Context: an optimization exercise on an open-source flow, tuned for small area, a short achievable clock period and few clock cycles. The choices shown serve that exercise and are no tape-out recipe.
Function was checked by simulation only, so behaviour that the tests miss may differ from the original.
Not every run is shown, and edits may drop behaviour that the tests do not exercise.
Power and IR drop assume default switching activity.

$ cat design/flow/flow/abc_speed.script
&get -n
&st
&dch
&nf -R 1000
&put
buffer -c
topo
stime -c
upsize -c
dnsize -c
$ cat design/flow/standard.sh
#!/bin/bash
# synth_recipe.tcl (not shown) runs the flow's synth.tcl, then flattens the netlist and writes it again
# the make line also repeats each setting of config.mk as NAME=value (left out here)
make -C /OpenROAD-flow-scripts/flow DESIGN_CONFIG=/design/flow/config.mk WORK_HOME=/design/flow/orfs CLKGATE_MAP_FILE= SYNTH_SCRIPT=/design/flow/synth_recipe.tcl "${@:-finish}"
$ cat design/flow/flow/run.sh
#!/bin/bash
set -euo pipefail
here=$(pwd)
MARGIN=11.5
rm -rf scripts_local
cp -r "$FLOW_HOME/scripts" scripts_local
cp flow/abc_speed.script scripts_local/abc_speed.script
sed -E "s#SETUP_SLACK_MARGIN=[^ ]+#SETUP_SLACK_MARGIN=$MARGIN ADDER_MAP_FILE= SCRIPTS_DIR=$here/scripts_local#" standard.sh > standard_own.sh
grep -q "SETUP_SLACK_MARGIN=$MARGIN" standard_own.sh
bash standard_own.sh > make_flow.log 2>&1
$ cat design/flow/constraint.sdc
create_clock -name core_clock -period 17.0 [get_ports {clk}]
set_input_delay 3.4000 -clock core_clock [delete_from_list [all_inputs] [get_ports {clk}]]
set_output_delay 3.4000 -clock core_clock [all_outputs]
set_load 0.01 [all_outputs]
$ cat design/flow/config.mk
export PLATFORM = sky130hd
export DESIGN_NAME = RISCV
export DESIGN_NICKNAME = RISCV
export VERILOG_FILES = /design/flow/design.v
export SDC_FILE = /design/flow/constraint.sdc
export NUM_CORES = 8
export LEC_CHECK = 0
export CAP_MARGIN = 35
export CORE_MARGIN = 2
export CORE_UTILIZATION = 40
export SETUP_SLACK_MARGIN = 5
export SLEW_MARGIN = 35
export SYNTH_HIERARCHICAL = 1
$ cat design/flow/design.v
module RISCV(clk,
            rst_n,
            mem_wen_D,
            mem_addr_D,
            mem_wdata_D,
            mem_rdata_D,
            mem_addr_I,
            mem_rdata_I
    );
    input             clk, rst_n ;
    output            mem_wen_D  ;
    output     [29:0] mem_addr_D ;
    output     [63:0] mem_wdata_D;
    input      [63:0] mem_rdata_D;
    output     [29:0] mem_addr_I ;
    input      [31:0] mem_rdata_I;
    integer k;
    reg [63:0] e_a;         
    reg [63:0] e_b;         
    reg [31:2] e_agu;       
    reg [31:2] e_btgt;      
    reg [32:2] e_pc4;       
    reg        e_taken;     
    reg        e_jalr;
    reg [4:0]  e_rd;
    reg        e_we;        
    reg        e_ld, e_sd, e_link;
    reg [8:0]  e_op;        
    reg  [63:0]   rf [1:31];
    reg  [1983:0] rf_flat;
    always @(*)
        for (k = 1; k < 32; k = k + 1)
            rf_flat[64*(k-1) +: 64] = rf[k];
    wire [63:0] wb;
    wire [29:0] npc;
    stage_e se (
        .e_a(e_a), .e_b(e_b), .e_agu(e_agu), .e_btgt(e_btgt), .e_pc4(e_pc4),
        .e_taken(e_taken), .e_jalr(e_jalr), .e_ld(e_ld), .e_link(e_link), .e_op(e_op),
        .mem_rdata_D(mem_rdata_D), .wb(wb), .npc(npc));
    assign mem_addr_I  = npc;
    assign mem_wen_D   = e_sd;
    assign mem_addr_D  = e_agu;
    assign mem_wdata_D = {e_b[7:0],   e_b[15:8],  e_b[23:16], e_b[31:24],
                          e_b[39:32], e_b[47:40], e_b[55:48], e_b[63:56]};
    always @(posedge clk) begin
        for (k = 1; k < 32; k = k + 1)
            if (!rst_n || (e_we && e_rd == k))
                rf[k] <= rst_n ? wb : 64'd0;
    end
    wire [63:0] f_a, f_b;
    wire [29:0] f_agu, f_btgt;
    wire [30:0] f_pc4;
    wire        f_taken, f_jalr, f_we, f_ld, f_sd, f_link, f_stall;
    wire [4:0]  f_rd;
    wire [8:0]  f_op;
    stage_f sf (
        .mem_rdata_I(mem_rdata_I), .rf_flat(rf_flat), .wb(wb), .e_rd(e_rd), .e_we(e_we),
        .npc(npc),
        .f_a(f_a), .f_b(f_b), .f_agu(f_agu), .f_btgt(f_btgt), .f_pc4(f_pc4),
        .f_taken(f_taken), .f_jalr(f_jalr), .f_rd(f_rd), .f_we(f_we), .f_ld(f_ld),
        .f_sd(f_sd), .f_link(f_link), .f_op(f_op), .f_stall(f_stall));
    always @(posedge clk) begin
        if (!rst_n || f_stall) begin
            e_pc4   <= rst_n ? {1'b0, npc} : 31'd0;
            e_taken <= 1'b0;
            e_jalr  <= 1'b0;
            e_we    <= 1'b0;
            e_sd    <= 1'b0;
        end else begin
            e_pc4   <= f_pc4;
            e_taken <= f_taken;
            e_jalr  <= f_jalr;
            e_we    <= f_we;
            e_sd    <= f_sd;
        end
        e_agu  <= f_agu;
        e_btgt <= f_btgt;
        e_a    <= f_a;
        e_b    <= f_b;
        e_rd   <= f_rd;
        e_ld   <= f_ld;
        e_link <= f_link;
        e_op   <= f_op;
    end
endmodule
module stage_e(e_a, e_b, e_agu, e_btgt, e_pc4, e_taken, e_jalr, e_ld, e_link, e_op,
               mem_rdata_D, wb, npc);
    input  [63:0] e_a, e_b;
    input  [29:0] e_agu, e_btgt;
    input  [30:0] e_pc4;
    input         e_taken, e_jalr, e_ld, e_link;
    input  [8:0]  e_op;
    input  [63:0] mem_rdata_D;
    output [63:0] wb;
    output [29:0] npc;
    wire [63:0] ld_data = {mem_rdata_D[7:0],   mem_rdata_D[15:8],  mem_rdata_D[23:16], mem_rdata_D[31:24],
                           mem_rdata_D[39:32], mem_rdata_D[47:40], mem_rdata_D[55:48], mem_rdata_D[63:56]};
    wire        sub   = e_op[1] | e_op[3];
    wire [63:0] sum   = e_a + (sub ? ~e_b : e_b) + {63'd0, sub};
    wire        lt    = (e_a[63] ^ e_b[63]) ? e_a[63] : sum[63];
    wire [5:0]  sh    = e_b[5:0];
    wire [63:0] sl    = e_a << sh;
    wire [63:0] sr    = $signed({e_op[6] & e_a[63], e_a}) >>> sh;
    reg  [63:0] alu;
    always @(*) begin
        alu = 64'd0;
        if (e_op[0] | e_op[1])  alu = alu | sum;
        if (e_op[3])                  alu = alu | {63'd0, lt};
        if (e_op[4])                  alu = alu | (e_a ^ e_b);
        if (e_op[7])                   alu = alu | (e_a | e_b);
        if (e_op[8])                  alu = alu | (e_a & e_b);
        if (e_op[2])                  alu = alu | sl;
        if (e_op[5] | e_op[6])  alu = alu | sr;
        if (e_link)                         alu = alu | {31'd0, e_pc4, 2'b00};
    end
    assign wb  = e_ld ? ld_data : alu;
    assign npc = e_jalr  ? e_agu  :
                 e_taken ? e_btgt : e_pc4[29:0];
endmodule
module stage_f(mem_rdata_I, rf_flat, wb, e_rd, e_we, npc,
               f_a, f_b, f_agu, f_btgt, f_pc4, f_taken, f_jalr, f_rd, f_we, f_ld,
               f_sd, f_link, f_op, f_stall);
    input  [31:0]   mem_rdata_I;
    input  [1983:0] rf_flat;
    input  [63:0]   wb;
    input  [4:0]    e_rd;
    input           e_we;
    input  [29:0]   npc;
    output [63:0]   f_a, f_b;
    output [29:0]   f_agu, f_btgt;
    output [30:0]   f_pc4;
    output          f_taken, f_jalr, f_we, f_ld, f_sd, f_link, f_stall;
    output [4:0]    f_rd;
    output [8:0]    f_op;
    integer k;
    wire [31:0] ins = {mem_rdata_I[7:0], mem_rdata_I[15:8], mem_rdata_I[23:16], mem_rdata_I[31:24]};
    wire [4:0]  op  = ins[6:2];
    wire [2:0]  f3  = ins[14:12];
    wire [4:0]  rs1 = ins[19:15];
    wire [4:0]  rs2 = ins[24:20];
    wire [4:0]  rd  = ins[11:7];
    wire d_r    = op == 5'b01100;
    wire d_i    = op == 5'b00100;
    wire d_ld   = op == 5'b00000;
    wire d_sd   = op == 5'b01000;
    wire d_br   = op == 5'b11000;
    wire d_jal  = op == 5'b11011;
    wire d_jalr = op == 5'b11001;
    wire [63:0] q1, q2;
    rf_read u_rd (.rf_flat(rf_flat), .rs1(rs1), .rs2(rs2), .q1(q1), .q2(q2));
    wire [63:0] r1 = (e_we && e_rd == rs1) ? wb : q1;
    wire [63:0] r2 = (e_we && e_rd == rs2) ? wb : q2;
    wire [31:0] imm_i = {{20{ins[31]}}, ins[31:20]};
    wire [31:0] imm_s = {{20{ins[31]}}, ins[31:25], ins[11:7]};
    wire [31:0] imm_b = {{20{ins[31]}}, ins[7], ins[30:25], ins[11:8], 1'b0};
    wire [31:0] imm_j = {{12{ins[31]}}, ins[19:12], ins[20], ins[30:21], 1'b0};
    wire [31:2] agu;
    agu_add u_agu (.a(q1[31:0]), .imm(d_sd ? imm_s[11:0] : imm_i[11:0]), .s(agu));
    wire [31:0] btgt = {npc, 2'b00} + (d_br ? imm_b : imm_j);
    assign f_stall = e_we & (e_rd == rs1) & (d_ld | d_sd | d_jalr);
    assign f_agu   = agu;
    assign f_btgt  = btgt[31:2];
    assign f_pc4   = {1'b0, npc} + 31'd1;
    wire eq;
    br_eq u_eq (.q1(q1), .q2(q2), .wb(wb), .fwd1(e_we && e_rd == rs1), .fwd2(e_we && e_rd == rs2), .eq(eq));
    assign f_taken = d_jal | (d_br & (eq ^ f3[0]));
    assign f_jalr  = d_jalr;
    assign f_we    = (d_r | d_i | d_ld | d_jal | d_jalr) & (rd != 5'd0);
    assign f_sd    = d_sd;
    assign f_a     = r1;
    assign f_b     = d_i ? {{32{imm_i[31]}}, imm_i} : r2;
    assign f_rd    = rd;
    assign f_ld    = d_ld;
    assign f_link  = d_jal | d_jalr;
    assign f_op[0] = (d_r & f3 == 3'b000 & !ins[30]) | (d_i & f3 == 3'b000);
    assign f_op[1] = d_r & f3 == 3'b000 & ins[30];
    assign f_op[2] = (d_r | d_i) & f3 == 3'b001;
    assign f_op[3] = (d_r | d_i) & f3 == 3'b010;
    assign f_op[4] = (d_r | d_i) & f3 == 3'b100;
    assign f_op[5] = (d_r | d_i) & f3 == 3'b101 & !ins[30];
    assign f_op[6] = (d_r | d_i) & f3 == 3'b101 & ins[30];
    assign f_op[7]  = (d_r | d_i) & f3 == 3'b110;
    assign f_op[8] = (d_r | d_i) & f3 == 3'b111;
endmodule
module rf_read(rf_flat, rs1, rs2, q1, q2);
    input  [1983:0] rf_flat;
    input  [4:0]    rs1, rs2;
    output [63:0]   q1, q2;
    rf_port p1 (.rf_flat(rf_flat), .rs(rs1), .q(q1));
    rf_port p2 (.rf_flat(rf_flat), .rs(rs2), .q(q2));
endmodule
module rf_port(rf_flat, rs, q);
    input  [1983:0] rf_flat;
    input  [4:0]    rs;
    output reg [63:0] q;
    wire [2047:0] r = {rf_flat, 64'd0};      
    reg  [511:0]  l1;
    integer g;
    always @(*) begin
        for (g = 0; g < 8; g = g + 1)
            case (rs[1:0])
                2'd0:    l1[64*g +: 64] = r[256*g       +: 64];
                2'd1:    l1[64*g +: 64] = r[256*g +  64 +: 64];
                2'd2:    l1[64*g +: 64] = r[256*g + 128 +: 64];
                default: l1[64*g +: 64] = r[256*g + 192 +: 64];
            endcase
        q = 64'd0;
        for (g = 0; g < 8; g = g + 1)
            q = q | (l1[64*g +: 64] & {64{rs[4:2] == g}});
    end
endmodule
module agu_add(a, imm, s);
    input  [31:0] a;
    input  [11:0] imm;
    output [31:2] s;
    wire [12:0]  lo     = {1'b0, a[11:0]} + {1'b0, imm};
    wire [31:12] hi_inc = a[31:12] + 20'd1;
    wire [31:12] hi_dec = a[31:12] - 20'd1;
    wire [31:12] hi     = (lo[12] == imm[11]) ? a[31:12] : lo[12] ? hi_inc : hi_dec;
    assign s = {hi, lo[11:2]};
endmodule
module br_eq(q1, q2, wb, fwd1, fwd2, eq);
    input  [63:0] q1, q2, wb;
    input         fwd1, fwd2;
    output        eq;
    wire [63:0] r1 = fwd1 ? wb : q1;
    wire [63:0] r2 = fwd2 ? wb : q2;
    assign eq = r1 == r2;
endmodule
Figure 1. PDN straps and rails (run 1).
Scale bar: 200 microns. Pins as bars on the die edge. Tap cells in gray.
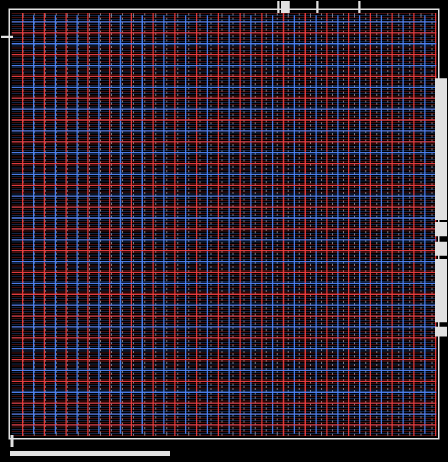
Red shows VSS. Blue shows VDD.
38 straps on met5. 39 straps on met4.
Die Ht: 534.5 microns
core footprint: 279600 sq um
Die Wd: 534.5 microns
maximum vdd drop: 0.0001104 V

Figure 2. Placed cells, one color a class (run 1).
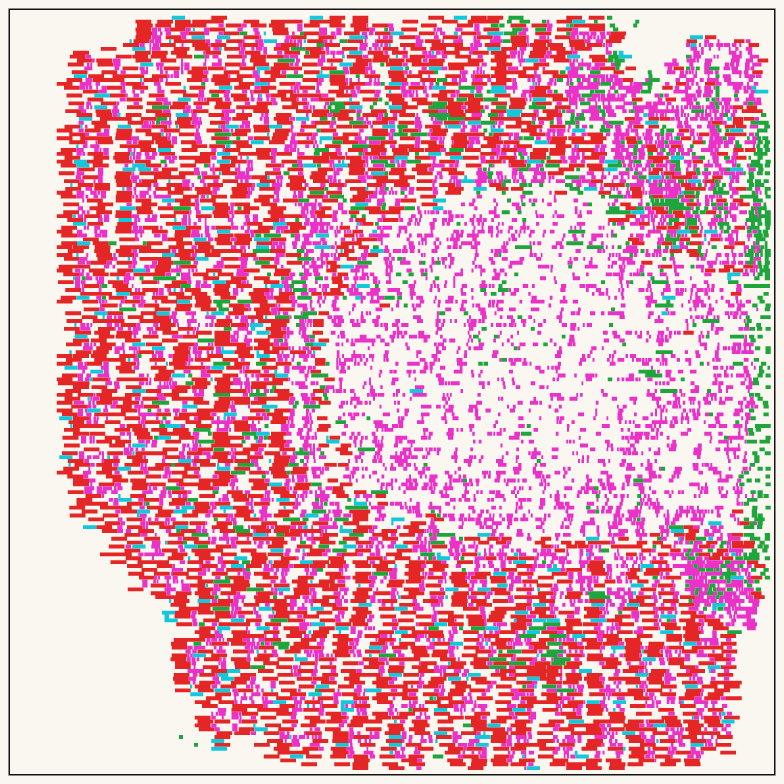
Red shows registers, cells 2223, share of their area 50%. Cyan shows clock drivers and dummy loads, cells 430, share of their area 5.6%. Magenta shows remaining logic cells, cells 7424, share of their area 36%. Green shows remaining buffers and delay cells, cells 867, share of their area 8.5%.
post-route cell area: 134400 sq um
row count: 194

==> metrics.md, run 1 <==
| Metric | Value |
|---|---|
| Clock Power Share | `33.4%` |
| Min Hold Slack | `between 700 and 800 ps` |
| Total gr overflow | `0` |
| CP max stage cell | `nor4_1` |
| Final Non-Filler Cells | `14690` |
| RSZ-0062 raised after global routing | `yes` |
| CP Cell Sequence | `buf_16 -> and2_4 -> buf_16 -> buf_12 -> a22oi_1 -> a21oi_1 -> nor4_1 -> nand2_2 -> mux2i_1 -> xnor2_1 -> nand4_1 -> nor4_2 -> buf_4 -> nand2_1 -> nor3_4 -> xor2_1 -> a22o_1 -> and2_1` |
| Syn avg cell area | `approximately 11 sq um` |
| DR pass1 iterations | `15` |
| Vias in the first global route | `between 90000 and 100k` |
| Largest net degree at the start of global routing | `152` |
| Worst Setup EP | `e_taken` |
| Max Slew Vio Count | `0` |
| Post-synthesis xor/xnor area fraction | `3.299%` |
| Min-delay src | `rf[7][57]` |
| Post-Synth Simple-Gate Area | `between 10% and 20%` |
| Slew HR | `between 20 and 25%` |
| Worst path max stage delay | `about 400 ps` |
| Post-route DRC | `0` |
| DR vias | `104900` |
| Fillers | `25050` |
| Area Growth Syn to Fin | `19.37%` |
| Status | `complete, no violations` |
| Hold depth | `6` |
| Combinational power share | `~22%` |
| Clock Skew | `approximately 120 ps` |
| Final Setup Violations | `0` |
| Most common cell after layout, fill and taps aside | `edfxtp_1` |
| DP Worst Slack | `6394 ps` |
| Worst-path clk slew | `about 60 ps` |
| Hold endpoint | `e_a[57]` |
| Avg WL per Cell | `a little over 40 microns` |
| Crit. Startpoint | `mem_rdata_I[23]` |
| Placed Instances | `13850` |
| GPL Wtd Cong | `1.061` |
| Switch Pwr | `0.004948 W` |
| DP Area | `~120000 sq um` |
| Syn_nets | `10670` |
| RR Endpoint | `e_taken` |
| Maxcap violations | `0` |
| DIE AREA | `around 290000 sq um` |
| Vias/cell | `7.144` |
| Most common flop cell mapped by yosys | `edfxtp_1` |
| Post-synth EDFFs | `1984` |
| Hold buffer count at cts | `0` |
| Final Hold Fails | `0` |
| First DRT Iteration DRCs | `~25000` |
| Detail Placement HPWL | `337600 microns` |
| Compound-cell area share of the yosys netlist | `20.78%` |
| Final worst-path cycle share | `42.53%` |
| Fmax | `138.3 MHz` |
| Unique masters post-synth | `100` |
| Sw Ratio | `32.70%` |
| Flop-to-flop setup slack | `approximately 9900 ps` |
| Global routing's busiest layer | `met2` |
| Crit path kind | `primary input to register` |
| IO buf count | `220` |
| Worst flop-to-flop path startpoint | `e_op[1]` |
| CP Depth | `18` |
| Antenna violations before repair | `41` |
| WP buf/inv | `4` |
| Overall Power | `approximately 0.015 W` |
| Crit path launch type | `primary input` |
| CTS tree | `done` |
| Critical path endpoint category | `register` |
| FF-to-FF path depth | `24` |
| Met3 usage | `13.55%` |
| Starting density of the core | `40.26%` |
| Post-synth ARST share | `0%` |
| Leakage | `around 46 nW` |
| #FFs+latches synth | `2223` |
| PnR worst setup slack | `9770 ps` |
| Mapped Cells | `around 11000` |
Testbench counts for the RTL of run 1, summed over its fixed seeds: cycles 140,026.
Figure 3. Clock distribution (run 1).
Scale bar: 200 microns.
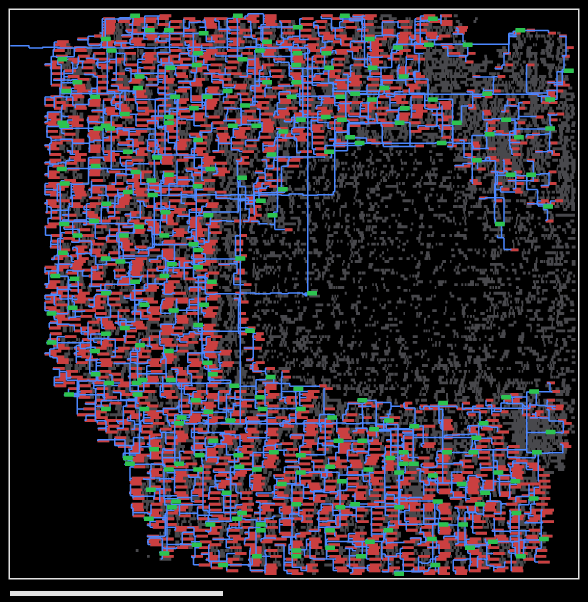
Blue shows clock wires, length 27.5 mm. Green shows clock-net drivers, count 238. Red shows flip-flops, count 2223.
There are 239 routed clock nets. Position of the flops: widely spread.

Figure 4. Signal wires by layer (run 1).
Scale bar: 200 microns. Only two layers are drawn.
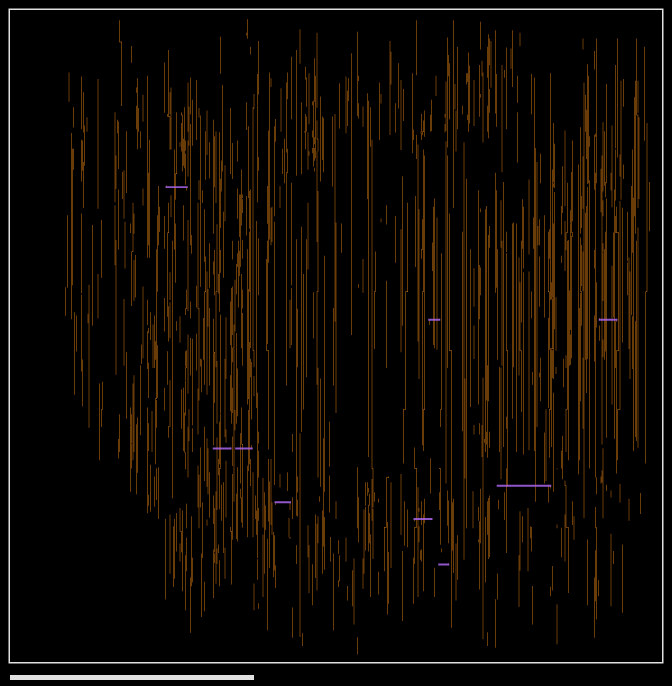
Orange shows M4, wire length 42.7 mm. Purple shows M5, wire length 142 microns.

## run 1: flip-flops by register name (all words and copies together), names as in the netlist
| name | cells |
|---|---|
| e_taken | 1 |
| e_jalr | 1 |
| e_btgt | 30 |
| e_agu | 30 |
| e_we | 1 |
| rf | 1984 |
| e_pc4 | 31 |
| e_ld | 1 |
| e_sd | 1 |
| e_link | 1 |
| e_b | 64 |
| e_op | 9 |
| e_a | 64 |
| e_rd | 5 |
## run 1: power groups by stage
stage | registers, W | clock network [W] | logic (W)
floorplan | 0.00657 | 0 | 0.00158
global placement | 0.00677 | 0 | 0.00275
detailed placement | 0.00679 | 0 | 0.00276
CTS | 0.00667 | 0.00505 | 0.00315
global route | 0.00670 | 0.00526 | 0.00344
finish | 0.00670 | 0.00505 | 0.00338
## run 1: modules after synthesis, one instance, submodules excluded, a selection
module	cell area (sq um)	copies in the design	flops+latches
RISCV	65590	1	2223
stage_f	4508	1	0
agu_add	1434	1	0
stage_e	15470	1	0
rf_port	11720	2	0
br_eq	2123	1	0
## run 1: synthesized netlist by cell type, types with 50 or more instances
master | instances | share of area, %
a222oi_1 | 902 | 8.0
a21oi_1 | 1468 | 6.5
nor2_1 | 437 | 1.5
buf_1 | 102 | 0.34
a31oi_1 | 51 | 0.28
dfxtp_1 | 239 | 4.3
nor4_1 | 281 | 1.6
o22ai_1 | 55 | 0.31
mux2_2 | 50 | 0.50
mux2i_1 | 249 | 2.2
inv_1 | 53 | 0.18
nor2b_1 | 51 | 0.28
a22oi_1 | 125 | 0.83
xnor2_1 | 240 | 1.9
and2_1 | 92 | 0.51
edfxtp_1 | 1984 | 53
buf_2 | 126 | 0.56
nand3_1 | 170 | 0.76
clkbuf_1 | 647 | 2.2
xor2_1 | 145 | 1.1
o21ai_0 | 529 | 2.4
nand2_1 | 1943 | 6.5
## run 1: final cells by class
cell class | instances | area (sq um) | area share (%)
Tap cell | 3724 | 4659 | 3.468
Clock buffer | 295 | 6201 | 4.615
Multi-Input combinational cell | 7366 | 46560 | 34.65
Antenna cell | 17 | 42.54 | 0.03166
Clock inverter | 135 | 1124 | 0.8362
Sequential cell | 2223 | 64490 | 47.99
Timing Repair Buffer | 867 | 11060 | 8.230
Inverter | 58 | 236.5 | 0.1760
## run 1: per-layer routing
metal  vias up  wire length [microns]
li1      41660                      -
met1     51750                 214200
met2      9702                 239100
met3      1788                  94830
met4        18                  42750
met5         -                    141
Figure 5. Finished layout with every layer on (run 1).
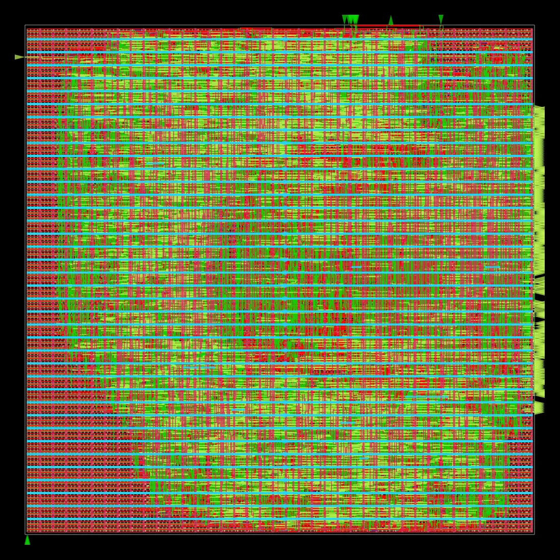

--- run 2 (changed files replaced; the others as in run 1) ---
==> design/flow/design.v <==
module RISCV(clk,
            rst_n,
            mem_wen_D,
            mem_addr_D,
            mem_wdata_D,
            mem_rdata_D,
            mem_addr_I,
            mem_rdata_I
    );
    input             clk, rst_n ;
    output            mem_wen_D  ;
    output     [29:0] mem_addr_D ;
    output     [63:0] mem_wdata_D;
    input      [63:0] mem_rdata_D;
    output     [29:0] mem_addr_I ;
    input      [31:0] mem_rdata_I;
    integer k;
    reg [63:0] e_a;         
    reg [63:0] e_b;         
    reg [11:2]  e_alo;
    reg [31:12] e_ahi, e_ahi_inc, e_ahi_dec;
    reg         e_asel_inc, e_asel_dec;
    reg [31:2] e_btgt;      
    reg [32:2] e_pc4;       
    reg        e_jal, e_br, e_bne;
    reg        e_eq;        
    reg        e_jalr;
    reg [4:0]  e_rd;
    reg        e_we;        
    reg        e_ld, e_sd, e_link;
    reg [8:0]  e_op;        
    reg  [63:0]   rf [1:31];
    reg  [1983:0] rf_flat;
    always @(*)
        for (k = 1; k < 32; k = k + 1)
            rf_flat[64*(k-1) +: 64] = rf[k];
    wire [63:0] wb;
    wire [29:0] npc;
    wire [31:12] ahi = e_asel_inc ? e_ahi_inc : e_asel_dec ? e_ahi_dec : e_ahi;
    wire [29:0] e_agu = {ahi, e_alo};
    stage_e se (
        .e_a(e_a), .e_b(e_b), .e_agu(e_agu), .e_btgt(e_btgt), .e_pc4(e_pc4),
        .e_jal(e_jal), .e_br(e_br), .e_bne(e_bne), .e_eq(e_eq), .e_jalr(e_jalr), .e_ld(e_ld), .e_link(e_link), .e_op(e_op),
        .mem_rdata_D(mem_rdata_D), .wb(wb), .npc(npc));
    assign mem_addr_I  = npc;
    assign mem_wen_D   = e_sd;
    assign mem_addr_D  = e_agu;
    assign mem_wdata_D = {e_b[7:0],   e_b[15:8],  e_b[23:16], e_b[31:24],
                          e_b[39:32], e_b[47:40], e_b[55:48], e_b[63:56]};
    always @(posedge clk) begin
        for (k = 1; k < 32; k = k + 1)
            if (!rst_n || (e_we && e_rd == k))
                rf[k] <= rst_n ? wb : 64'd0;
    end
    wire [63:0] f_a, f_b;
    wire [29:0] f_btgt;
    wire [11:2]  f_alo;
    wire [31:12] f_ahi, f_ahi_inc, f_ahi_dec;
    wire         f_asel_inc, f_asel_dec;
    wire [30:0] f_pc4;
    wire        f_eq, f_jal, f_br, f_bne, f_jalr, f_we, f_ld, f_sd, f_link, f_stall;
    wire [4:0]  f_rd;
    wire [8:0]  f_op;
    stage_f sf (
        .mem_rdata_I(mem_rdata_I), .rf_flat(rf_flat), .wb(wb), .e_rd(e_rd), .e_we(e_we),
        .npc(npc),
        .f_a(f_a), .f_b(f_b), .f_alo(f_alo), .f_ahi(f_ahi), .f_ahi_inc(f_ahi_inc),
        .f_ahi_dec(f_ahi_dec), .f_asel_inc(f_asel_inc), .f_asel_dec(f_asel_dec), .f_btgt(f_btgt), .f_pc4(f_pc4),
        .f_jal(f_jal), .f_br(f_br), .f_bne(f_bne), .f_eq(f_eq), .f_jalr(f_jalr), .f_rd(f_rd), .f_we(f_we), .f_ld(f_ld),
        .f_sd(f_sd), .f_link(f_link), .f_op(f_op), .f_stall(f_stall));
    always @(posedge clk) begin
        if (!rst_n || f_stall) begin
            e_pc4   <= rst_n ? {1'b0, npc} : 31'd0;
            e_jal   <= 1'b0;
            e_br    <= 1'b0;
            e_jalr  <= 1'b0;
            e_we    <= 1'b0;
            e_sd    <= 1'b0;
        end else begin
            e_pc4   <= f_pc4;
            e_jal   <= f_jal;
            e_br    <= f_br;
            e_jalr  <= f_jalr;
            e_we    <= f_we;
            e_sd    <= f_sd;
        end
        e_alo      <= f_alo;
        e_ahi      <= f_ahi;
        e_ahi_inc  <= f_ahi_inc;
        e_ahi_dec  <= f_ahi_dec;
        e_asel_inc <= f_asel_inc;
        e_asel_dec <= f_asel_dec;
        e_btgt <= f_btgt;
        e_a    <= f_a;
        e_bne  <= f_bne;
        e_eq   <= f_eq;
        e_b    <= f_b;
        e_rd   <= f_rd;
        e_ld   <= f_ld;
        e_link <= f_link;
        e_op   <= f_op;
    end
endmodule
module stage_e(e_a, e_b, e_agu, e_btgt, e_pc4, e_jal, e_br, e_bne, e_eq, e_jalr, e_ld, e_link, e_op,
               mem_rdata_D, wb, npc);
    input  [63:0] e_a, e_b;
    input  [29:0] e_agu, e_btgt;
    input  [30:0] e_pc4;
    input         e_jal, e_br, e_bne, e_eq, e_jalr, e_ld, e_link;
    input  [8:0]  e_op;
    input  [63:0] mem_rdata_D;
    output [63:0] wb;
    output [29:0] npc;
    wire [63:0] ld_data = {mem_rdata_D[7:0],   mem_rdata_D[15:8],  mem_rdata_D[23:16], mem_rdata_D[31:24],
                           mem_rdata_D[39:32], mem_rdata_D[47:40], mem_rdata_D[55:48], mem_rdata_D[63:56]};
    wire        sub   = e_op[1] | e_op[3];
    wire [63:0] sum   = e_a + (sub ? ~e_b : e_b) + {63'd0, sub};
    wire        lt    = (e_a[63] ^ e_b[63]) ? e_a[63] : sum[63];
    wire [5:0]  sh    = e_b[5:0];
    wire [63:0] sl    = e_a << sh;
    wire [63:0] sr    = $signed({e_op[6] & e_a[63], e_a}) >>> sh;
    reg  [63:0] alu;
    always @(*) begin
        alu = 64'd0;
        if (e_op[0] | e_op[1])  alu = alu | sum;
        if (e_op[3])                  alu = alu | {63'd0, lt};
        if (e_op[4])                  alu = alu | (e_a ^ e_b);
        if (e_op[7])                   alu = alu | (e_a | e_b);
        if (e_op[8])                  alu = alu | (e_a & e_b);
        if (e_op[2])                  alu = alu | sl;
        if (e_op[5] | e_op[6])  alu = alu | sr;
        if (e_link)                         alu = alu | {31'd0, e_pc4, 2'b00};
    end
    assign wb  = e_ld ? ld_data : alu;
    wire   e_taken = e_jal | (e_br & (e_eq ^ e_bne));
    assign npc = e_jalr  ? e_agu  :
                 e_taken ? e_btgt : e_pc4[29:0];
endmodule
module stage_f(mem_rdata_I, rf_flat, wb, e_rd, e_we, npc,
               f_a, f_b, f_eq, f_jal, f_br, f_bne, f_alo, f_ahi, f_ahi_inc, f_ahi_dec, f_asel_inc, f_asel_dec, f_btgt, f_pc4, f_jalr, f_rd, f_we, f_ld,
               f_sd, f_link, f_op, f_stall);
    input  [31:0]   mem_rdata_I;
    input  [1983:0] rf_flat;
    input  [63:0]   wb;
    input  [4:0]    e_rd;
    input           e_we;
    input  [29:0]   npc;
    output [63:0]   f_a, f_b;
    output [29:0]   f_btgt;
    output [11:2]   f_alo;
    output [31:12]  f_ahi, f_ahi_inc, f_ahi_dec;
    output          f_asel_inc, f_asel_dec;
    output [30:0]   f_pc4;
    output          f_eq, f_jal, f_br, f_bne, f_jalr, f_we, f_ld, f_sd, f_link, f_stall;
    output [4:0]    f_rd;
    output [8:0]    f_op;
    integer k;
    wire [31:0] ins = {mem_rdata_I[7:0], mem_rdata_I[15:8], mem_rdata_I[23:16], mem_rdata_I[31:24]};
    wire [4:0]  op  = ins[6:2];
    wire [2:0]  f3  = ins[14:12];
    wire [4:0]  rs1 = ins[19:15];
    wire [4:0]  rs2 = ins[24:20];
    wire [4:0]  rd  = ins[11:7];
    wire d_r    = op == 5'b01100;
    wire d_i    = op == 5'b00100;
    wire d_ld   = op == 5'b00000;
    wire d_sd   = op == 5'b01000;
    wire d_br   = op == 5'b11000;
    wire d_jal  = op == 5'b11011;
    wire d_jalr = op == 5'b11001;
    wire [63:0] q1, q2;
    rf_read u_rd (.rf_flat(rf_flat), .rs1(rs1), .rs2(rs2), .q1(q1), .q2(q2));
    wire [63:0] r1 = (e_we && e_rd == rs1) ? wb : q1;
    wire [63:0] r2 = (e_we && e_rd == rs2) ? wb : q2;
    wire [31:0] imm_i = {{20{ins[31]}}, ins[31:20]};
    wire [31:0] imm_s = {{20{ins[31]}}, ins[31:25], ins[11:7]};
    wire [31:0] imm_b = {{20{ins[31]}}, ins[7], ins[30:25], ins[11:8], 1'b0};
    wire [31:0] imm_j = {{12{ins[31]}}, ins[19:12], ins[20], ins[30:21], 1'b0};
    agu_add u_agu (.a(q1[31:0]), .imm(d_sd ? imm_s[11:0] : imm_i[11:0]),
                   .lo(f_alo), .hi(f_ahi), .hi_inc(f_ahi_inc), .hi_dec(f_ahi_dec),
                   .sel_inc(f_asel_inc), .sel_dec(f_asel_dec));
    wire [31:0] btgt = {npc, 2'b00} + (d_br ? imm_b : imm_j);
    assign f_stall = e_we & (e_rd == rs1) & (d_ld | d_sd | d_jalr);
    assign f_btgt  = btgt[31:2];
    assign f_pc4   = {1'b0, npc} + 31'd1;
    br_eq u_eq (.q1(q1), .q2(q2), .wb(wb), .fwd1(e_we && e_rd == rs1), .fwd2(e_we && e_rd == rs2), .eq(f_eq));
    assign f_jal   = d_jal;
    assign f_br    = d_br;
    assign f_bne   = f3[0];
    assign f_jalr  = d_jalr;
    assign f_we    = (d_r | d_i | d_ld | d_jal | d_jalr) & (rd != 5'd0);
    assign f_sd    = d_sd;
    assign f_a     = r1;
    assign f_b     = d_i ? {{32{imm_i[31]}}, imm_i} : r2;
    assign f_rd    = rd;
    assign f_ld    = d_ld;
    assign f_link  = d_jal | d_jalr;
    assign f_op[0] = (d_r & f3 == 3'b000 & !ins[30]) | (d_i & f3 == 3'b000);
    assign f_op[1] = d_r & f3 == 3'b000 & ins[30];
    assign f_op[2] = (d_r | d_i) & f3 == 3'b001;
    assign f_op[3] = (d_r | d_i) & f3 == 3'b010;
    assign f_op[4] = (d_r | d_i) & f3 == 3'b100;
    assign f_op[5] = (d_r | d_i) & f3 == 3'b101 & !ins[30];
    assign f_op[6] = (d_r | d_i) & f3 == 3'b101 & ins[30];
    assign f_op[7]  = (d_r | d_i) & f3 == 3'b110;
    assign f_op[8] = (d_r | d_i) & f3 == 3'b111;
endmodule
module rf_read(rf_flat, rs1, rs2, q1, q2);
    input  [1983:0] rf_flat;
    input  [4:0]    rs1, rs2;
    output [63:0]   q1, q2;
    rf_port p1 (.rf_flat(rf_flat), .rs(rs1), .q(q1));
    rf_port p2 (.rf_flat(rf_flat), .rs(rs2), .q(q2));
endmodule
module rf_port(rf_flat, rs, q);
    input  [1983:0] rf_flat;
    input  [4:0]    rs;
    output reg [63:0] q;
    wire [2047:0] r = {rf_flat, 64'd0};      
    reg  [511:0]  l1;
    integer g;
    always @(*) begin
        for (g = 0; g < 8; g = g + 1)
            case (rs[1:0])
                2'd0:    l1[64*g +: 64] = r[256*g       +: 64];
                2'd1:    l1[64*g +: 64] = r[256*g +  64 +: 64];
                2'd2:    l1[64*g +: 64] = r[256*g + 128 +: 64];
                default: l1[64*g +: 64] = r[256*g + 192 +: 64];
            endcase
        q = 64'd0;
        for (g = 0; g < 8; g = g + 1)
            q = q | (l1[64*g +: 64] & {64{rs[4:2] == g}});
    end
endmodule
module agu_add(a, imm, lo, hi, hi_inc, hi_dec, sel_inc, sel_dec);
    input  [31:0]  a;
    input  [11:0]  imm;
    output [11:2]  lo;
    output [31:12] hi, hi_inc, hi_dec;
    output         sel_inc, sel_dec;
    wire [12:0] sum = {1'b0, a[11:0]} + {1'b0, imm};
    assign lo      = sum[11:2];
    assign hi      = a[31:12];
    assign hi_inc  = a[31:12] + 20'd1;
    assign hi_dec  = a[31:12] - 20'd1;
    assign sel_inc = sum[12] & !imm[11];
    assign sel_dec = !sum[12] & imm[11];
endmodule
module br_eq(q1, q2, wb, fwd1, fwd2, eq);
    input  [63:0] q1, q2, wb;
    input         fwd1, fwd2;
    output        eq;
    wire [63:0] r1 = fwd1 ? wb : q1;
    wire [63:0] r2 = fwd2 ? wb : q2;
    assign eq = r1 == r2;
endmodule
==> design/flow/flow/run.sh <==
#!/bin/bash
# The standard layout (standard.sh, ORFS), with these changes to how it is made:
#  - synthesis maps logic with ABC: modules on the critical paths each with a delay target
#    (flow/abc_per_module.tcl), the rest with flow/abc_speed.script (area-oriented);
#  - synthesis does not extract full/half adder cells (ADDER_MAP_FILE empty), so ABC sees
#    the adders' logic and its timing.
# Flip-flops are mapped exactly as in the standard synthesis. Each tool's log is in
# orfs/logs/; make's own output is in make_flow.log.
set -euo pipefail
here=$(pwd)
MARGIN=11.5
PER_MODULE="rf_port=1200 agu_add=800 br_eq=600 stage_e=2500 stage_f=1500"
rm -rf scripts_local
cp -r "$FLOW_HOME/scripts" scripts_local
cp flow/abc_speed.script scripts_local/abc_speed.script
sed -i "s#^  log_cmd abc {\*}\$abc_args\$#  source $here/flow/abc_per_module.tcl#" scripts_local/synth.tcl
grep -q "abc_per_module.tcl" scripts_local/synth.tcl
sed -E "s#SETUP_SLACK_MARGIN=[^ ]+#SETUP_SLACK_MARGIN=$MARGIN ADDER_MAP_FILE= SCRIPTS_DIR=$here/scripts_local 'ABC_PER_MODULE=$PER_MODULE'#" standard.sh > standard_own.sh
grep -q "SETUP_SLACK_MARGIN=$MARGIN" standard_own.sh
bash standard_own.sh > make_flow.log 2>&1
==> design/flow/flow/abc_per_module.tcl <==
# Replaces synth.tcl's single "abc" call. The modules named in ABC_PER_MODULE
# (module=target_ps ...) are mapped first, each with ABC's delay-constrained
# mapper at its own delay target; then the rest with the default script
# (abc_speed.script). Flip-flops are already mapped at this point, so the
# registers are those of the standard synthesis.
if { [env_var_exists_and_non_empty ABC_PER_MODULE] } {
  foreach item $::env(ABC_PER_MODULE) {
    lassign [split $item =] mod target
    set scr $::env(OBJECTS_DIR)/abc_$mod.script
    set f [open $scr w]
    puts $f "&get -n\n&st\n&dch\n&nf -D $target\n&put\nbuffer -c\ntopo\nstime -c\nupsize -c\ndnsize -c"
    close $f
    log_cmd abc {*}[lreplace $abc_args 1 1 $scr] $mod
  }
}
log_cmd abc {*}$abc_args
==> design/flow/config.mk <==
export PLATFORM = sky130hd
export DESIGN_NAME = RISCV
export DESIGN_NICKNAME = RISCV
export VERILOG_FILES = /design/flow/design.v
export SDC_FILE = /design/flow/constraint.sdc
export NUM_CORES = 8
export LEC_CHECK = 0
export CAP_MARGIN = 35
export CORE_MARGIN = 2
export CORE_UTILIZATION = 40
export CTS_BUF_LIST = sky130_fd_sc_hd__clkbuf_8
export SETUP_SLACK_MARGIN = 5
export SLEW_MARGIN = 35
export SYNTH_HIERARCHICAL = 1
Figure 6. Finished layout with every layer on (run 2).
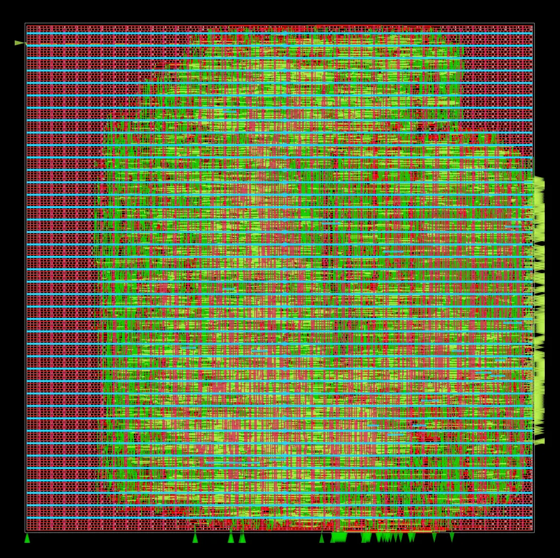
DIE AREA: 311300 sq um
Final Non-Filler Cells: 14580
Layout Utilization: 47.04%

Figure 7. Signal wires by layer (run 2).
Scale bar: 200 microns. Only two layers are drawn.
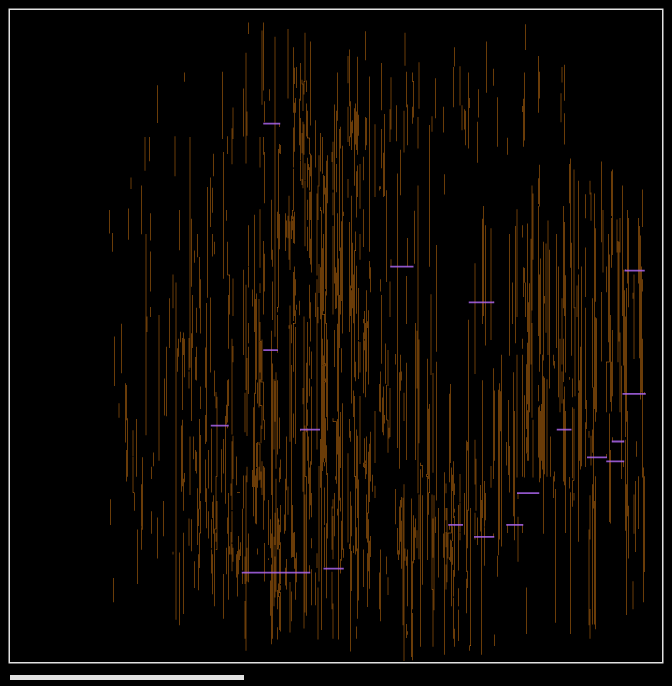
Purple shows M5, wire length 305 microns. Orange shows M4, wire length 40.0 mm.
Avg WL per Cell: 38.60 microns
gr usage total: 34.74%

==> metrics.md, run 2 <==
| Metric | Value |
|---|---|
| DR vias | `100900 (-3.9%)` |
| Post-synth EDFFs | `1984 (unchanged)` |
| Row count | `203 (+4.6%)` |
| DP Worst Slack | `7342 ps (+948.5 ps)` |
| Max Slew Vio Count | `0 (unchanged)` |
| Die Wd | `557.9 microns (+4.4%)` |
| Leakage | `51.28 nW (+12%)` |
| Antenna violations before repair | `39 (-4.9%)` |
| Most common cell in the synthesized netlist | `edfxtp_1` |
| Total gr overflow | `0 (unchanged)` |
| Final Setup Violations | `0 (unchanged)` |
| Share of the synthesized area in the top cell type | `48.54% (-4.4 points)` |
| DR pass1 iterations | `10 (-5)` |
| Compound-cell area share of the yosys netlist | `12.89% (-7.9 points)` |
| Area Growth Syn to Fin | `17.11%` |
| Largest Register | `rf` |
| #FFs+latches synth | `2268 (+2.0%)` |
| Crit path launch type | `primary input` |
| Largest regs | `rf x1984, e_a x64, e_b x64` |
| RSZ-0062 raised after global routing | `yes` |
| Post-route cell area | `143700 sq um (+7.0%)` |
| Final Hold Fails | `0 (unchanged)` |
| Max reg flops | `1984 (unchanged)` |
| Unique masters post-synth | `110 (+10%)` |
| Vias/cell | `6.916 (-3.2%)` |
| Final net count | `10270` |
| Synth area leaders | `edfxtp_1, mux4_2, dfxtp_1` |
| Most common cell after layout, fill and taps aside | `edfxtp_1` |
| Syn_nets | `9947 (-6.7%)` |
| IO buf count | `220 (unchanged)` |
| Worst path max stage delay | `520 ps (+110 ps)` |
| Post-route DRC | `0 (unchanged)` |
| Placed Instances | `13610 (-1.7%)` |
| Overall Power | `0.01496 W (-1.2%)` |
| Hold buffer count at cts | `0 (unchanged)` |
| Largest net degree at the start of global routing | `112 (-26%)` |
| Maximum vdd drop | `0.00007059 V (-36%)` |
| Status | `complete, no violations` |
| Vias in the first global route | `95940 (-0.099%)` |
| First-pass GRT wire length | `756300 microns` |
| CTS tree | `done` |
| Fmax | `158.9 MHz (+15%)` |
| Min Hold Slack | `819.5 ps (+20.74 ps)` |
| Final worst-path cycle share | `37.02% (-5.5 points)` |
| Slew HR | `28.55% (+4.1 points)` |
| CP Cell Sequence | `buf_16 -> buf_16 -> buf_16 -> mux4_2 -> a22oi_1 -> and3_1 -> nand4_1 -> mux2i_1 -> xnor2_1 -> nand4_1 -> nor4_2 -> nand2_2 -> nor3_2` |
| First DRT Iteration DRCs | `16770 (-32%)` |
| GPL Wtd Cong | `1.033 (-2.6%)` |
| Area leader, netlist | `edfxtp_1` |
| Crit path kind | `primary input to register` |
| Starting density of the core | `40.17% (-0.085 points)` |
| Post-synthesis xor/xnor area fraction | `3.344% (+0.045 points)` |
| Die Ht | `557.9 microns (+4.4%)` |
| Syn avg cell area | `12.46 sq um (+17%)` |
| Worst-path clk slew | `60 ps (about the same)` |
| CP max stage cell | `mux4_2` |
| Post-synth ARST share | `0% (unchanged)` |
| Most common flop cell mapped by yosys | `edfxtp_1` |
Testbench counts for the RTL of run 2, summed over its fixed seeds: cycles 140,026.
Figure 8. Clock distribution (run 2).
Scale bar: 200 microns.
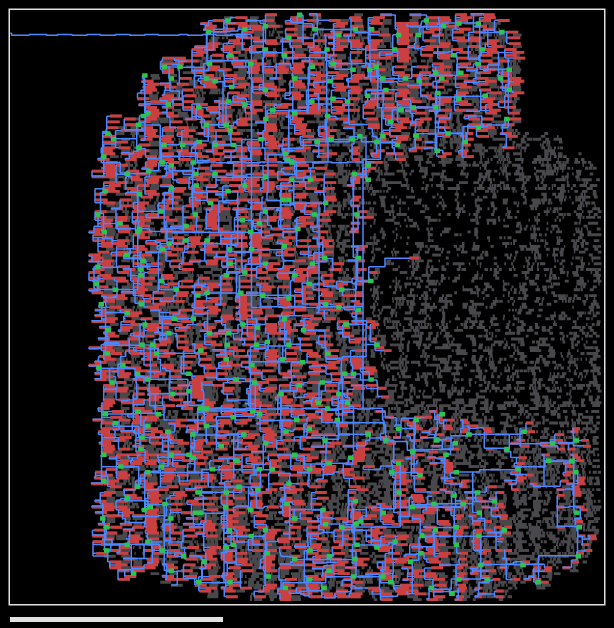
Red shows flip-flops, count 2268. Blue shows clock wires, length 29.4 mm. Green shows clock-net drivers, count 370.
There are 371 routed clock nets.
P_clk: 0.00476 W
later-pin clock latency in the skew report: 1080 ps
Clock Skew: 134.9 ps
Clock Power Share: 31.8%

Figure 9. Placement view (run 2).
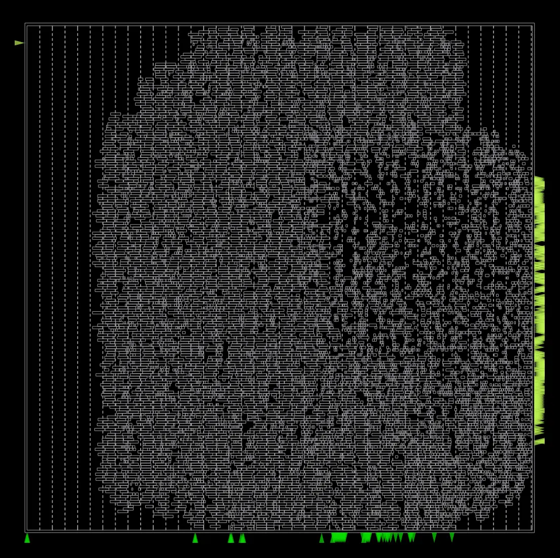
core footprint: 305600 sq um
Seq/total area: 45.55%

run 2: metal layers:
layer	share of wire [%]	wire length [microns]	vias up	global-route usage, %
met3	14	79680	1900	10.36
li1	-	-	39460	-
met5	0.054	305	-	0
met2	44	246800	8415	52.82
met4	7.1	40000	36	20.40
met1	35	196200	51060	43.90
run 2: worst max-delay path: cells and delay by family:
family          cells  cell delay [ps]
buf+inv             3              690
xor+xnor            1              150
compound gates      1              220
simple gates        6             1750
mux                 2              850
run 2: timing repair:
item | CTS | global route
gates resized for setup | 829 | 160
setup buffers | 148 | 57
pin swaps | 71 | 49
cloned | 75 | 12
setup endpoints to repair | 1900 | 321
run 2: worst paths after layout:
check        cells after the start      end       startpoint  slack [ps]
max                             13     e_eq  mem_rdata_I[12]       10710
min                              5  e_a[37]        rf[7][37]         820
max reg2reg                     17     e_eq          e_op[1]       10950
min reg2reg                      5  e_a[37]        rf[7][37]         820
run 2: power breakdown:
part,switching (W),internal (W),leakage (nW),total (W)
clock network,0.00229,0.00247,4.02,0.00476
logic,0.00217,0.00128,24.4,0.00345
registers,0.000335,0.00641,22.9,0.00674
total,0.00480,0.0102,51.3,0.0150
run 2: per-module statistics from Yosys (local to each module, per instance), excerpt:
| module | flip-flops and latches | cells | area (sq um) | times used |
|---|---|---|---|---|
| RISCV | 2268 | 2573 | 66900 | 1 |
| agu_add | 0 | 201 | 1323 | 1 |
| br_eq | 0 | 228 | 2123 | 1 |
| rf_port | 0 | 1590 | 14810 | 2 |
| stage_e | 0 | 2799 | 18060 | 1 |
| stage_f | 0 | 868 | 4708 | 1 |
run 2: logic make-up (layout without fill, tap and decap cells):
group,Yosys count,in the layout
other cells,0,28
simple gates,2736,2743
xor+xnor,339,339
compound gates,2392,2392
fa+ha+maj,10,10
mux,1123,1123
flops,2268,2268
buf+inv,981,1581
run 2: layout make-up:
type | count | area [sq um]
Clock buffer | 385 | 5299
Inverter | 104 | 426.7
Fill cell | 26970 | 161800
Timing Repair inverter | 1 | 8.758
Tap cell | 4100 | 5130
Sequential cell | 2268 | 65480
Timing Repair Buffer | 819 | 10430
Antenna cell | 28 | 70.07
Multi-Input combinational cell | 6607 | 55080
Clock inverter | 272 | 1822
Figure 10. Placed cells, one color a class (run 2).
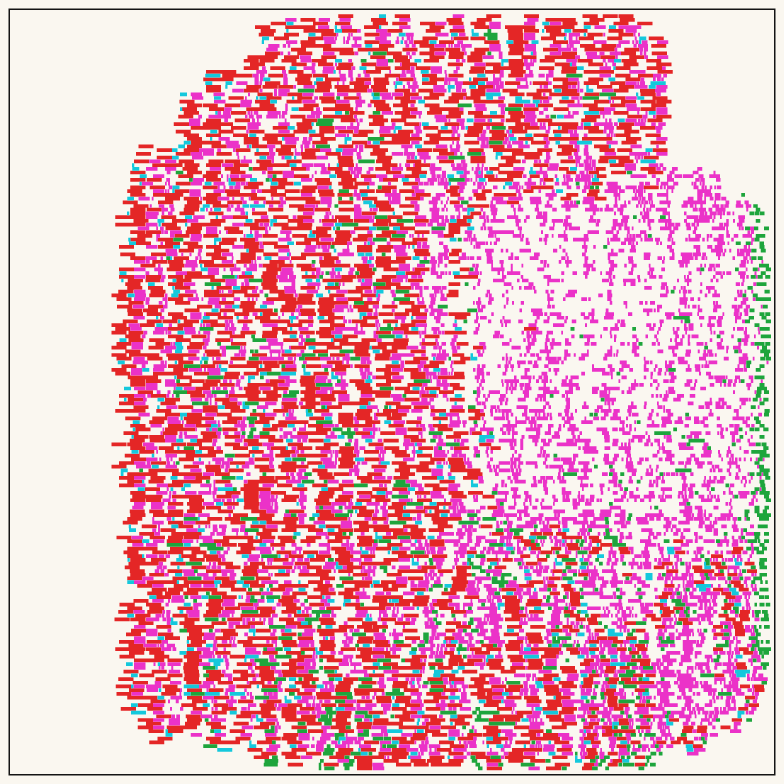

## Run 3: files that changed since run 2, shown whole
==> design/flow/design.v <==
module RISCV(clk,
            rst_n,
            mem_wen_D,
            mem_addr_D,
            mem_wdata_D,
            mem_rdata_D,
            mem_addr_I,
            mem_rdata_I
    );
    input             clk, rst_n ;
    output            mem_wen_D  ;
    output     [29:0] mem_addr_D ;
    output     [63:0] mem_wdata_D;
    input      [63:0] mem_rdata_D;
    output     [29:0] mem_addr_I ;
    input      [31:0] mem_rdata_I;
    integer k;
    reg [63:0] e_a;         
    reg [63:0] e_b;         
    reg [11:2]  e_alo;
    reg [31:12] e_ahi, e_ahi_inc, e_ahi_dec;
    reg         e_asel_inc, e_asel_dec;
    reg [31:2] e_n1, e_n0;  
    reg [32:2] e_pc4;       
    reg [1:0]  e_eqh;       
    reg        e_jalr;
    reg [4:0]  e_rd;
    reg        e_we;        
    reg        e_ld, e_sd, e_link;
    reg [8:0]  e_op;        
    reg  [63:0]   rf [1:31];
    reg  [1983:0] rf_flat;
    always @(*)
        for (k = 1; k < 32; k = k + 1)
            rf_flat[64*(k-1) +: 64] = rf[k];
    wire [63:0] wb;
    wire [29:0] npc;
    wire [31:12] ahi = e_asel_inc ? e_ahi_inc : e_asel_dec ? e_ahi_dec : e_ahi;
    wire [29:0] e_agu = {ahi, e_alo};
    stage_e se (
        .e_a(e_a), .e_b(e_b), .e_agu(e_agu), .e_n1(e_n1), .e_n0(e_n0), .e_pc4(e_pc4),
        .e_eqh(e_eqh), .e_jalr(e_jalr), .e_ld(e_ld), .e_link(e_link), .e_op(e_op),
        .mem_rdata_D(mem_rdata_D), .wb(wb), .npc(npc));
    assign mem_addr_I  = npc;
    assign mem_wen_D   = e_sd;
    assign mem_addr_D  = e_agu;
    assign mem_wdata_D = {e_b[7:0],   e_b[15:8],  e_b[23:16], e_b[31:24],
                          e_b[39:32], e_b[47:40], e_b[55:48], e_b[63:56]};
    always @(posedge clk) begin
        for (k = 1; k < 32; k = k + 1)
            if (!rst_n || (e_we && e_rd == k))
                rf[k] <= rst_n ? wb : 64'd0;
    end
    wire [63:0] f_a, f_b;
    wire [29:0] f_n1, f_n0;
    wire [1:0]  f_eqh;
    wire [11:2]  f_alo;
    wire [31:12] f_ahi, f_ahi_inc, f_ahi_dec;
    wire         f_asel_inc, f_asel_dec;
    wire [30:0] f_pc4;
    wire        f_jalr, f_we, f_ld, f_sd, f_link, f_stall;
    wire [4:0]  f_rd;
    wire [8:0]  f_op;
    stage_f sf (
        .mem_rdata_I(mem_rdata_I), .rf_flat(rf_flat), .wb(wb), .e_rd(e_rd), .e_we(e_we),
        .npc(npc),
        .f_a(f_a), .f_b(f_b), .f_alo(f_alo), .f_ahi(f_ahi), .f_ahi_inc(f_ahi_inc),
        .f_ahi_dec(f_ahi_dec), .f_asel_inc(f_asel_inc), .f_asel_dec(f_asel_dec), .f_n1(f_n1), .f_n0(f_n0), .f_pc4(f_pc4),
        .f_eqh(f_eqh), .f_jalr(f_jalr), .f_rd(f_rd), .f_we(f_we), .f_ld(f_ld),
        .f_sd(f_sd), .f_link(f_link), .f_op(f_op), .f_stall(f_stall));
    always @(posedge clk) begin
        if (!rst_n || f_stall) begin
            e_pc4   <= rst_n ? {1'b0, npc} : 31'd0;
            e_n1    <= rst_n ? npc : 30'd0;
            e_n0    <= rst_n ? npc : 30'd0;
            e_jalr  <= 1'b0;
            e_we    <= 1'b0;
            e_sd    <= 1'b0;
        end else begin
            e_pc4   <= f_pc4;
            e_n1    <= f_n1;
            e_n0    <= f_n0;
            e_jalr  <= f_jalr;
            e_we    <= f_we;
            e_sd    <= f_sd;
        end
        e_alo      <= f_alo;
        e_ahi      <= f_ahi;
        e_ahi_inc  <= f_ahi_inc;
        e_ahi_dec  <= f_ahi_dec;
        e_asel_inc <= f_asel_inc;
        e_asel_dec <= f_asel_dec;
        e_a    <= f_a;
        e_eqh  <= f_eqh;
        e_b    <= f_b;
        e_rd   <= f_rd;
        e_ld   <= f_ld;
        e_link <= f_link;
        e_op   <= f_op;
    end
endmodule
module stage_e(e_a, e_b, e_agu, e_n1, e_n0, e_pc4, e_eqh, e_jalr, e_ld, e_link, e_op,
               mem_rdata_D, wb, npc);
    input  [63:0] e_a, e_b;
    input  [29:0] e_agu, e_n1, e_n0;
    input  [1:0]  e_eqh;
    input  [30:0] e_pc4;
    input         e_jalr, e_ld, e_link;
    input  [8:0]  e_op;
    input  [63:0] mem_rdata_D;
    output [63:0] wb;
    output [29:0] npc;
    wire [63:0] ld_data = {mem_rdata_D[7:0],   mem_rdata_D[15:8],  mem_rdata_D[23:16], mem_rdata_D[31:24],
                           mem_rdata_D[39:32], mem_rdata_D[47:40], mem_rdata_D[55:48], mem_rdata_D[63:56]};
    wire        sub   = e_op[1] | e_op[3];
    wire [63:0] sum   = e_a + (sub ? ~e_b : e_b) + {63'd0, sub};
    wire        lt    = (e_a[63] ^ e_b[63]) ? e_a[63] : sum[63];
    wire [5:0]  sh    = e_b[5:0];
    wire [63:0] sl    = e_a << sh;
    wire [63:0] sr    = $signed({e_op[6] & e_a[63], e_a}) >>> sh;
    reg  [63:0] alu;
    always @(*) begin
        alu = 64'd0;
        if (e_op[0] | e_op[1])  alu = alu | sum;
        if (e_op[3])                  alu = alu | {63'd0, lt};
        if (e_op[4])                  alu = alu | (e_a ^ e_b);
        if (e_op[7])                   alu = alu | (e_a | e_b);
        if (e_op[8])                  alu = alu | (e_a & e_b);
        if (e_op[2])                  alu = alu | sl;
        if (e_op[5] | e_op[6])  alu = alu | sr;
        if (e_link)                         alu = alu | {31'd0, e_pc4, 2'b00};
    end
    assign wb  = e_ld ? ld_data : alu;
    assign npc = e_jalr ? e_agu : (&e_eqh) ? e_n1 : e_n0;
endmodule
module stage_f(mem_rdata_I, rf_flat, wb, e_rd, e_we, npc,
               f_a, f_b, f_eqh, f_alo, f_ahi, f_ahi_inc, f_ahi_dec, f_asel_inc, f_asel_dec, f_n1, f_n0, f_pc4, f_jalr, f_rd, f_we, f_ld,
               f_sd, f_link, f_op, f_stall);
    input  [31:0]   mem_rdata_I;
    input  [1983:0] rf_flat;
    input  [63:0]   wb;
    input  [4:0]    e_rd;
    input           e_we;
    input  [29:0]   npc;
    output [63:0]   f_a, f_b;
    output [29:0]   f_n1, f_n0;
    output [1:0]    f_eqh;
    output [11:2]   f_alo;
    output [31:12]  f_ahi, f_ahi_inc, f_ahi_dec;
    output          f_asel_inc, f_asel_dec;
    output [30:0]   f_pc4;
    output          f_jalr, f_we, f_ld, f_sd, f_link, f_stall;
    output [4:0]    f_rd;
    output [8:0]    f_op;
    integer k;
    wire [31:0] ins = {mem_rdata_I[7:0], mem_rdata_I[15:8], mem_rdata_I[23:16], mem_rdata_I[31:24]};
    wire [4:0]  op  = ins[6:2];
    wire [2:0]  f3  = ins[14:12];
    wire [4:0]  rs1 = ins[19:15];
    wire [4:0]  rs2 = ins[24:20];
    wire [4:0]  rd  = ins[11:7];
    wire d_r    = op == 5'b01100;
    wire d_i    = op == 5'b00100;
    wire d_ld   = op == 5'b00000;
    wire d_sd   = op == 5'b01000;
    wire d_br   = op == 5'b11000;
    wire d_jal  = op == 5'b11011;
    wire d_jalr = op == 5'b11001;
    wire [63:0] q1, q2;
    rf_read u_rd (.rf_flat(rf_flat), .rs1(rs1), .rs2(rs2), .q1(q1), .q2(q2));
    wire [63:0] r1 = (e_we && e_rd == rs1) ? wb : q1;
    wire [63:0] r2 = (e_we && e_rd == rs2) ? wb : q2;
    wire [31:0] imm_i = {{20{ins[31]}}, ins[31:20]};
    wire [31:0] imm_s = {{20{ins[31]}}, ins[31:25], ins[11:7]};
    wire [31:0] imm_b = {{20{ins[31]}}, ins[7], ins[30:25], ins[11:8], 1'b0};
    wire [31:0] imm_j = {{12{ins[31]}}, ins[19:12], ins[20], ins[30:21], 1'b0};
    agu_add u_agu (.a(q1[31:0]), .imm(d_sd ? imm_s[11:0] : imm_i[11:0]),
                   .lo(f_alo), .hi(f_ahi), .hi_inc(f_ahi_inc), .hi_dec(f_ahi_dec),
                   .sel_inc(f_asel_inc), .sel_dec(f_asel_dec));
    wire [31:0] btgt = {npc, 2'b00} + (d_br ? imm_b : imm_j);
    assign f_stall = e_we & (e_rd == rs1) & (d_ld | d_sd | d_jalr);
    wire   t1 = d_jal | (d_br & !f3[0]);
    wire   t0 = d_jal | (d_br & f3[0]);
    assign f_n1    = t1 ? btgt[31:2] : f_pc4[29:0];
    assign f_n0    = t0 ? btgt[31:2] : f_pc4[29:0];
    assign f_pc4   = {1'b0, npc} + 31'd1;
    br_eq u_eq (.q1(q1), .q2(q2), .wb(wb), .fwd1(e_we && e_rd == rs1), .fwd2(e_we && e_rd == rs2), .eqh(f_eqh));
    assign f_jalr  = d_jalr;
    assign f_we    = (d_r | d_i | d_ld | d_jal | d_jalr) & (rd != 5'd0);
    assign f_sd    = d_sd;
    assign f_a     = r1;
    assign f_b     = d_i ? {{32{imm_i[31]}}, imm_i} : r2;
    assign f_rd    = rd;
    assign f_ld    = d_ld;
    assign f_link  = d_jal | d_jalr;
    assign f_op[0] = (d_r & f3 == 3'b000 & !ins[30]) | (d_i & f3 == 3'b000);
    assign f_op[1] = d_r & f3 == 3'b000 & ins[30];
    assign f_op[2] = (d_r | d_i) & f3 == 3'b001;
    assign f_op[3] = (d_r | d_i) & f3 == 3'b010;
    assign f_op[4] = (d_r | d_i) & f3 == 3'b100;
    assign f_op[5] = (d_r | d_i) & f3 == 3'b101 & !ins[30];
    assign f_op[6] = (d_r | d_i) & f3 == 3'b101 & ins[30];
    assign f_op[7]  = (d_r | d_i) & f3 == 3'b110;
    assign f_op[8] = (d_r | d_i) & f3 == 3'b111;
endmodule
module rf_read(rf_flat, rs1, rs2, q1, q2);
    input  [1983:0] rf_flat;
    input  [4:0]    rs1, rs2;
    output [63:0]   q1, q2;
    rf_port p1 (.rf_flat(rf_flat), .rs(rs1), .q(q1));
    rf_port p2 (.rf_flat(rf_flat), .rs(rs2), .q(q2));
endmodule
module rf_port(rf_flat, rs, q);
    input  [1983:0] rf_flat;
    input  [4:0]    rs;
    output reg [63:0] q;
    wire [2047:0] r = {rf_flat, 64'd0};      
    reg  [511:0]  l1;
    integer g;
    always @(*) begin
        for (g = 0; g < 8; g = g + 1)
            case (rs[1:0])
                2'd0:    l1[64*g +: 64] = r[256*g       +: 64];
                2'd1:    l1[64*g +: 64] = r[256*g +  64 +: 64];
                2'd2:    l1[64*g +: 64] = r[256*g + 128 +: 64];
                default: l1[64*g +: 64] = r[256*g + 192 +: 64];
            endcase
        q = 64'd0;
        for (g = 0; g < 8; g = g + 1)
            q = q | (l1[64*g +: 64] & {64{rs[4:2] == g}});
    end
endmodule
module agu_add(a, imm, lo, hi, hi_inc, hi_dec, sel_inc, sel_dec);
    input  [31:0]  a;
    input  [11:0]  imm;
    output [11:2]  lo;
    output [31:12] hi, hi_inc, hi_dec;
    output         sel_inc, sel_dec;
    wire [12:0] sum = {1'b0, a[11:0]} + {1'b0, imm};
    assign lo      = sum[11:2];
    assign hi      = a[31:12];
    assign hi_inc  = a[31:12] + 20'd1;
    assign hi_dec  = a[31:12] - 20'd1;
    assign sel_inc = sum[12] & !imm[11];
    assign sel_dec = !sum[12] & imm[11];
endmodule
module br_eq(q1, q2, wb, fwd1, fwd2, eqh);
    input  [63:0] q1, q2, wb;
    input         fwd1, fwd2;
    output [1:0]  eqh;
    wire [63:0] r1 = fwd1 ? wb : q1;
    wire [63:0] r2 = fwd2 ? wb : q2;
    assign eqh[0] = r1[31:0]  == r2[31:0];
    assign eqh[1] = r1[63:32] == r2[63:32];
endmodule
==> design/flow/flow/run.sh <==
#!/bin/bash
# The standard layout (standard.sh, ORFS), with these changes to how it is made:
#  - synthesis maps logic with ABC: modules on the critical paths each with a delay target
#    (flow/abc_per_module.tcl), the rest with flow/abc_speed.script (area-oriented);
#  - synthesis does not extract full/half adder cells (ADDER_MAP_FILE empty), so ABC sees
#    the adders' logic and its timing;
#  - the clock delay buffers (clkdlybuf4s*) are not used, in addition to the platform's
#    don't-use cells, so that port buffers are not sized into them.
# Flip-flops are mapped exactly as in the standard synthesis. Each tool's log is in
# orfs/logs/; make's own output is in make_flow.log.
set -euo pipefail
here=$(pwd)
MARGIN=11.5
PER_MODULE="rf_port=1200 agu_add=800 br_eq=600 stage_e=2500 stage_f=1500"
DONT_USE="$(grep -A40 'DONT_USE_CELLS +=' "$FLOW_HOME/platforms/sky130hd/config.mk" | grep -o 'sky130_fd_sc_hd__[a-z0-9_]*' | tr '\n' ' ')"
for c in 15_1 15_2 18_1 18_2 25_1 25_2 50_1 50_2; do DONT_USE="$DONT_USE sky130_fd_sc_hd__clkdlybuf4s$c"; done
rm -rf scripts_local
cp -r "$FLOW_HOME/scripts" scripts_local
cp flow/abc_speed.script scripts_local/abc_speed.script
sed -i "s#^  log_cmd abc {\*}\$abc_args\$#  source $here/flow/abc_per_module.tcl#" scripts_local/synth.tcl
grep -q "abc_per_module.tcl" scripts_local/synth.tcl
sed -E "s#SETUP_SLACK_MARGIN=[^ ]+#SETUP_SLACK_MARGIN=$MARGIN ADDER_MAP_FILE= SCRIPTS_DIR=$here/scripts_local 'ABC_PER_MODULE=$PER_MODULE' 'DONT_USE_CELLS=$DONT_USE'#" standard.sh > standard_own.sh
grep -q "SETUP_SLACK_MARGIN=$MARGIN" standard_own.sh
bash standard_own.sh > make_flow.log 2>&1
==> design/flow/config.mk <==
export PLATFORM = sky130hd
export DESIGN_NAME = RISCV
export DESIGN_NICKNAME = RISCV
export VERILOG_FILES = /design/flow/design.v
export SDC_FILE = /design/flow/constraint.sdc
export NUM_CORES = 8
export LEC_CHECK = 0
export CAP_MARGIN = 35
export CORE_MARGIN = 2
export CORE_UTILIZATION = 40
export CTS_BUF_LIST = sky130_fd_sc_hd__clkbuf_8
export SETUP_SLACK_MARGIN = 5
export SLEW_MARGIN = 35
export SYNTH_HIERARCHICAL = 1
export TNS_END_PERCENT = 20
Figure 11. Placed cells, one color a class (run 3).
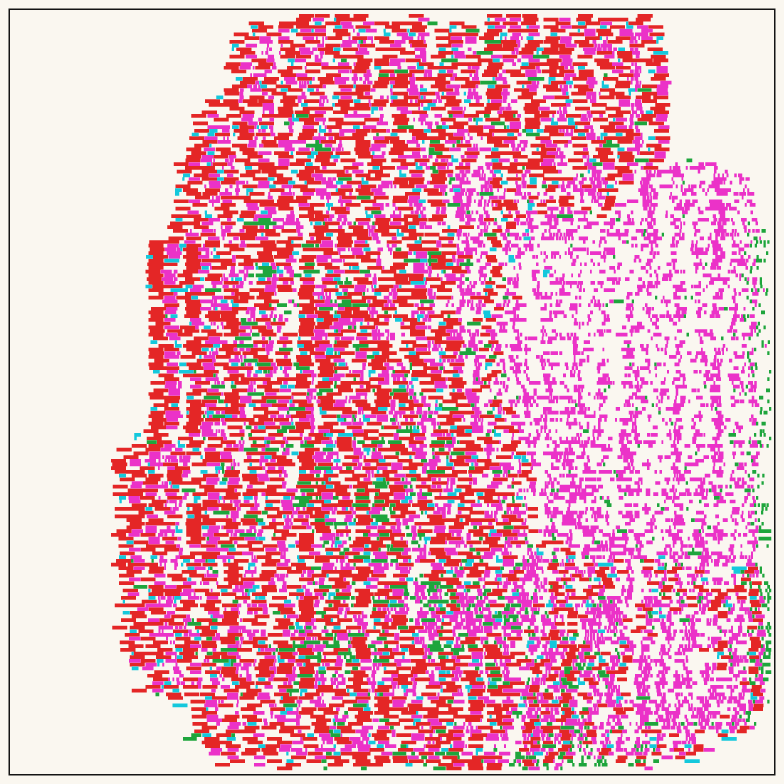
Red shows registers, cells 2296, share of their area 48%. Magenta shows remaining logic cells, cells 6839, share of their area 40%. Green shows remaining buffers and delay cells, cells 958, share of their area 6.9%. Cyan shows clock drivers and dummy loads, cells 670, share of their area 5.0%.
core footprint: 308600 sq um
row count: 204
Layout Utilization: 46.47%
post-route cell area: 143400 sq um

Figure 12. Clock distribution (run 3).
Scale bar: 200 microns.
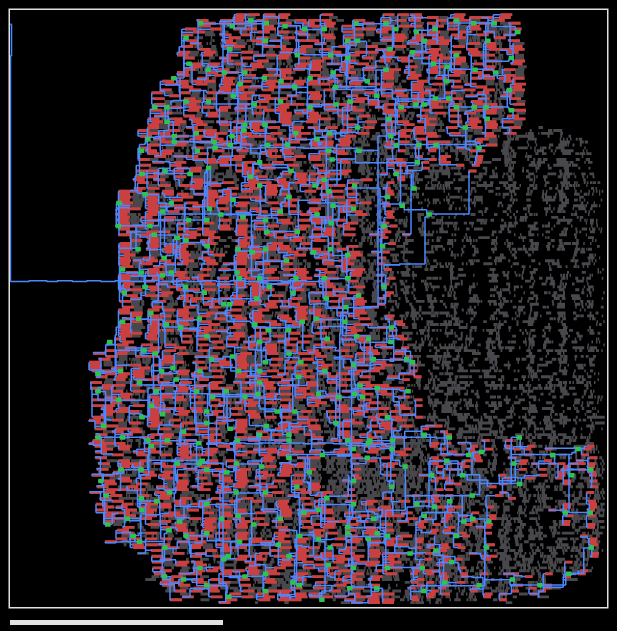
Green shows clock-net drivers, count 375. Red shows flip-flops, count 2296. Blue shows clock wires, length 30.4 mm.
There are 376 routed clock nets.

Figure 13. Signal wires by layer (run 3).
Scale bar: 200 microns. Only two layers are drawn.
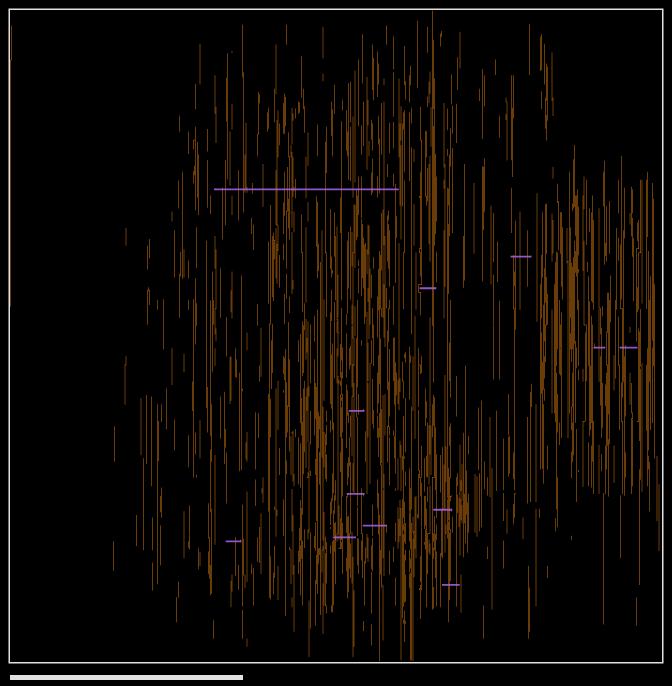
Orange shows M4, wire length 43.1 mm. Purple shows M5, wire length 313 microns.

Figure 14. Finished layout with every layer on (run 3).
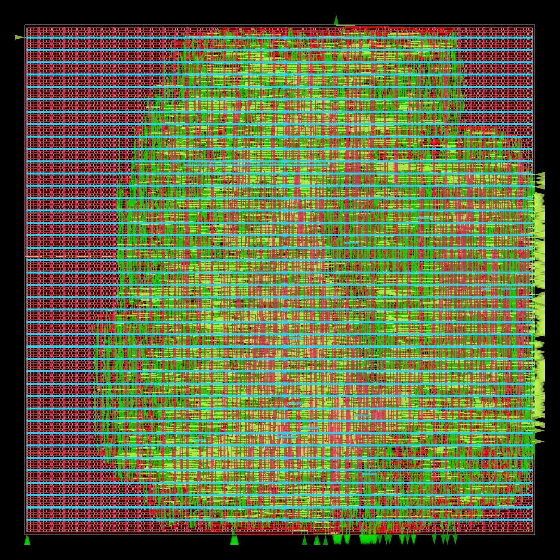
io pins: 223
DIE AREA: 314200 sq um
Die Wd: 560.5 microns
Final Non-Filler Cells: 14910

==> metrics.md, run 3 <==
| Metric | Value |
|---|---|
| WP buf/inv | `4 (+1)` |
| Share of power burned in registers | `46.2% (+1.1 points)` |
| Crit path required time | `17910 ps` |
| Syn_nets | `10120 (+1.7%)` |
| GPL Wtd Cong | `1.056 (+2.3%)` |
| Largest regs | `rf x1984, e_a x64, e_b x64` |
| Max reg flops | `1984 (unchanged)` |
| Worst-path clk slew | `70 ps (about the same)` |
| Comb. pwr | `0.00333 W (-3%)` |
| Main power group | `sequential cells` |
| Avg WL per Cell | `38.27 microns (-0.85%)` |
| CP max stage cell | `buf_6` |
| Area leader, netlist | `edfxtp_1` |
| Post-synth ARST share | `0% (unchanged)` |
| Fmax | `167.7 MHz (+5.6%)` |
| First-pass GRT wire length | `770600 microns (+1.9%)` |
| CP Depth | `13 (unchanged)` |
| Commonest non-fill, non-tap cells in the layout | `edfxtp_1, nand2_1, o21ai_0` |
| Unique masters post-synth | `113 (+2.7%)` |
| Worst flop-to-flop path startpoint | `e_b[3]` |
| Crit path launch type | `primary input` |
| #FFs+latches synth | `2296 (+1.2%)` |
| Final Hold Fails | `0 (unchanged)` |
| First DRT Iteration DRCs | `18800 (+12%)` |
| Compound-cell area share of the yosys netlist | `13.56% (+0.66 points)` |
| Synth area leaders | `edfxtp_1, mux4_2, dfxtp_1` |
| Flop-to-flop setup slack | `11110 ps (+160 ps)` |
| Min-delay src | `rf[11][8]` |
| Slew HR | `23.62% (-4.9 points)` |
| Fillers | `27370 (+1.5%)` |
| Seq. pwr | `0.00684 W (+1%)` |
| Largest Register | `rf` |
| Vias/cell | `6.944 (+0.40%)` |
| Most common flop cell mapped by yosys | `edfxtp_1` |
| Post-Route M1 WL | `198200 microns (+1.0%)` |
| Total gr overflow | `0 (unchanged)` |
| Largest net degree at the start of global routing | `130 (+16%)` |
| Syn avg cell area | `12.36 sq um (-0.79%)` |
| DR pass1 iterations | `17 (+7)` |
| Sw Ratio | `32.84% (+0.78 points)` |
| Share of the synthesized area in the top cell type | `48.09% (-0.45 points)` |
| Reg area | `65870 sq um (+0.60%)` |
| Routed wl met3 | `81160 microns (+1.9%)` |
| Hold depth | `5 (unchanged)` |
| Met2 wire len | `247900 microns (+0.48%)` |
| Area Growth Syn to Fin | `15.73%` |
| DR vias | `103600 (+2.7%)` |
| Later-pin clock latency in the skew report | `1120 ps (+40 ps)` |
| Starting density of the core | `40.15% (about the same)` |
| Maximum vdd drop | `0.00006659 V (-5.7%)` |
| Final worst-path cycle share | `35.07% (-2.0 points)` |
| Clock Power Share | `31.3% (-0.5 points)` |
| Multi-input gate area | `55600 sq um (+0.95%)` |
| Gr usage total | `34.74% (about the same)` |
| Hold buffer count at cts | `0 (unchanged)` |
| Delay-heaviest family, CP | `buffers and inverters` |
| Antenna violations before repair | `34 (-13%)` |
| Most common cell after layout, fill and taps aside | `edfxtp_1` |
| IO buf count | `220 (unchanged)` |
| CTS tree | `done` |
| Status | `complete, no violations` |
| Max Used Layer | `met5` |
| Crit path kind | `primary input to register` |
| Post-route DRC | `0 (unchanged)` |
| RR Endpoint | `e_eqh[1]` |
| Leakage | `50.89 nW (-0.75%)` |
| CP Cell Sequence | `buf_4 -> buf_4 -> and3b_4 -> buf_4 -> buf_6 -> o21ai_0 -> o211ai_1 -> or3_1 -> mux2i_1 -> xor2_1 -> nor4_1 -> nand4_1 -> nor2_1` |
| Post-synth EDFFs | `1984 (unchanged)` |
| Most common cell in the synthesized netlist | `edfxtp_1` |
| Final net count | `10570 (+2.9%)` |
| Hold endpoint | `e_a[8]` |
| Max Slew Vio Count | `0 (unchanged)` |
| Combinational power share | `22.5% (-0.6 points)` |
| RSZ-0062 raised after global routing | `yes` |
| Int Pwr | `0.009944 W (-2.1%)` |
| Post-synthesis xor/xnor area fraction | `3.047% (-0.30 points)` |
| Worst path max stage delay | `490 ps (-30 ps)` |
| Vias in the first global route | `97530 (+1.7%)` |
Testbench counts for the RTL of run 3, summed over its fixed seeds: cycles 140,026.
[run 3: changes by cell type after synthesis, sizes merged, moves of 29 or more]
cell    delta
a21boi    -29
a21oi     +49
a22o      +92
buf       -54
clkbuf    +74
inv       -38
nand3     -29
o21ai     +77
xnor2     -47
[run 3: cells by family (layout without fill, tap and decap cells)]
logic type	Yosys count	count (layout)
flip-flops	2296	2296
buffers and inverters	963	1694
AO/OA/AOI/OAI	2563	2563
other	0	30
XOR/XNOR	314	314
multiplexers	1124	1124
AND/OR/NAND/NOR	2757	2768
adder cells (fa/ha/maj)	4	4
[run 3: routing by layer]
metal,vias to the layer above,track usage [%]
met2,9042,51.95
met5,-,0
met4,24,21.96
met1,51840,44.39
li1,40530,-
met3,2121,9.868
[run 3: how the worst max path moves through the flow]
stage / start / endpoint / slack [ps]
2_1_floorplan: rst_n / rf[16][0] / 10790
3_3_place_gp: mem_rdata_I[13] / e_eqh[0] / 7440
5_1_grt: e_asel_dec / mem_addr_I[24] / 11110
3_5_place_dp: mem_rdata_I[23] / e_eqh[1] / 7430
6_report: mem_rdata_I[14] / e_eqh[1] / 11040
4_1_cts: e_b[0] / mem_wdata_D[56] / 11110
[run 3: stage by stage]
stage               util, %  power [W]  hold slack, ps  cells  setup WS [ps]
floorplan                 -   0.008546           705.5  10020          10790
global placement      41.49   0.009720           776.7  13780           7436
detailed placement    41.68   0.009765           774.5  13800           7435
CTS                   45.87    0.01456           751.3  14740          11110
global route          46.45    0.01511           844.3  14890          11110
finish                46.47    0.01481           789.2  14910          11040
[run 3: cell type report]
cell class                      instances  area share, %
Tap cell                             4120          3.595
Multi-Input combinational cell       6773          38.78
Inverter                               66         0.2024
Clock buffer                          392          3.763
Antenna cell                           30        0.05236
Clock inverter                        278          1.042
Sequential cell                      2296          45.94
Timing Repair Buffer                  958          6.629
[run 3: worst min-delay path: cells and delay by family, from the launching register on]
family	cells	cell delay, ps
flops	1	350
simple gates	4	380
compound gates	1	150
[run 3: Yosys stat by module, one instance, submodules excluded, excerpt]
module	flip-flops and latches	cells	copies in the design	cell area, sq um
RISCV	2296	2609	1	67980
agu_add	0	201	1	1353
br_eq	0	228	1	2150
rf_port	0	1591	2	14710
stage_e	0	2758	1	17550
stage_f	0	1043	1	5439
[run 3: what timing repair did]
action	CTS	global route
setup buffers	191	123
gates cloned	78	11
gates resized for setup	726	211
setup endpoints to repair	2097	1007
pin swaps	79	62
Figure 15. PDN straps and rails (run 3).
Scale bar: 200 microns. Pins as bars on the die edge. Tap cells in gray.
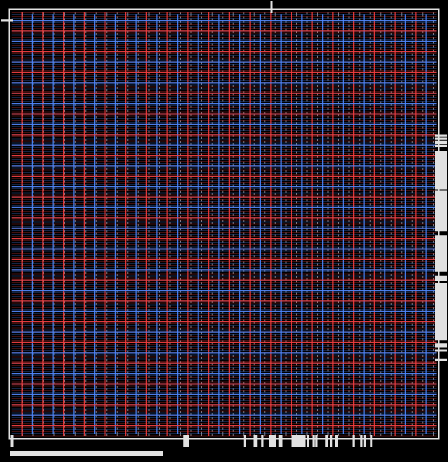

## Run 4: what changed since run 3
--- a/design/flow/flow/run.sh
+++ b/design/flow/flow/run.sh
@@ -1,7 +1,8 @@
 #!/bin/bash
 # The standard layout (standard.sh, ORFS), with these changes to how it is made:
-#  - synthesis maps logic with ABC: modules on the critical paths each with a delay target
-#    (flow/abc_per_module.tcl), the rest with flow/abc_speed.script (area-oriented);
+#  - synthesis maps logic with ABC per module: the datapath modules with the delay-oriented
+#    mapper and a per-module delay relaxation (flow/abc_per_module.tcl), the rest with
+#    flow/abc_speed.script (area-oriented);
 #  - synthesis does not extract full/half adder cells (ADDER_MAP_FILE empty), so ABC sees
 #    the adders' logic and its timing;
 #  - the clock delay buffers (clkdlybuf4s*) are not used, in addition to the platform's
@@ -11,7 +12,7 @@
 set -euo pipefail
 here=$(pwd)
 MARGIN=11.5
-PER_MODULE="rf_port=1200 agu_add=800 br_eq=600 stage_e=2500 stage_f=1500"
+PER_MODULE="rf_port=50 agu_add=0 br_eq=0 stage_e=50 stage_f=50"
 DONT_USE="$(grep -A40 'DONT_USE_CELLS +=' "$FLOW_HOME/platforms/sky130hd/config.mk" | grep -o 'sky130_fd_sc_hd__[a-z0-9_]*' | tr '\n' ' ')"
 for c in 15_1 15_2 18_1 18_2 25_1 25_2 50_1 50_2; do DONT_USE="$DONT_USE sky130_fd_sc_hd__clkdlybuf4s$c"; done
 rm -rf scripts_local
==> design/flow/flow/abc_per_module.tcl (replaced) <==
# Replaces synth.tcl's single "abc" call. The modules named in ABC_PER_MODULE
# (module=relaxation ...) are mapped first, each with ABC's delay-oriented
# mapper &nf and its own delay relaxation (-R, in percent; 0 maps for the
# shortest delay); then the rest with the default script (abc_speed.script,
# area-oriented). Flip-flops are already mapped at this point, so the
# registers are those of the standard synthesis.
if { [env_var_exists_and_non_empty ABC_PER_MODULE] } {
  foreach item $::env(ABC_PER_MODULE) {
    lassign [split $item =] mod target
    set scr $::env(OBJECTS_DIR)/abc_$mod.script
    set f [open $scr w]
    puts $f "&get -n\n&st\n&dch\n&nf -R $target\n&put\nbuffer -c\ntopo\nstime -c\nupsize -c\ndnsize -c"
    close $f
    log_cmd abc {*}[lreplace $abc_args 1 1 $scr] $mod
  }
}
log_cmd abc {*}$abc_args
Figure 16. PDN straps and rails (run 4).
Scale bar: 200 microns. Pins as bars on the die edge. Tap cells in gray.
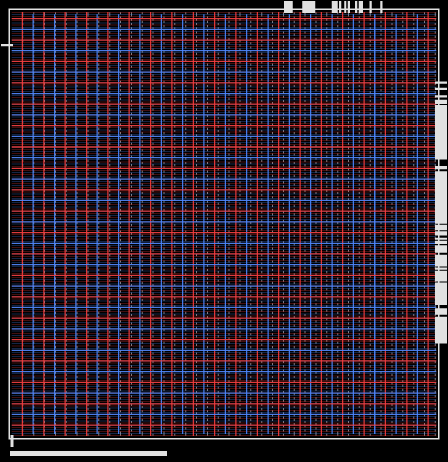
Red shows VSS. Blue shows VDD.
39 straps on met5. 223 signal pins sit on the boundary. 3900 tap cells. The core has 198 rows. 199 met1 rails follow the rows.

Figure 17. Signal wires by layer (run 4).
Scale bar: 200 microns. Only two layers are drawn.
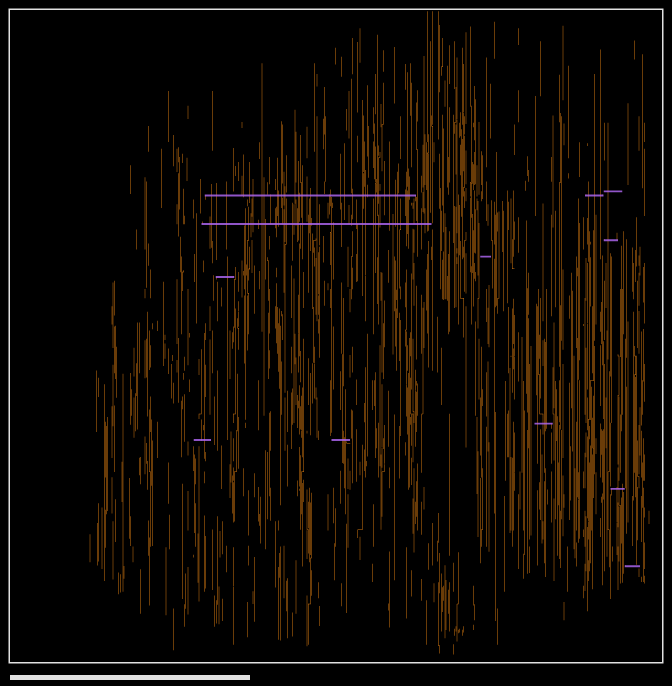
Orange shows M4, wire length 45.0 mm. Purple shows M5, wire length 486 microns.

==> metrics.md, run 4 <==
| Metric | Value |
|---|---|
| Status | `complete, no violations` |
| Most common cell in the synthesized netlist | `edfxtp_1` |
| Placed Instances | `14370 (+4.1%)` |
| Multi-input gate count | `7604 (+12%)` |
| Hold buffer count at cts | `0 (unchanged)` |
| Starting density of the core | `40.15% (about the same)` |
| Area leader, netlist | `edfxtp_1` |
| Worst path max stage delay | `500 ps (about the same)` |
| Seq Cell Count | `2296 (unchanged)` |
| Core footprint | `290600 sq um (-5.8%)` |
| Vias in the first global route | `98750 (+1.3%)` |
| Diode count | `41 (+37%)` |
| Overall Power | `0.01442 W (-2.6%)` |
| Avg WL per Cell | `36.16 microns (-5.5%)` |
| Flop-to-flop setup slack | `11190 ps (+80 ps)` |
| Clock-cell share of area | `5.078% (+0.27 points)` |
| Top cell category | `flip-flops and latches` |
| Io pins | `223 (unchanged)` |
| Antenna violations before repair | `45 (+32%)` |
| Syn avg cell area | `10.67 sq um (-14%)` |
| Post-route cell area | `135100 sq um (-5.8%)` |
| DR vias | `106900 (+3.3%)` |
| Crit path launch type | `primary input` |
| Post-route DRC | `0 (unchanged)` |
| Clock Power Share | `31.7% (+0.4 points)` |
| Min Hold Slack | `810.9 ps (+21.72 ps)` |
| First-pass GRT wire length | `754800 microns (-2.1%)` |
| First DRT Iteration DRCs | `23070 (+23%)` |
| Gr usage total | `35.76% (+1.0 points)` |
| Later-pin clock latency in the skew report | `1090 ps (-30 ps)` |
| Crit path required time | `17960 ps (+50 ps)` |
| Max reg flops | `1984 (unchanged)` |
| Non-clock inverters | `77 (+17%)` |
| Share of the synthesized area in the top cell type | `51.06% (+3.0 points)` |
| Non-clock buffering overhead | `5.871% (-0.76 points)` |
| Final worst-path cycle share | `34.73% (-0.33 points)` |
| Worst-path clk slew | `60 ps (about the same)` |
| Multi-input gate area | `49090 sq um (-12%)` |
| Vias/cell | `6.927 (-0.24%)` |
| Min-delay src | `rf[15][61]` |
| Max Slew Vio Count | `0 (unchanged)` |
| Share of power burned in registers | `47.2% (+1.0 points)` |
| Area Growth Syn to Fin | `15.76% (about the same)` |
| Synth area leaders | `edfxtp_1, a222oi_1, a21oi_1` |
| WP buf/inv | `3 (-1)` |
| CP max stage cell | `or3_4` |
| Fmax | `169.4 MHz (+0.96%)` |
| Combinational power share | `21.1% (-1.4 points)` |
| Commonest non-fill, non-tap cells in the layout | `edfxtp_1, nand2_1, a21oi_1` |
| Int Pwr | `0.009609 W (-3.4%)` |
| Sw Ratio | `33.35% (+0.51 points)` |
| DR pass1 iterations | `22 (+5)` |
| Post-synth EDFFs | `1984 (unchanged)` |
Figure 18. Finished layout with every layer on (run 4).
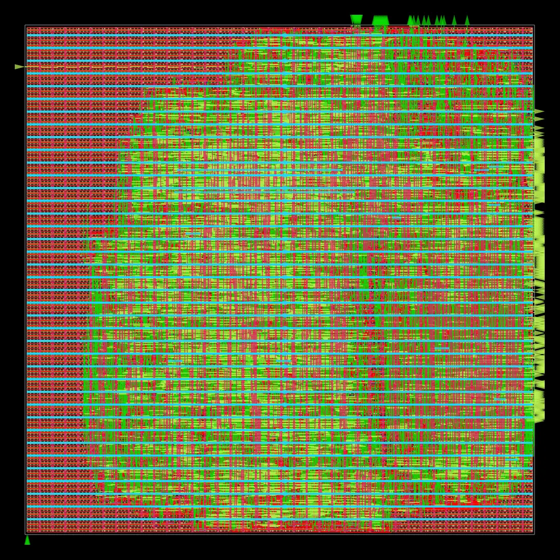
Die Ht: 544.1 microns
DIE AREA: 296000 sq um
row count: 198
Final Non-Filler Cells: 15440
drt total wl: 558100 microns

Figure 19. Placed cells, one color a class (run 4).
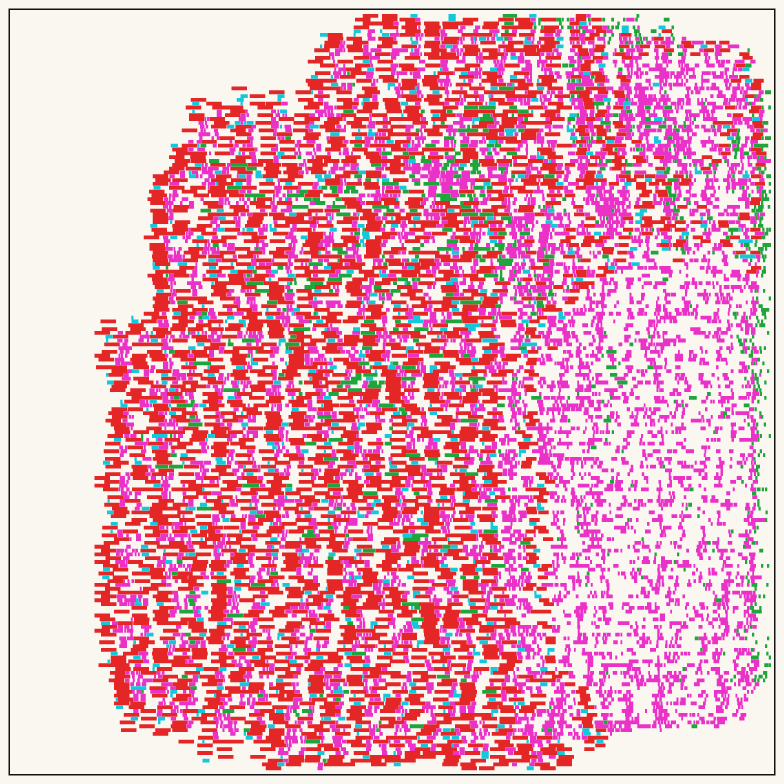
Red shows registers, cells 2296, share of their area 51%. Green shows remaining buffers and delay cells, cells 845, share of their area 6.1%. Cyan shows clock drivers and dummy loads, cells 672, share of their area 5.3%. Magenta shows remaining logic cells, cells 7681, share of their area 38%.

run 4: changes by cell type in the layout (fill, tap and decap cells not counted), moves of 82 or more:
cell / previous run / this run
nand2_2: 10 / 92
a222oi_1: 142 / 902
nor4_1: 31 / 165
a221oi_1: 216 / 10
mux4_2: 664 / 2
nand4_1: 134 / 41
a21oi_1: 542 / 1484
o21ai_0: 707 / 492
mux2i_1: 323 / 236
and3_1: 125 / 18
nor4_2: 12 / 112
o21a_1: 139 / 28
nand2_1: 1245 / 1818
run 4: worst max path at each step:
stage	endpoint	slack (ps)	depth (start not counted)
CTS	rf[19][4]	11160	6
global placement	e_eqh[1]	7360	14
floorplan	rf[16][0]	10790	3
detailed placement	e_eqh[1]	7400	14
finish	e_eqh[1]	11100	12
global route	e_eqh[1]	11150	15
run 4: logic make-up after synthesis:
| group | Yosys count | share of synthesized area [%] |
|---|---|---|
| simple gates | 3240 | 12.35 |
| compound gates | 3710 | 21.49 |
| flops | 2296 | 56.42 |
| xor+xnor | 321 | 2.772 |
| fa+ha+maj | 3 | 0.02574 |
| buf+inv | 1058 | 4.203 |
| mux | 310 | 2.737 |
run 4: power by group through the flow:
| stage | logic [W] | registers (W) | clock network [W] |
|---|---|---|---|
| after floorplan | 0.00156 | 0.00673 | 0 |
| after global placement | 0.00253 | 0.00688 | 0 |
| after detailed placement | 0.00254 | 0.00689 | 0 |
| after CTS | 0.00279 | 0.00677 | 0.00458 |
| after global routing | 0.00310 | 0.00681 | 0.00482 |
| final | 0.00304 | 0.00680 | 0.00457 |
run 4: per-layer routing:
layer / vias to the layer above / global-route usage (%) / share of wire (%)
met1: 51820 / 44.60 / 34
li1: 43380 / - / -
met3: 2141 / 10.81 / 15
met4: 24 / 23.67 / 8.1
met2: 9561 / 53.55 / 43
met5: - / 0 / 0.087
run 4: stage by stage:
step | setup slack, ps | util, %
detailed placement | 7399 | 41.48
global placement | 7363 | 41.35
finish | 11100 | 46.48
CTS | 11160 | 45.80
floorplan | 10790 | -
global route | 11150 | 46.45
run 4: repair_timing:
action	4_1_cts	5_1_grt
pin swaps	145	86
resized for setup	809	211
setup buffers	199	76
gates cloned	60	15
setup endpoints to repair	1967	1220
run 4: worst reg2reg max path: cells and delay by family, from the launching register on:
family	cells	cell delay, ps
muxes	2	630
buffers and inverters	2	1020
DFF	1	480
and+or+nand+nor	6	1110
xor gates and xnor gates	1	220
AOI/OAI and AO/OA	5	2320
Figure 20. Clock distribution (run 4).
Scale bar: 200 microns.
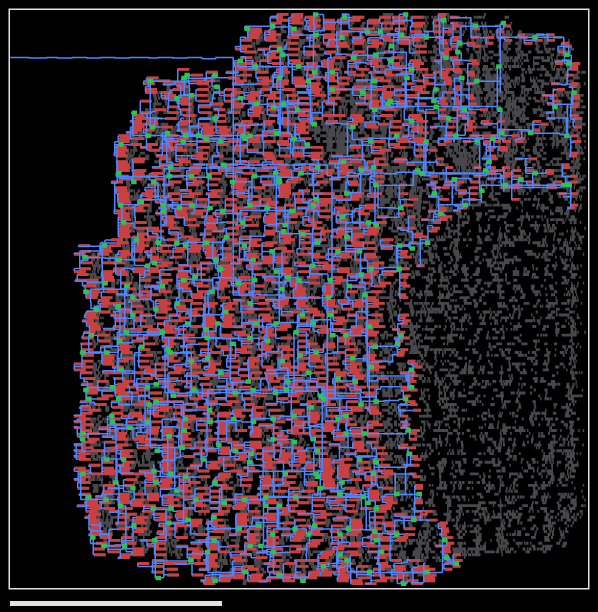

## Run 5: what changed since run 4
--- a/design/flow/design.v
+++ b/design/flow/design.v
@@ -18,7 +18,7 @@
     reg [63:0] e_a;         
     reg [63:0] e_b;         
     reg [11:2]  e_alo;
-    reg [31:12] e_ahi, e_ahi_inc, e_ahi_dec;
+    reg [31:12] e_ahi_inc, e_ahi_dec;    
     reg         e_asel_inc, e_asel_dec;
     reg [31:2] e_n1, e_n0;  
     reg [32:2] e_pc4;       
@@ -35,7 +35,7 @@
             rf_flat[64*(k-1) +: 64] = rf[k];
     wire [63:0] wb;
     wire [29:0] npc;
-    wire [31:12] ahi = e_asel_inc ? e_ahi_inc : e_asel_dec ? e_ahi_dec : e_ahi;
+    wire [31:12] ahi = e_asel_inc ? e_ahi_inc : e_asel_dec ? e_ahi_dec : e_a[31:12];
     wire [29:0] e_agu = {ahi, e_alo};
     stage_e se (
         .e_a(e_a), .e_b(e_b), .e_agu(e_agu), .e_n1(e_n1), .e_n0(e_n0), .e_pc4(e_pc4),
@@ -55,7 +55,7 @@
     wire [29:0] f_n1, f_n0;
     wire [1:0]  f_eqh;
     wire [11:2]  f_alo;
-    wire [31:12] f_ahi, f_ahi_inc, f_ahi_dec;
+    wire [31:12] f_ahi_inc, f_ahi_dec;
     wire         f_asel_inc, f_asel_dec;
     wire [30:0] f_pc4;
     wire        f_jalr, f_we, f_ld, f_sd, f_link, f_stall;
@@ -64,7 +64,7 @@
     stage_f sf (
         .mem_rdata_I(mem_rdata_I), .rf_flat(rf_flat), .wb(wb), .e_rd(e_rd), .e_we(e_we),
         .npc(npc),
-        .f_a(f_a), .f_b(f_b), .f_alo(f_alo), .f_ahi(f_ahi), .f_ahi_inc(f_ahi_inc),
+        .f_a(f_a), .f_b(f_b), .f_alo(f_alo), .f_ahi_inc(f_ahi_inc),
         .f_ahi_dec(f_ahi_dec), .f_asel_inc(f_asel_inc), .f_asel_dec(f_asel_dec), .f_n1(f_n1), .f_n0(f_n0), .f_pc4(f_pc4),
         .f_eqh(f_eqh), .f_jalr(f_jalr), .f_rd(f_rd), .f_we(f_we), .f_ld(f_ld),
         .f_sd(f_sd), .f_link(f_link), .f_op(f_op), .f_stall(f_stall));
@@ -85,7 +85,6 @@
             e_sd    <= f_sd;
         end
         e_alo      <= f_alo;
-        e_ahi      <= f_ahi;
         e_ahi_inc  <= f_ahi_inc;
         e_ahi_dec  <= f_ahi_dec;
         e_asel_inc <= f_asel_inc;
@@ -116,8 +115,12 @@
     wire [63:0] sum   = e_a + (sub ? ~e_b : e_b) + {63'd0, sub};
     wire        lt    = (e_a[63] ^ e_b[63]) ? e_a[63] : sum[63];
     wire [5:0]  sh    = e_b[5:0];
-    wire [63:0] sl    = e_a << sh;
-    wire [63:0] sr    = $signed({e_op[6] & e_a[63], e_a}) >>> sh;
+    reg  [63:0] a_rev, sl;
+    integer k;
+    always @(*) for (k = 0; k < 64; k = k + 1) a_rev[k] = e_a[63-k];
+    wire [63:0] sin   = e_op[2] ? a_rev : e_a;
+    wire [63:0] sr    = $signed({e_op[6] & e_a[63], sin}) >>> sh;
+    always @(*) for (k = 0; k < 64; k = k + 1) sl[k] = sr[63-k];
     reg  [63:0] alu;
     always @(*) begin
         alu = 64'd0;
@@ -131,10 +134,12 @@
         if (e_link)                         alu = alu | {31'd0, e_pc4, 2'b00};
     end
     assign wb  = e_ld ? ld_data : alu;
-    assign npc = e_jalr ? e_agu : (&e_eqh) ? e_n1 : e_n0;
+    wire [29:0] nx1 = e_jalr ? e_agu : e_n1;
+    wire [29:0] nx0 = e_jalr ? e_agu : e_n0;
+    assign npc = (&e_eqh) ? nx1 : nx0;
 endmodule
 module stage_f(mem_rdata_I, rf_flat, wb, e_rd, e_we, npc,
-               f_a, f_b, f_eqh, f_alo, f_ahi, f_ahi_inc, f_ahi_dec, f_asel_inc, f_asel_dec, f_n1, f_n0, f_pc4, f_jalr, f_rd, f_we, f_ld,
+               f_a, f_b, f_eqh, f_alo, f_ahi_inc, f_ahi_dec, f_asel_inc, f_asel_dec, f_n1, f_n0, f_pc4, f_jalr, f_rd, f_we, f_ld,
                f_sd, f_link, f_op, f_stall);
     input  [31:0]   mem_rdata_I;
     input  [1983:0] rf_flat;
@@ -146,7 +151,7 @@
     output [29:0]   f_n1, f_n0;
     output [1:0]    f_eqh;
     output [11:2]   f_alo;
-    output [31:12]  f_ahi, f_ahi_inc, f_ahi_dec;
+    output [31:12]  f_ahi_inc, f_ahi_dec;
     output          f_asel_inc, f_asel_dec;
     output [30:0]   f_pc4;
     output          f_jalr, f_we, f_ld, f_sd, f_link, f_stall;
@@ -175,7 +180,7 @@
     wire [31:0] imm_b = {{20{ins[31]}}, ins[7], ins[30:25], ins[11:8], 1'b0};
     wire [31:0] imm_j = {{12{ins[31]}}, ins[19:12], ins[20], ins[30:21], 1'b0};
     agu_add u_agu (.a(q1[31:0]), .imm(d_sd ? imm_s[11:0] : imm_i[11:0]),
-                   .lo(f_alo), .hi(f_ahi), .hi_inc(f_ahi_inc), .hi_dec(f_ahi_dec),
+                   .lo(f_alo), .hi_inc(f_ahi_inc), .hi_dec(f_ahi_dec),
                    .sel_inc(f_asel_inc), .sel_dec(f_asel_dec));
     wire [31:0] btgt = {npc, 2'b00} + (d_br ? imm_b : imm_j);
     assign f_stall = e_we & (e_rd == rs1) & (d_ld | d_sd | d_jalr);
@@ -230,15 +235,14 @@
             q = q | (l1[64*g +: 64] & {64{rs[4:2] == g}});
     end
 endmodule
-module agu_add(a, imm, lo, hi, hi_inc, hi_dec, sel_inc, sel_dec);
+module agu_add(a, imm, lo, hi_inc, hi_dec, sel_inc, sel_dec);
     input  [31:0]  a;
     input  [11:0]  imm;
     output [11:2]  lo;
-    output [31:12] hi, hi_inc, hi_dec;
+    output [31:12] hi_inc, hi_dec;
     output         sel_inc, sel_dec;
     wire [12:0] sum = {1'b0, a[11:0]} + {1'b0, imm};
     assign lo      = sum[11:2];
-    assign hi      = a[31:12];
     assign hi_inc  = a[31:12] + 20'd1;
     assign hi_dec  = a[31:12] - 20'd1;
     assign sel_inc = sum[12] & !imm[11];
--- a/design/flow/config.mk
+++ b/design/flow/config.mk
@@ -9,6 +9,8 @@
 export CORE_MARGIN = 2
 export CORE_UTILIZATION = 40
 export CTS_BUF_LIST = sky130_fd_sc_hd__clkbuf_8
+export CTS_CLUSTER_DIAMETER = 50
+export CTS_CLUSTER_SIZE = 16
 export SETUP_SLACK_MARGIN = 5
 export SLEW_MARGIN = 35
 export SYNTH_HIERARCHICAL = 1
Figure 21. Clock distribution (run 5).
Scale bar: 200 microns.
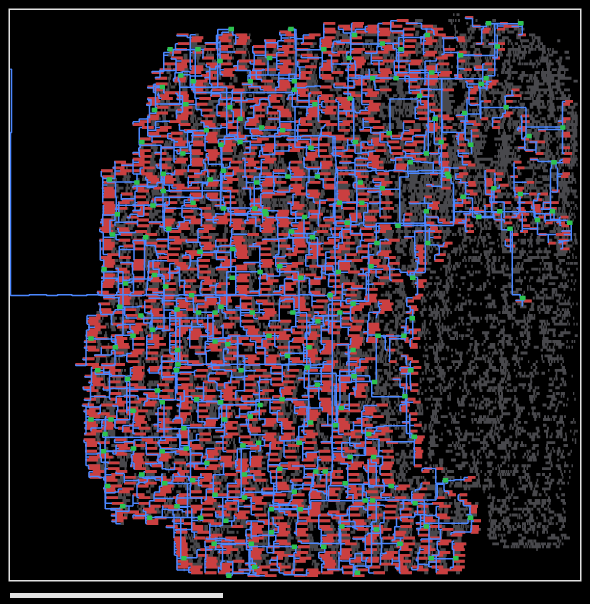
Red shows flip-flops, count 2276. Green shows clock-net drivers, count 216. Blue shows clock wires, length 26.7 mm.
There are 217 routed clock nets.
later-pin clock latency in the skew report: 1100 ps
Clock Power Share: 27.9%
Clock Skew: 130.3 ps
P_clk: 0.00368 W

Figure 22. Placed cells, one color a class (run 5).
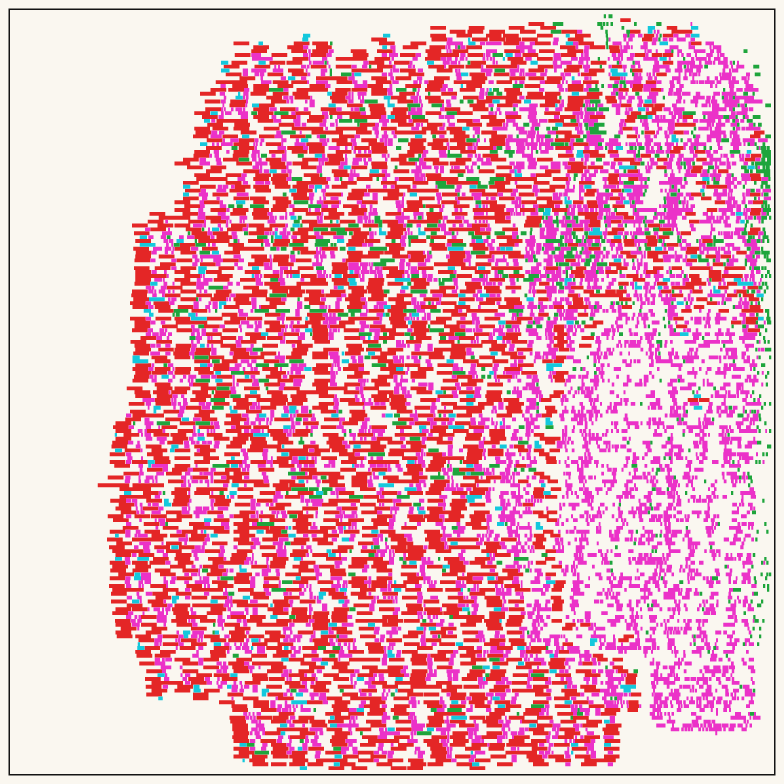
Green shows remaining buffers and delay cells, cells 908, share of their area 6.2%. Cyan shows clock drivers and dummy loads, cells 371, share of their area 3.7%. Magenta shows remaining logic cells, cells 7248, share of their area 38%. Red shows registers, cells 2276, share of their area 52%.
row count: 195
Layout Utilization: 46.00%
post-route cell area: 129700 sq um
core footprint: 282000 sq um

==> metrics.md, run 5 <==
| Metric | Value |
|---|---|
| Post-synthesis sequential area ratio | `57.76%` |
| Antenna violations before repair | `30 (-33%)` |
| Drt total wl | `525900 microns (-5.8%)` |
| Mapped Cells | `10390` |
| Syn avg cell area | `10.90 sq um (+2.2%)` |
| Worst-path clk slew | `90 ps (+30 ps)` |
| Maximum vdd drop | `0.00007920 V` |
| Multi-input combinational area share | `35.97%` |
| Crit path launch type | `primary input` |
| DIE AREA | `287500 sq um (-2.9%)` |
| Hold buffer count at cts | `0 (unchanged)` |
| List of most frequent post-synthesis cells | `edfxtp_1, nand2_1, a21oi_1` |
| Non-clock buffering overhead | `6.000% (+0.13 points)` |
| Yosys warning total | `10` |
| Most common cell in the synthesized netlist | `edfxtp_1` |
| Post-synth ARST share | `0%` |
| Bufs w/o clock | `about 910` |
| Main combinational cell family by area after synthesis | `compound AO/OA/AOI/OAI gates` |
| Starting density of the core | `40.16% (about the same)` |
| Post-route DRC | `0 (unchanged)` |
| Compound-cell area share of the yosys netlist | `20.83% (-0.67 points)` |
| Multi-input gate count | `7150 (-6.0%)` |
| First-pass GRT wire length | `706500 microns (-6.4%)` |
| Largest Register | `rf` |
| Multi-input gate area | `46670 sq um (-4.9%)` |
| Area leader, netlist | `edfxtp_1` |
| Synth area leaders | `edfxtp_1, a222oi_1, a21oi_1` |
| Delay-heaviest family, CP | `simple AND/OR/NAND/NOR gates` |
| Post-route setup TNS | `0 ps` |
| Crit path time final | `between 5000 and 6000 ps` |
| Post-synthesis xor/xnor area fraction | `2.976% (+0.20 points)` |
| Data arrival, critical path | `6900 ps` |
| Non-clock inverters | `98 (+27%)` |
| Adder-Cell Fraction of Synth Area | `0.02651% (+0.00077 points)` |
| Avg WL per Cell | `36.08 microns (-0.20%)` |
| Max Slew Vio Count | `0 (unchanged)` |
| Leakage | `roughly 44 nW` |
| DR vias | `101900 (-4.7%)` |
| CTS tree | `done` |
| Clk root buf | `clkbuf_8` |
| H-tree depth | `4` |
| Vias in the first global route | `92930 (-5.9%)` |
| Vias/cell | `6.991 (+0.91%)` |
| Most common cell after layout, fill and taps aside | `edfxtp_1` |
| Sink Count | `2276` |
| Diode count | `27 (-34%)` |
| Syn_nets | `10490` |
| Post_cts resized | `751 (-7.2%)` |
| Setup bufs post-CTS | `174 (-13%)` |
| Int Pwr | `0.008787 W (-8.5%)` |
| Post-synth EDFFs | `1984 (unchanged)` |
| Die Ht | `536.1 microns (-1.5%)` |
| Sw Ratio | `33.47% (+0.12 points)` |
| Max reg flops | `1984 (unchanged)` |
| Seq Cell Count | `2276 (-0.87%)` |
| WP buf/inv | `4 (+1)` |
| Die Wd | `536.1 microns` |
| Area Growth Syn to Fin | `14.54%` |
| CP Cell Sequence | `buf_2 -> buf_2 -> nand3_4 -> buf_2 -> buf_6 -> a21oi_1 -> nor4_1 -> nand2_2 -> mux2i_1 -> xor2_2 -> nor4_2 -> nand4_1 -> nor2_1` |
| Final worst-path cycle share | `35.07% (+0.34 points)` |
| Gr usage total | `34.23% (-1.5 points)` |
| DR pass1 iterations | `22 (unchanged)` |
| Fmax | `167.7 MHz (-0.96%)` |
| Share of power burned in registers | `50.9% (+3.7 points)` |
| Comb. pwr | `0.00281 W (-7.6%)` |
| TritonCTS buffer count | `216` |
| Crit path required time | `17940 ps (-20 ps)` |
| Combinational power share | `21.3% (+0.2 points)` |
| Crit path kind | `primary input to register` |
| Top cell category | `flip-flops and latches` |
| CTS Buffer Depth | `4` |
| Seq. pwr | `0.00672 W (-1%)` |
| First DRT Iteration DRCs | `22860 (-0.88%)` |
| Commonest non-fill, non-tap cells in the layout | `edfxtp_1, nand2_1, a21oi_1` |
| Detail Placement HPWL | `307000 microns` |
| Worst slew pin tran | `1050 ps` |
| CP max stage cell | `nor4_1` |
| Status | `complete, no violations` |
| Clock-cell share of area | `3.525% (-1.6 points)` |
| Share of the synthesized area in the top cell type | `52.60% (+1.5 points)` |
| Io pins | `223 (unchanged)` |
| Post-synthesis mux area share | `3.090% (+0.35 points)` |
| Switch Pwr | `~0.0044 W` |
| Post-Synth Simple-Gate Area | `11.40% (-0.95 points)` |
| Fraction of layout cells with a size suffix above 1 | `between 10 and 15%` |
| Worst path max stage delay | `460 ps (-40 ps)` |
| Main power group | `sequential cells` |
Testbench counts for the RTL of run 5, summed over its fixed seeds: cycles 140,026.
Figure 23. Placement view (run 5).
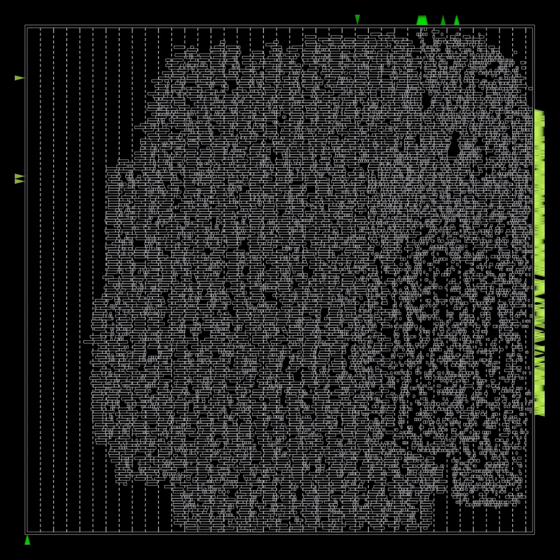
fillers: 25760
Seq/total area: 50.53%
Final Non-Filler Cells: 14570
n_taps: 3743

Figure 24. Signal wires by layer (run 5).
Scale bar: 200 microns. Only two layers are drawn.
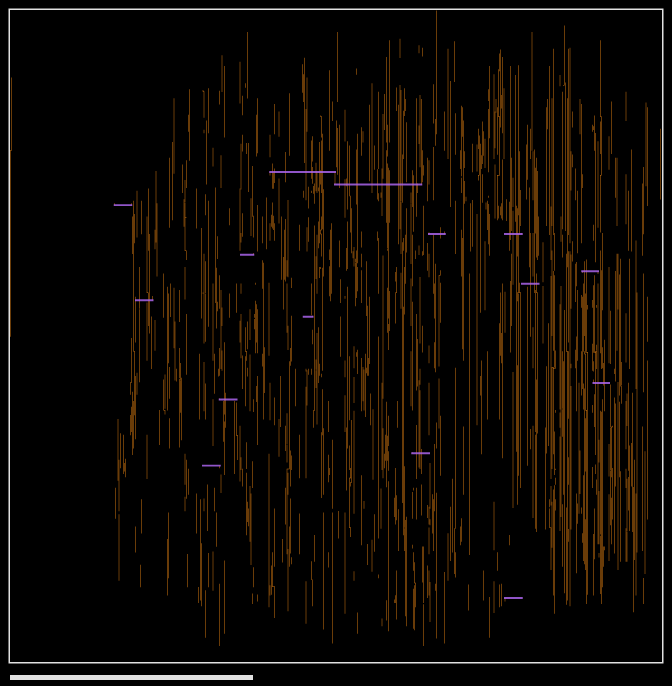
Purple shows M5, wire length 291 microns. Orange shows M4, wire length 37.5 mm.

[run 5: cell count changes in the layout (fill, tap and decap cells not counted), sizes merged, moves of 22 or more]
cell,change
nand3,-49
clkbuf,-133
xnor2,+28
clkinv,-52
inv,-64
o21ai,-75
buf,+36
a21oi,-88
nor2,-29
nand2,-132
a2bb2oi,-22
o22ai,-36
[run 5: worst register-to-register path, cell delays in order, from the launching register on]
cell	delay, ps
dfxtp_4	470
nor2_4	490
buf_6	390
xnor2_1	190
xnor2_1	520
nor2_1	180
inv_1	90
o21bai_1	90
o21bai_1	220
a211oi_1	560
a31o_2	240
nand2_1	150
nor2_1	150
nor4b_1	70
a21oi_1	160
buf_1	630
mux2i_1	250
xor2_2	280
nor4_2	310
nand4_1	230
nor2_1	150
[run 5: Yosys stat by module, one instance, submodules excluded, excerpt]
module	cells	flops+latches	copies in the design	area, sq um
br_eq	228	0	1	2150
stage_e	2361	0	1	13600
stage_f	1003	0	1	5152
RISCV	2589	2276	1	67580
agu_add	181	0	1	1202
rf_port	2014	0	2	11800
[run 5: through the flow]
| step | worst slack [ps] | cell area (sq um) | power [W] | cells | hold WS (ps) |
|---|---|---|---|---|---|
| global route | 10990 | 129700 | 0.01348 | 14550 | 903.1 |
| CTS | 11070 | 126700 | 0.01290 | 14370 | 825.5 |
| floorplan | 10790 | 113300 | 0.008057 | 10390 | 657.0 |
| detailed placement | 7759 | 117600 | 0.009147 | 13790 | 793.1 |
| finish | 11040 | 129700 | 0.01321 | 14570 | 838.4 |
| global placement | 7201 | 117100 | 0.009115 | 13770 | 798.1 |
[run 5: worst paths after layout]
path | start | endpoint | slack [ps] | cells after the start
hold / removal | rf[2][61] | e_a[61] | 840 | 6
hold reg to reg | rf[2][61] | e_a[61] | 840 | 6
setup / recovery | mem_rdata_I[14] | e_eqh[1] | 11040 | 13
setup reg to reg | e_op[3] | e_eqh[1] | 11070 | 20
[run 5: cells by family after synthesis]
kind of cell,after synthesis
XOR/XNOR,354
multiplexers,332
AO/OA/AOI/OAI,3473
flip-flops,2276
adder cells (fa/ha/maj),3
AND/OR/NAND/NOR,2967
buffers and inverters,985
[run 5: layer usage]
layer  wire (microns)  vias up  global-route usage, %
met1           179000    49690                  43.58
met2           225100     9143                  51.25
met4            37490       31                  19.76
met3            83930     1860                  10.77
met5              290        -                      0
li1                 -    41160                      -
Figure 25. Finished layout with every layer on (run 5).
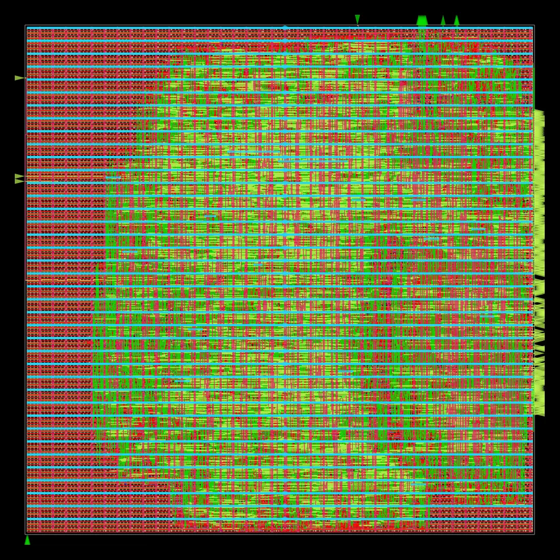

## Run 6: what changed since run 5
--- a/design/flow/config.mk
+++ b/design/flow/config.mk
@@ -14,4 +14,4 @@
 export SETUP_SLACK_MARGIN = 5
 export SLEW_MARGIN = 35
 export SYNTH_HIERARCHICAL = 1
-export TNS_END_PERCENT = 20
+export TNS_END_PERCENT = 5
Figure 26. Finished layout with every layer on (run 6).
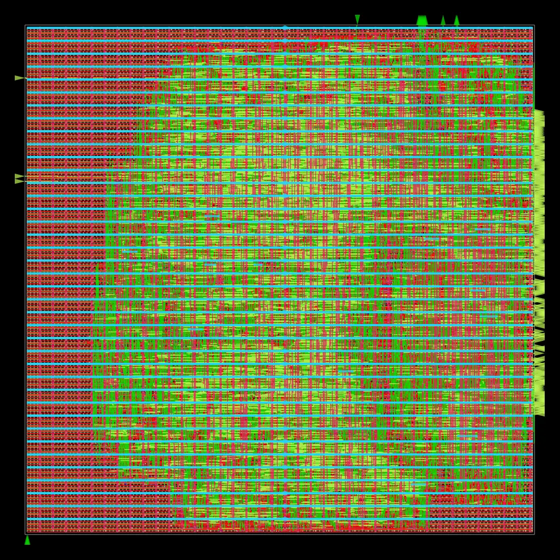
Die Wd: 536.1 microns
drt total wl: 521200 microns
post-route cell area: 128400 sq um

Figure 27. Clock distribution (run 6).
Scale bar: 200 microns.
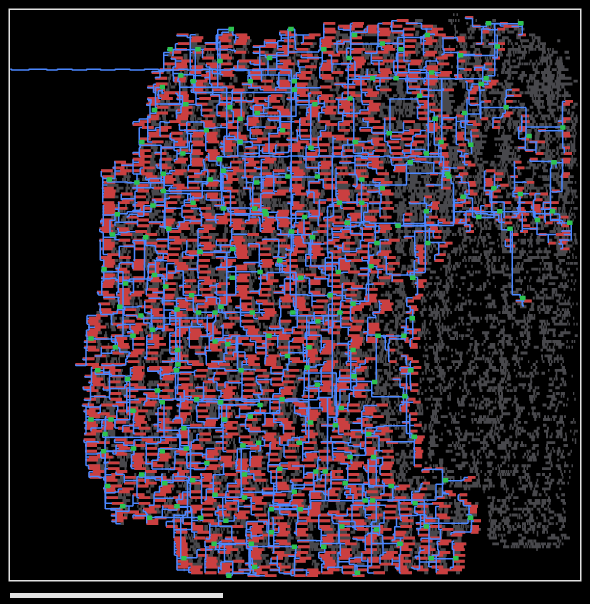
Green shows clock-net drivers, count 216. Blue shows clock wires, length 26.7 mm. Red shows flip-flops, count 2276.
There are 217 routed clock nets.
Clock Skew: 125.5 ps
later-pin clock latency in the skew report: 1110 ps
Clock Power Share: 28.0%

==> metrics.md, run 6 <==
| Metric | Value |
|---|---|
| Status | `complete, no violations` |
| Syn avg cell area | `10.90 sq um (unchanged)` |
| CTS Buffer Depth | `4 (unchanged)` |
| Yosys warning total | `10 (unchanged)` |
| FF-to-FF path depth | `20 (unchanged)` |
| Hold buffer count at cts | `0 (unchanged)` |
| DR vias | `101100 (-0.78%)` |
| Crit path required time | `17940 ps (about the same)` |
| Crit. Startpoint | `mem_rdata_I[15]` |
| Post-route setup TNS | `0 ps (unchanged)` |
| DR pass1 iterations | `17 (-23%)` |
| Largest Register | `rf` |
| First-pass GRT wire length | `705700 microns (-0.11%)` |
| Most common cell in the synthesized netlist | `edfxtp_1` |
| Area Growth Syn to Fin | `13.34%` |
| Data arrival, critical path | `6940 ps (+40 ps)` |
| Max reg flops | `1984 (unchanged)` |
| Share of the synthesized area in the top cell type | `52.60% (unchanged)` |
| Commonest non-fill, non-tap cells in the layout | `edfxtp_1, nand2_1, a21oi_1` |
| Post-synth EDFFs | `1984 (unchanged)` |
| Starting density of the core | `40.16% (unchanged)` |
| Flop-to-flop setup slack | `11140 ps (+70 ps)` |
| Fmax | `166.7 MHz (-0.64%)` |
| Crit path kind | `primary input to register` |
| Mapped Cells | `10390 (unchanged)` |
| Fillers | `25940 (+0.67%)` |
| Vias in the first global route | `92630 (-0.32%)` |
| Post-route DRC | `0 (unchanged)` |
| Hold depth | `3 (-3)` |
| Clk root buf | `clkbuf_8` |
| Max Slew Vio Count | `0 (unchanged)` |
| Area leader, netlist | `edfxtp_1` |
| Io pins | `223 (unchanged)` |
| Sink Count | `2276 (unchanged)` |
| CTS tree | `done` |
| Worst Setup EP | `e_eqh[1]` |
| Maximum vdd drop | `0.00007798 V (-1.5%)` |
| List of most frequent post-synthesis cells | `edfxtp_1, nand2_1, a21oi_1` |
| Layout Utilization | `45.52% (-0.48 points)` |
| Final worst-path cycle share | `35.29% (+0.22 points)` |
| Hold endpoint | `e_n0[4]` |
| Min Hold Slack | `835.8 ps (-2.629 ps)` |
| Placed Instances | `13790 (unchanged)` |
| Post-synth ARST share | `0% (unchanged)` |
| Worst-path clk slew | `80 ps (about the same)` |
| Avg WL per Cell | `36.04 microns (-0.13%)` |
| Most common cell after layout, fill and taps aside | `edfxtp_1` |
Figure 28. PDN straps and rails (run 6).
Scale bar: 200 microns. Pins as bars on the die edge. Tap cells in gray.
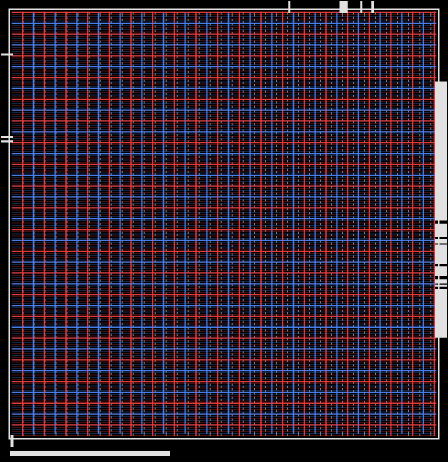
Blue shows VDD. Red shows VSS.
39 straps on met4. 196 met1 rails follow the rows. 3743 tap cells.

Figure 29. Placed cells, one color a class (run 6).
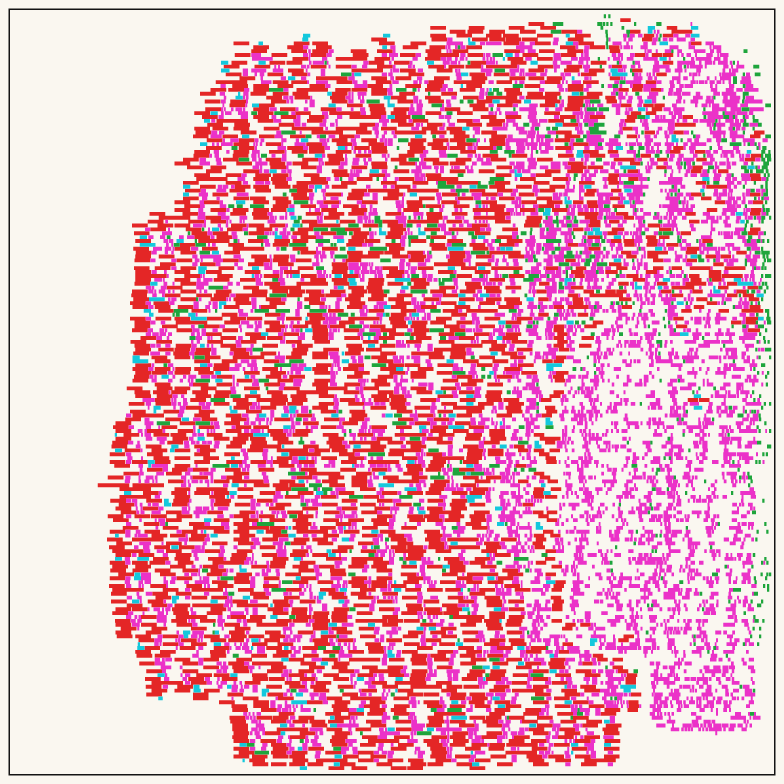
Cyan shows clock drivers and dummy loads, cells 371, share of their area 3.7%. Green shows remaining buffers and delay cells, cells 813, share of their area 5.5%. Red shows registers, cells 2276, share of their area 53%. Magenta shows remaining logic cells, cells 7246, share of their area 38%.

-- run 6: report_power, final --
group | internal (W) | switching, W | total, W | leakage [nW]
registers | 0.00639 | 0.000322 | 0.00671 | 22.9
logic | 0.000800 | 0.00195 | 0.00275 | 17.7
clock network | 0.00156 | 0.00212 | 0.00368 | 2.43
total | 0.00875 | 0.00439 | 0.0131 | 43.0
-- run 6: logic make-up (layout without fill, tap and decap cells) --
kind of cell             after synthesis  after routing  share of synthesized area [%]
buffers and inverters                985           1282                          3.920
flip-flops                          2276           2276                          57.76
other                                  0             14                              0
multiplexers                         332            332                          3.090
AND/OR/NAND/NOR                     2967           2986                          11.40
AO/OA/AOI/OAI                       3473           3473                          20.83
XOR/XNOR                             354            354                          2.976
adder cells (fa/ha/maj)                3              3                        0.02651
-- run 6: per-module statistics from Yosys, one instance, submodules excluded, a selection --
module   flip-flops and latches  area, sq um
RISCV                      2276        67580
stage_e                       0        13600
rf_port                       0        11800
stage_f                       0         5152
br_eq                         0         2150
agu_add                       0         1202
-- run 6: worst max-delay path: stages --
cell	delay (ps)
buf_2	500
or3_4	420
buf_1	740
a21oi_1	100
nor4_1	330
nand2_1	220
mux2i_1	290
xor2_2	130
nor4_4	370
nand4_1	250
nor2_1	150
-- run 6: through the flow --
step / power, W / setup WS (ps) / area (sq um)
detailed placement: 0.009147 / 7759 / 117600
finish: 0.01315 / 11000 / 128400
floorplan: 0.008057 / 10790 / 113300
global placement: 0.009115 / 7201 / 117100
CTS: 0.01289 / 11070 / 126400
global route: 0.01342 / 11050 / 128400
-- run 6: layout make-up --
type	count	area (sq um)	share of cell area, %
Antenna cell	14	35.03	0.02729
Clock buffer	224	3083	2.401
Clock inverter	147	1490	1.161
Inverter	98	410.4	0.3197
Multi-Input combinational cell	7148	46300	36.07
Sequential cell	2276	65550	51.06
Tap cell	3743	4683	3.648
Timing Repair Buffer	813	6820	5.313
-- run 6: repair_timing --
item / in CTS / in global routing
setup endpoints to repair: 2364 / 1895
buffers inserted: 155 / 81
cloned: 37 / 15
gates resized for setup: 697 / 229
pin swaps: 94 / 65
-- run 6: metal layers --
metal	track usage [%]	part of all wire [%]
met3	10.61	15
met5	0	0.031
met4	19.34	6.8
met2	51.36	43
met1	43.66	35
Figure 30. Placement view (run 6).
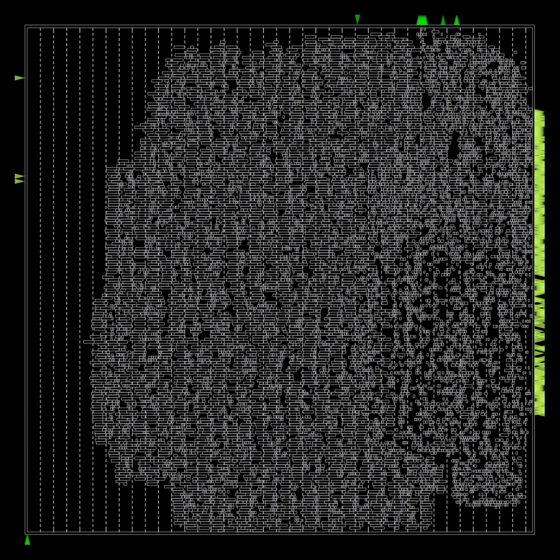

## Run 7: what changed since run 6
--- a/design/flow/design.v
+++ b/design/flow/design.v
@@ -112,8 +112,8 @@
     wire [63:0] ld_data = {mem_rdata_D[7:0],   mem_rdata_D[15:8],  mem_rdata_D[23:16], mem_rdata_D[31:24],
                            mem_rdata_D[39:32], mem_rdata_D[47:40], mem_rdata_D[55:48], mem_rdata_D[63:56]};
     wire        sub   = e_op[1] | e_op[3];
-    wire [63:0] sum   = e_a + (sub ? ~e_b : e_b) + {63'd0, sub};
-    wire        lt    = (e_a[63] ^ e_b[63]) ? e_a[63] : sum[63];
+    wire [63:0] sum   = e_a + e_b + {63'd0, sub};
+    wire        lt    = (e_a[63] == e_b[63]) ? e_a[63] : sum[63];
     wire [5:0]  sh    = e_b[5:0];
     reg  [63:0] a_rev, sl;
     integer k;
@@ -194,7 +194,7 @@
     assign f_we    = (d_r | d_i | d_ld | d_jal | d_jalr) & (rd != 5'd0);
     assign f_sd    = d_sd;
     assign f_a     = r1;
-    assign f_b     = d_i ? {{32{imm_i[31]}}, imm_i} : r2;
+    assign f_b     = (d_i ? {{32{imm_i[31]}}, imm_i} : r2) ^ {64{f_op[1] | f_op[3]}};
     assign f_rd    = rd;
     assign f_ld    = d_ld;
     assign f_link  = d_jal | d_jalr;
@@ -218,22 +218,27 @@
 module rf_port(rf_flat, rs, q);
     input  [1983:0] rf_flat;
     input  [4:0]    rs;
-    output reg [63:0] q;
-    wire [2047:0] r = {rf_flat, 64'd0};      
-    reg  [511:0]  l1;
-    integer g;
-    always @(*) begin
-        for (g = 0; g < 8; g = g + 1)
-            case (rs[1:0])
-                2'd0:    l1[64*g +: 64] = r[256*g       +: 64];
-                2'd1:    l1[64*g +: 64] = r[256*g +  64 +: 64];
-                2'd2:    l1[64*g +: 64] = r[256*g + 128 +: 64];
-                default: l1[64*g +: 64] = r[256*g + 192 +: 64];
-            endcase
-        q = 64'd0;
-        for (g = 0; g < 8; g = g + 1)
-            q = q | (l1[64*g +: 64] & {64{rs[4:2] == g}});
-    end
+    output [63:0]   q;
+    reg [31:1] sel;
+    integer k;
+    always @(*)
+        for (k = 1; k < 32; k = k + 1)
+            sel[k] = rs == k;
+    genvar b, g;
+    generate for (b = 0; b < 64; b = b + 1) begin : bit_
+        wire [9:0] n;
+        for (g = 0; g < 10; g = g + 1) begin : g3
+            aoi222 u (.a(rf_flat[64*(3*g)   + b]), .b(sel[3*g+1]),
+                      .c(rf_flat[64*(3*g+1) + b]), .d(sel[3*g+2]),
+                      .e(rf_flat[64*(3*g+2) + b]), .f(sel[3*g+3]), .y(n[g]));
+        end
+        assign q[b] = ~&n[3:0] | ~&n[7:4] | ~&n[9:8] | (rf_flat[64*30 + b] & sel[31]);
+    end endgenerate
+endmodule
+module aoi222(a, b, c, d, e, f, y);
+    input  a, b, c, d, e, f;
+    output y;
+    assign y = ~((a & b) | (c & d) | (e & f));
 endmodule
 module agu_add(a, imm, lo, hi_inc, hi_dec, sel_inc, sel_dec);
     input  [31:0]  a;
Figure 31. Placement view (run 7).
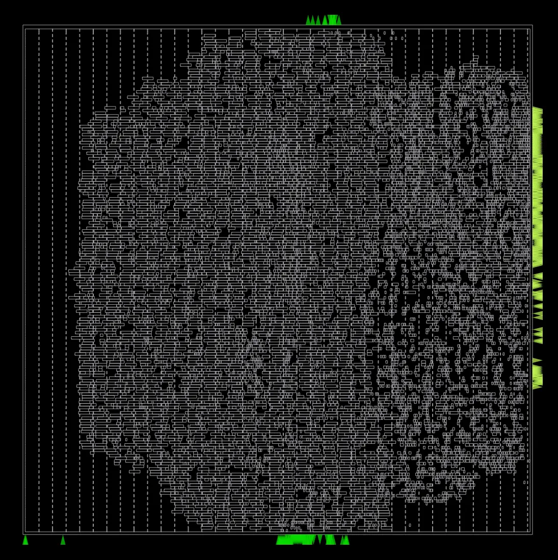
n_taps: 3515
Final Non-Filler Cells: 12760

Figure 32. Placed cells, one color a class (run 7).
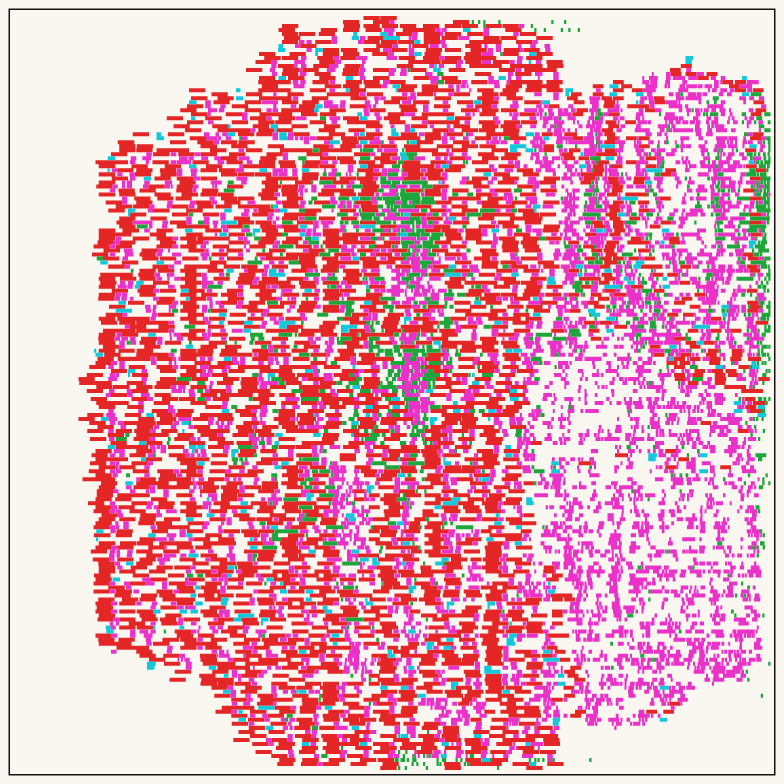
Red shows registers, cells 2276, share of their area 54%. Magenta shows remaining logic cells, cells 5450, share of their area 34%. Cyan shows clock drivers and dummy loads, cells 374, share of their area 3.9%. Green shows remaining buffers and delay cells, cells 1110, share of their area 7.2%.

Figure 33. Clock distribution (run 7).
Scale bar: 200 microns.
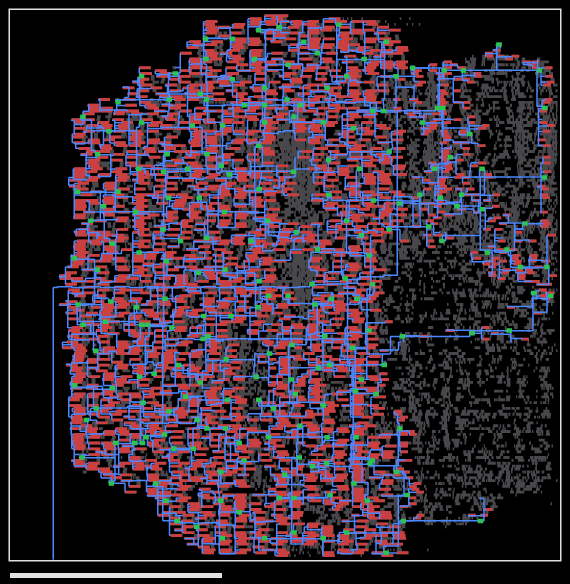
Green shows clock-net drivers, count 213. Blue shows clock wires, length 25.9 mm. Red shows flip-flops, count 2276.
There are 214 routed clock nets.
P_clk: 0.00373 W
Clock Power Share: 28.7%

Figure 34. PDN straps and rails (run 7).
Scale bar: 200 microns. Pins as bars on the die edge. Tap cells in gray.
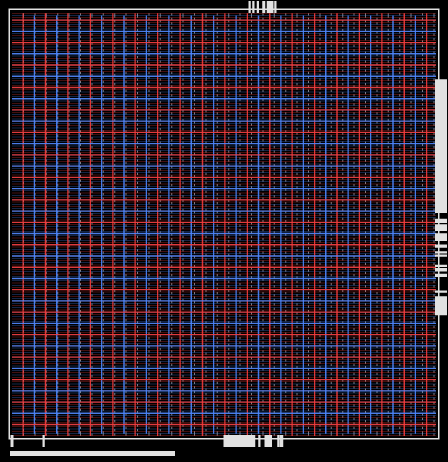
Blue shows VDD. Red shows VSS.
37 straps on met5. 3515 tap cells. 37 straps on met4.

==> metrics.md, run 7 <==
| Metric | Value |
|---|---|
| Post-synthesis xor/xnor area fraction | `3.245% (+0.27 points)` |
| Fillers | `23100 (-11%)` |
| First-pass GRT wire length | `724000 microns (+2.6%)` |
| Post-route DRC | `0 (unchanged)` |
| Clk root buf | `clkbuf_8` |
| Layout Utilization | `47.60% (+2.1 points)` |
| Compound-cell area share of the yosys netlist | `21.01% (+0.18 points)` |
| Overall Power | `0.01304 W (-0.84%)` |
| Status | `complete, no violations` |
| Max Used Layer | `met5` |
| Post-Route M1 WL | `176200 microns (-2.2%)` |
| Multi-input gate area | `41280 sq um (-11%)` |
| Flop-to-flop setup slack | `10970 ps (-170 ps)` |
| Post-synthesis mux area share | `3.564% (+0.47 points)` |
| CTS tree | `done` |
| Share of power burned in registers | `51.7% (+0.6 points)` |
| Placed Instances | `11760 (-15%)` |
Testbench counts for the RTL of run 7, summed over its fixed seeds: cycles 140,026.
run 7: metrics by stage:
stage	setup slack, ps	hold WS [ps]
floorplan	10200	576.2
CTS	11030	685.3
detailed placement	8377	650.2
global placement	8246	635.6
global route	10970	726.6
finish	10830	715.6
run 7: per-module statistics from Yosys (local to each module, per instance), a selection:
module   area (sq um)  flops+latches  times used  cells inside
RISCV           67580           2276           1          2589
agu_add          1202              0           1           181
aoi222          10.01              0        1280             1
br_eq            2150              0           1           228
rf_port          2100              0           2           327
stage_e         12040              0           1          2005
stage_f          5748              0           1          1081
run 7: layout make-up:
| class | count | share of cell area [%] |
|---|---|---|
| repair buffers | 1110 | 6.972 |
| clock inverters | 155 | 1.377 |
| multi-input cells | 5396 | 33.04 |
| flip-flops and latches | 2276 | 52.41 |
| diodes | 39 | 0.07810 |
| well taps | 3515 | 3.519 |
| clock buffers | 219 | 2.412 |
| inverters | 54 | 0.1932 |
run 7: cells by family after synthesis:
kind of cell,after synthesis
AO/OA/AOI/OAI,2719
XOR/XNOR,381
flip-flops,2276
AND/OR/NAND/NOR,1905
adder cells (fa/ha/maj),2
buffers and inverters,376
multiplexers,359
run 7: timing repair:
| item | CTS | global route |
|---|---|---|
| gates resized for setup | 665 | 292 |
| cloned | 48 | 11 |
| endpoints found under the setup margin | 1767 | 888 |
| buffers inserted | 394 | 136 |
| pin swaps | 165 | 125 |

==> port drivers added, routing unchanged <==
No port has a modelled driver above. Below, the same layouts with a new extraction and two added sets of constraints.
Step 1 sets driving cells, clkbuf_16 on the clock port and buf_2 on the other inputs (assumed; they add their load-dependent delay and slew).
Step 2 also shifts input and output timing later by t, the mid clock arrival at the registers, as if the neighbouring blocks saw the same clock.
Slacks: ideal ports / drivers / drivers and shift; pairs: ideal ports / drivers.
run | shift t [ns] | setup slack, ns | worst setup path after step 2
run 1 | 1.030 | 9.770 / 9.759 / 8.729 | input to register
run 2 | 1.127 | 10.706 / 10.597 / 9.471 | input to register
run 3 | 1.124 | 11.039 / 10.820 / 9.696 | input to register
run 4 | 1.137 | 11.095 / 11.105 / 10.027 | input to register
run 5 | 1.135 | 11.038 / 10.974 / 9.916 | input to register
run 6 | 1.159 | 11.000 / 10.983 / 9.824 | input to register
run 7 | 1.196 | 10.833 / 10.690 / 9.493 | input to register
After both steps setup and hold are still met in every run listed. The setup slack of run 3, which loses most, moves by -0.219 ns with the drivers and by -1.343 ns with both steps.
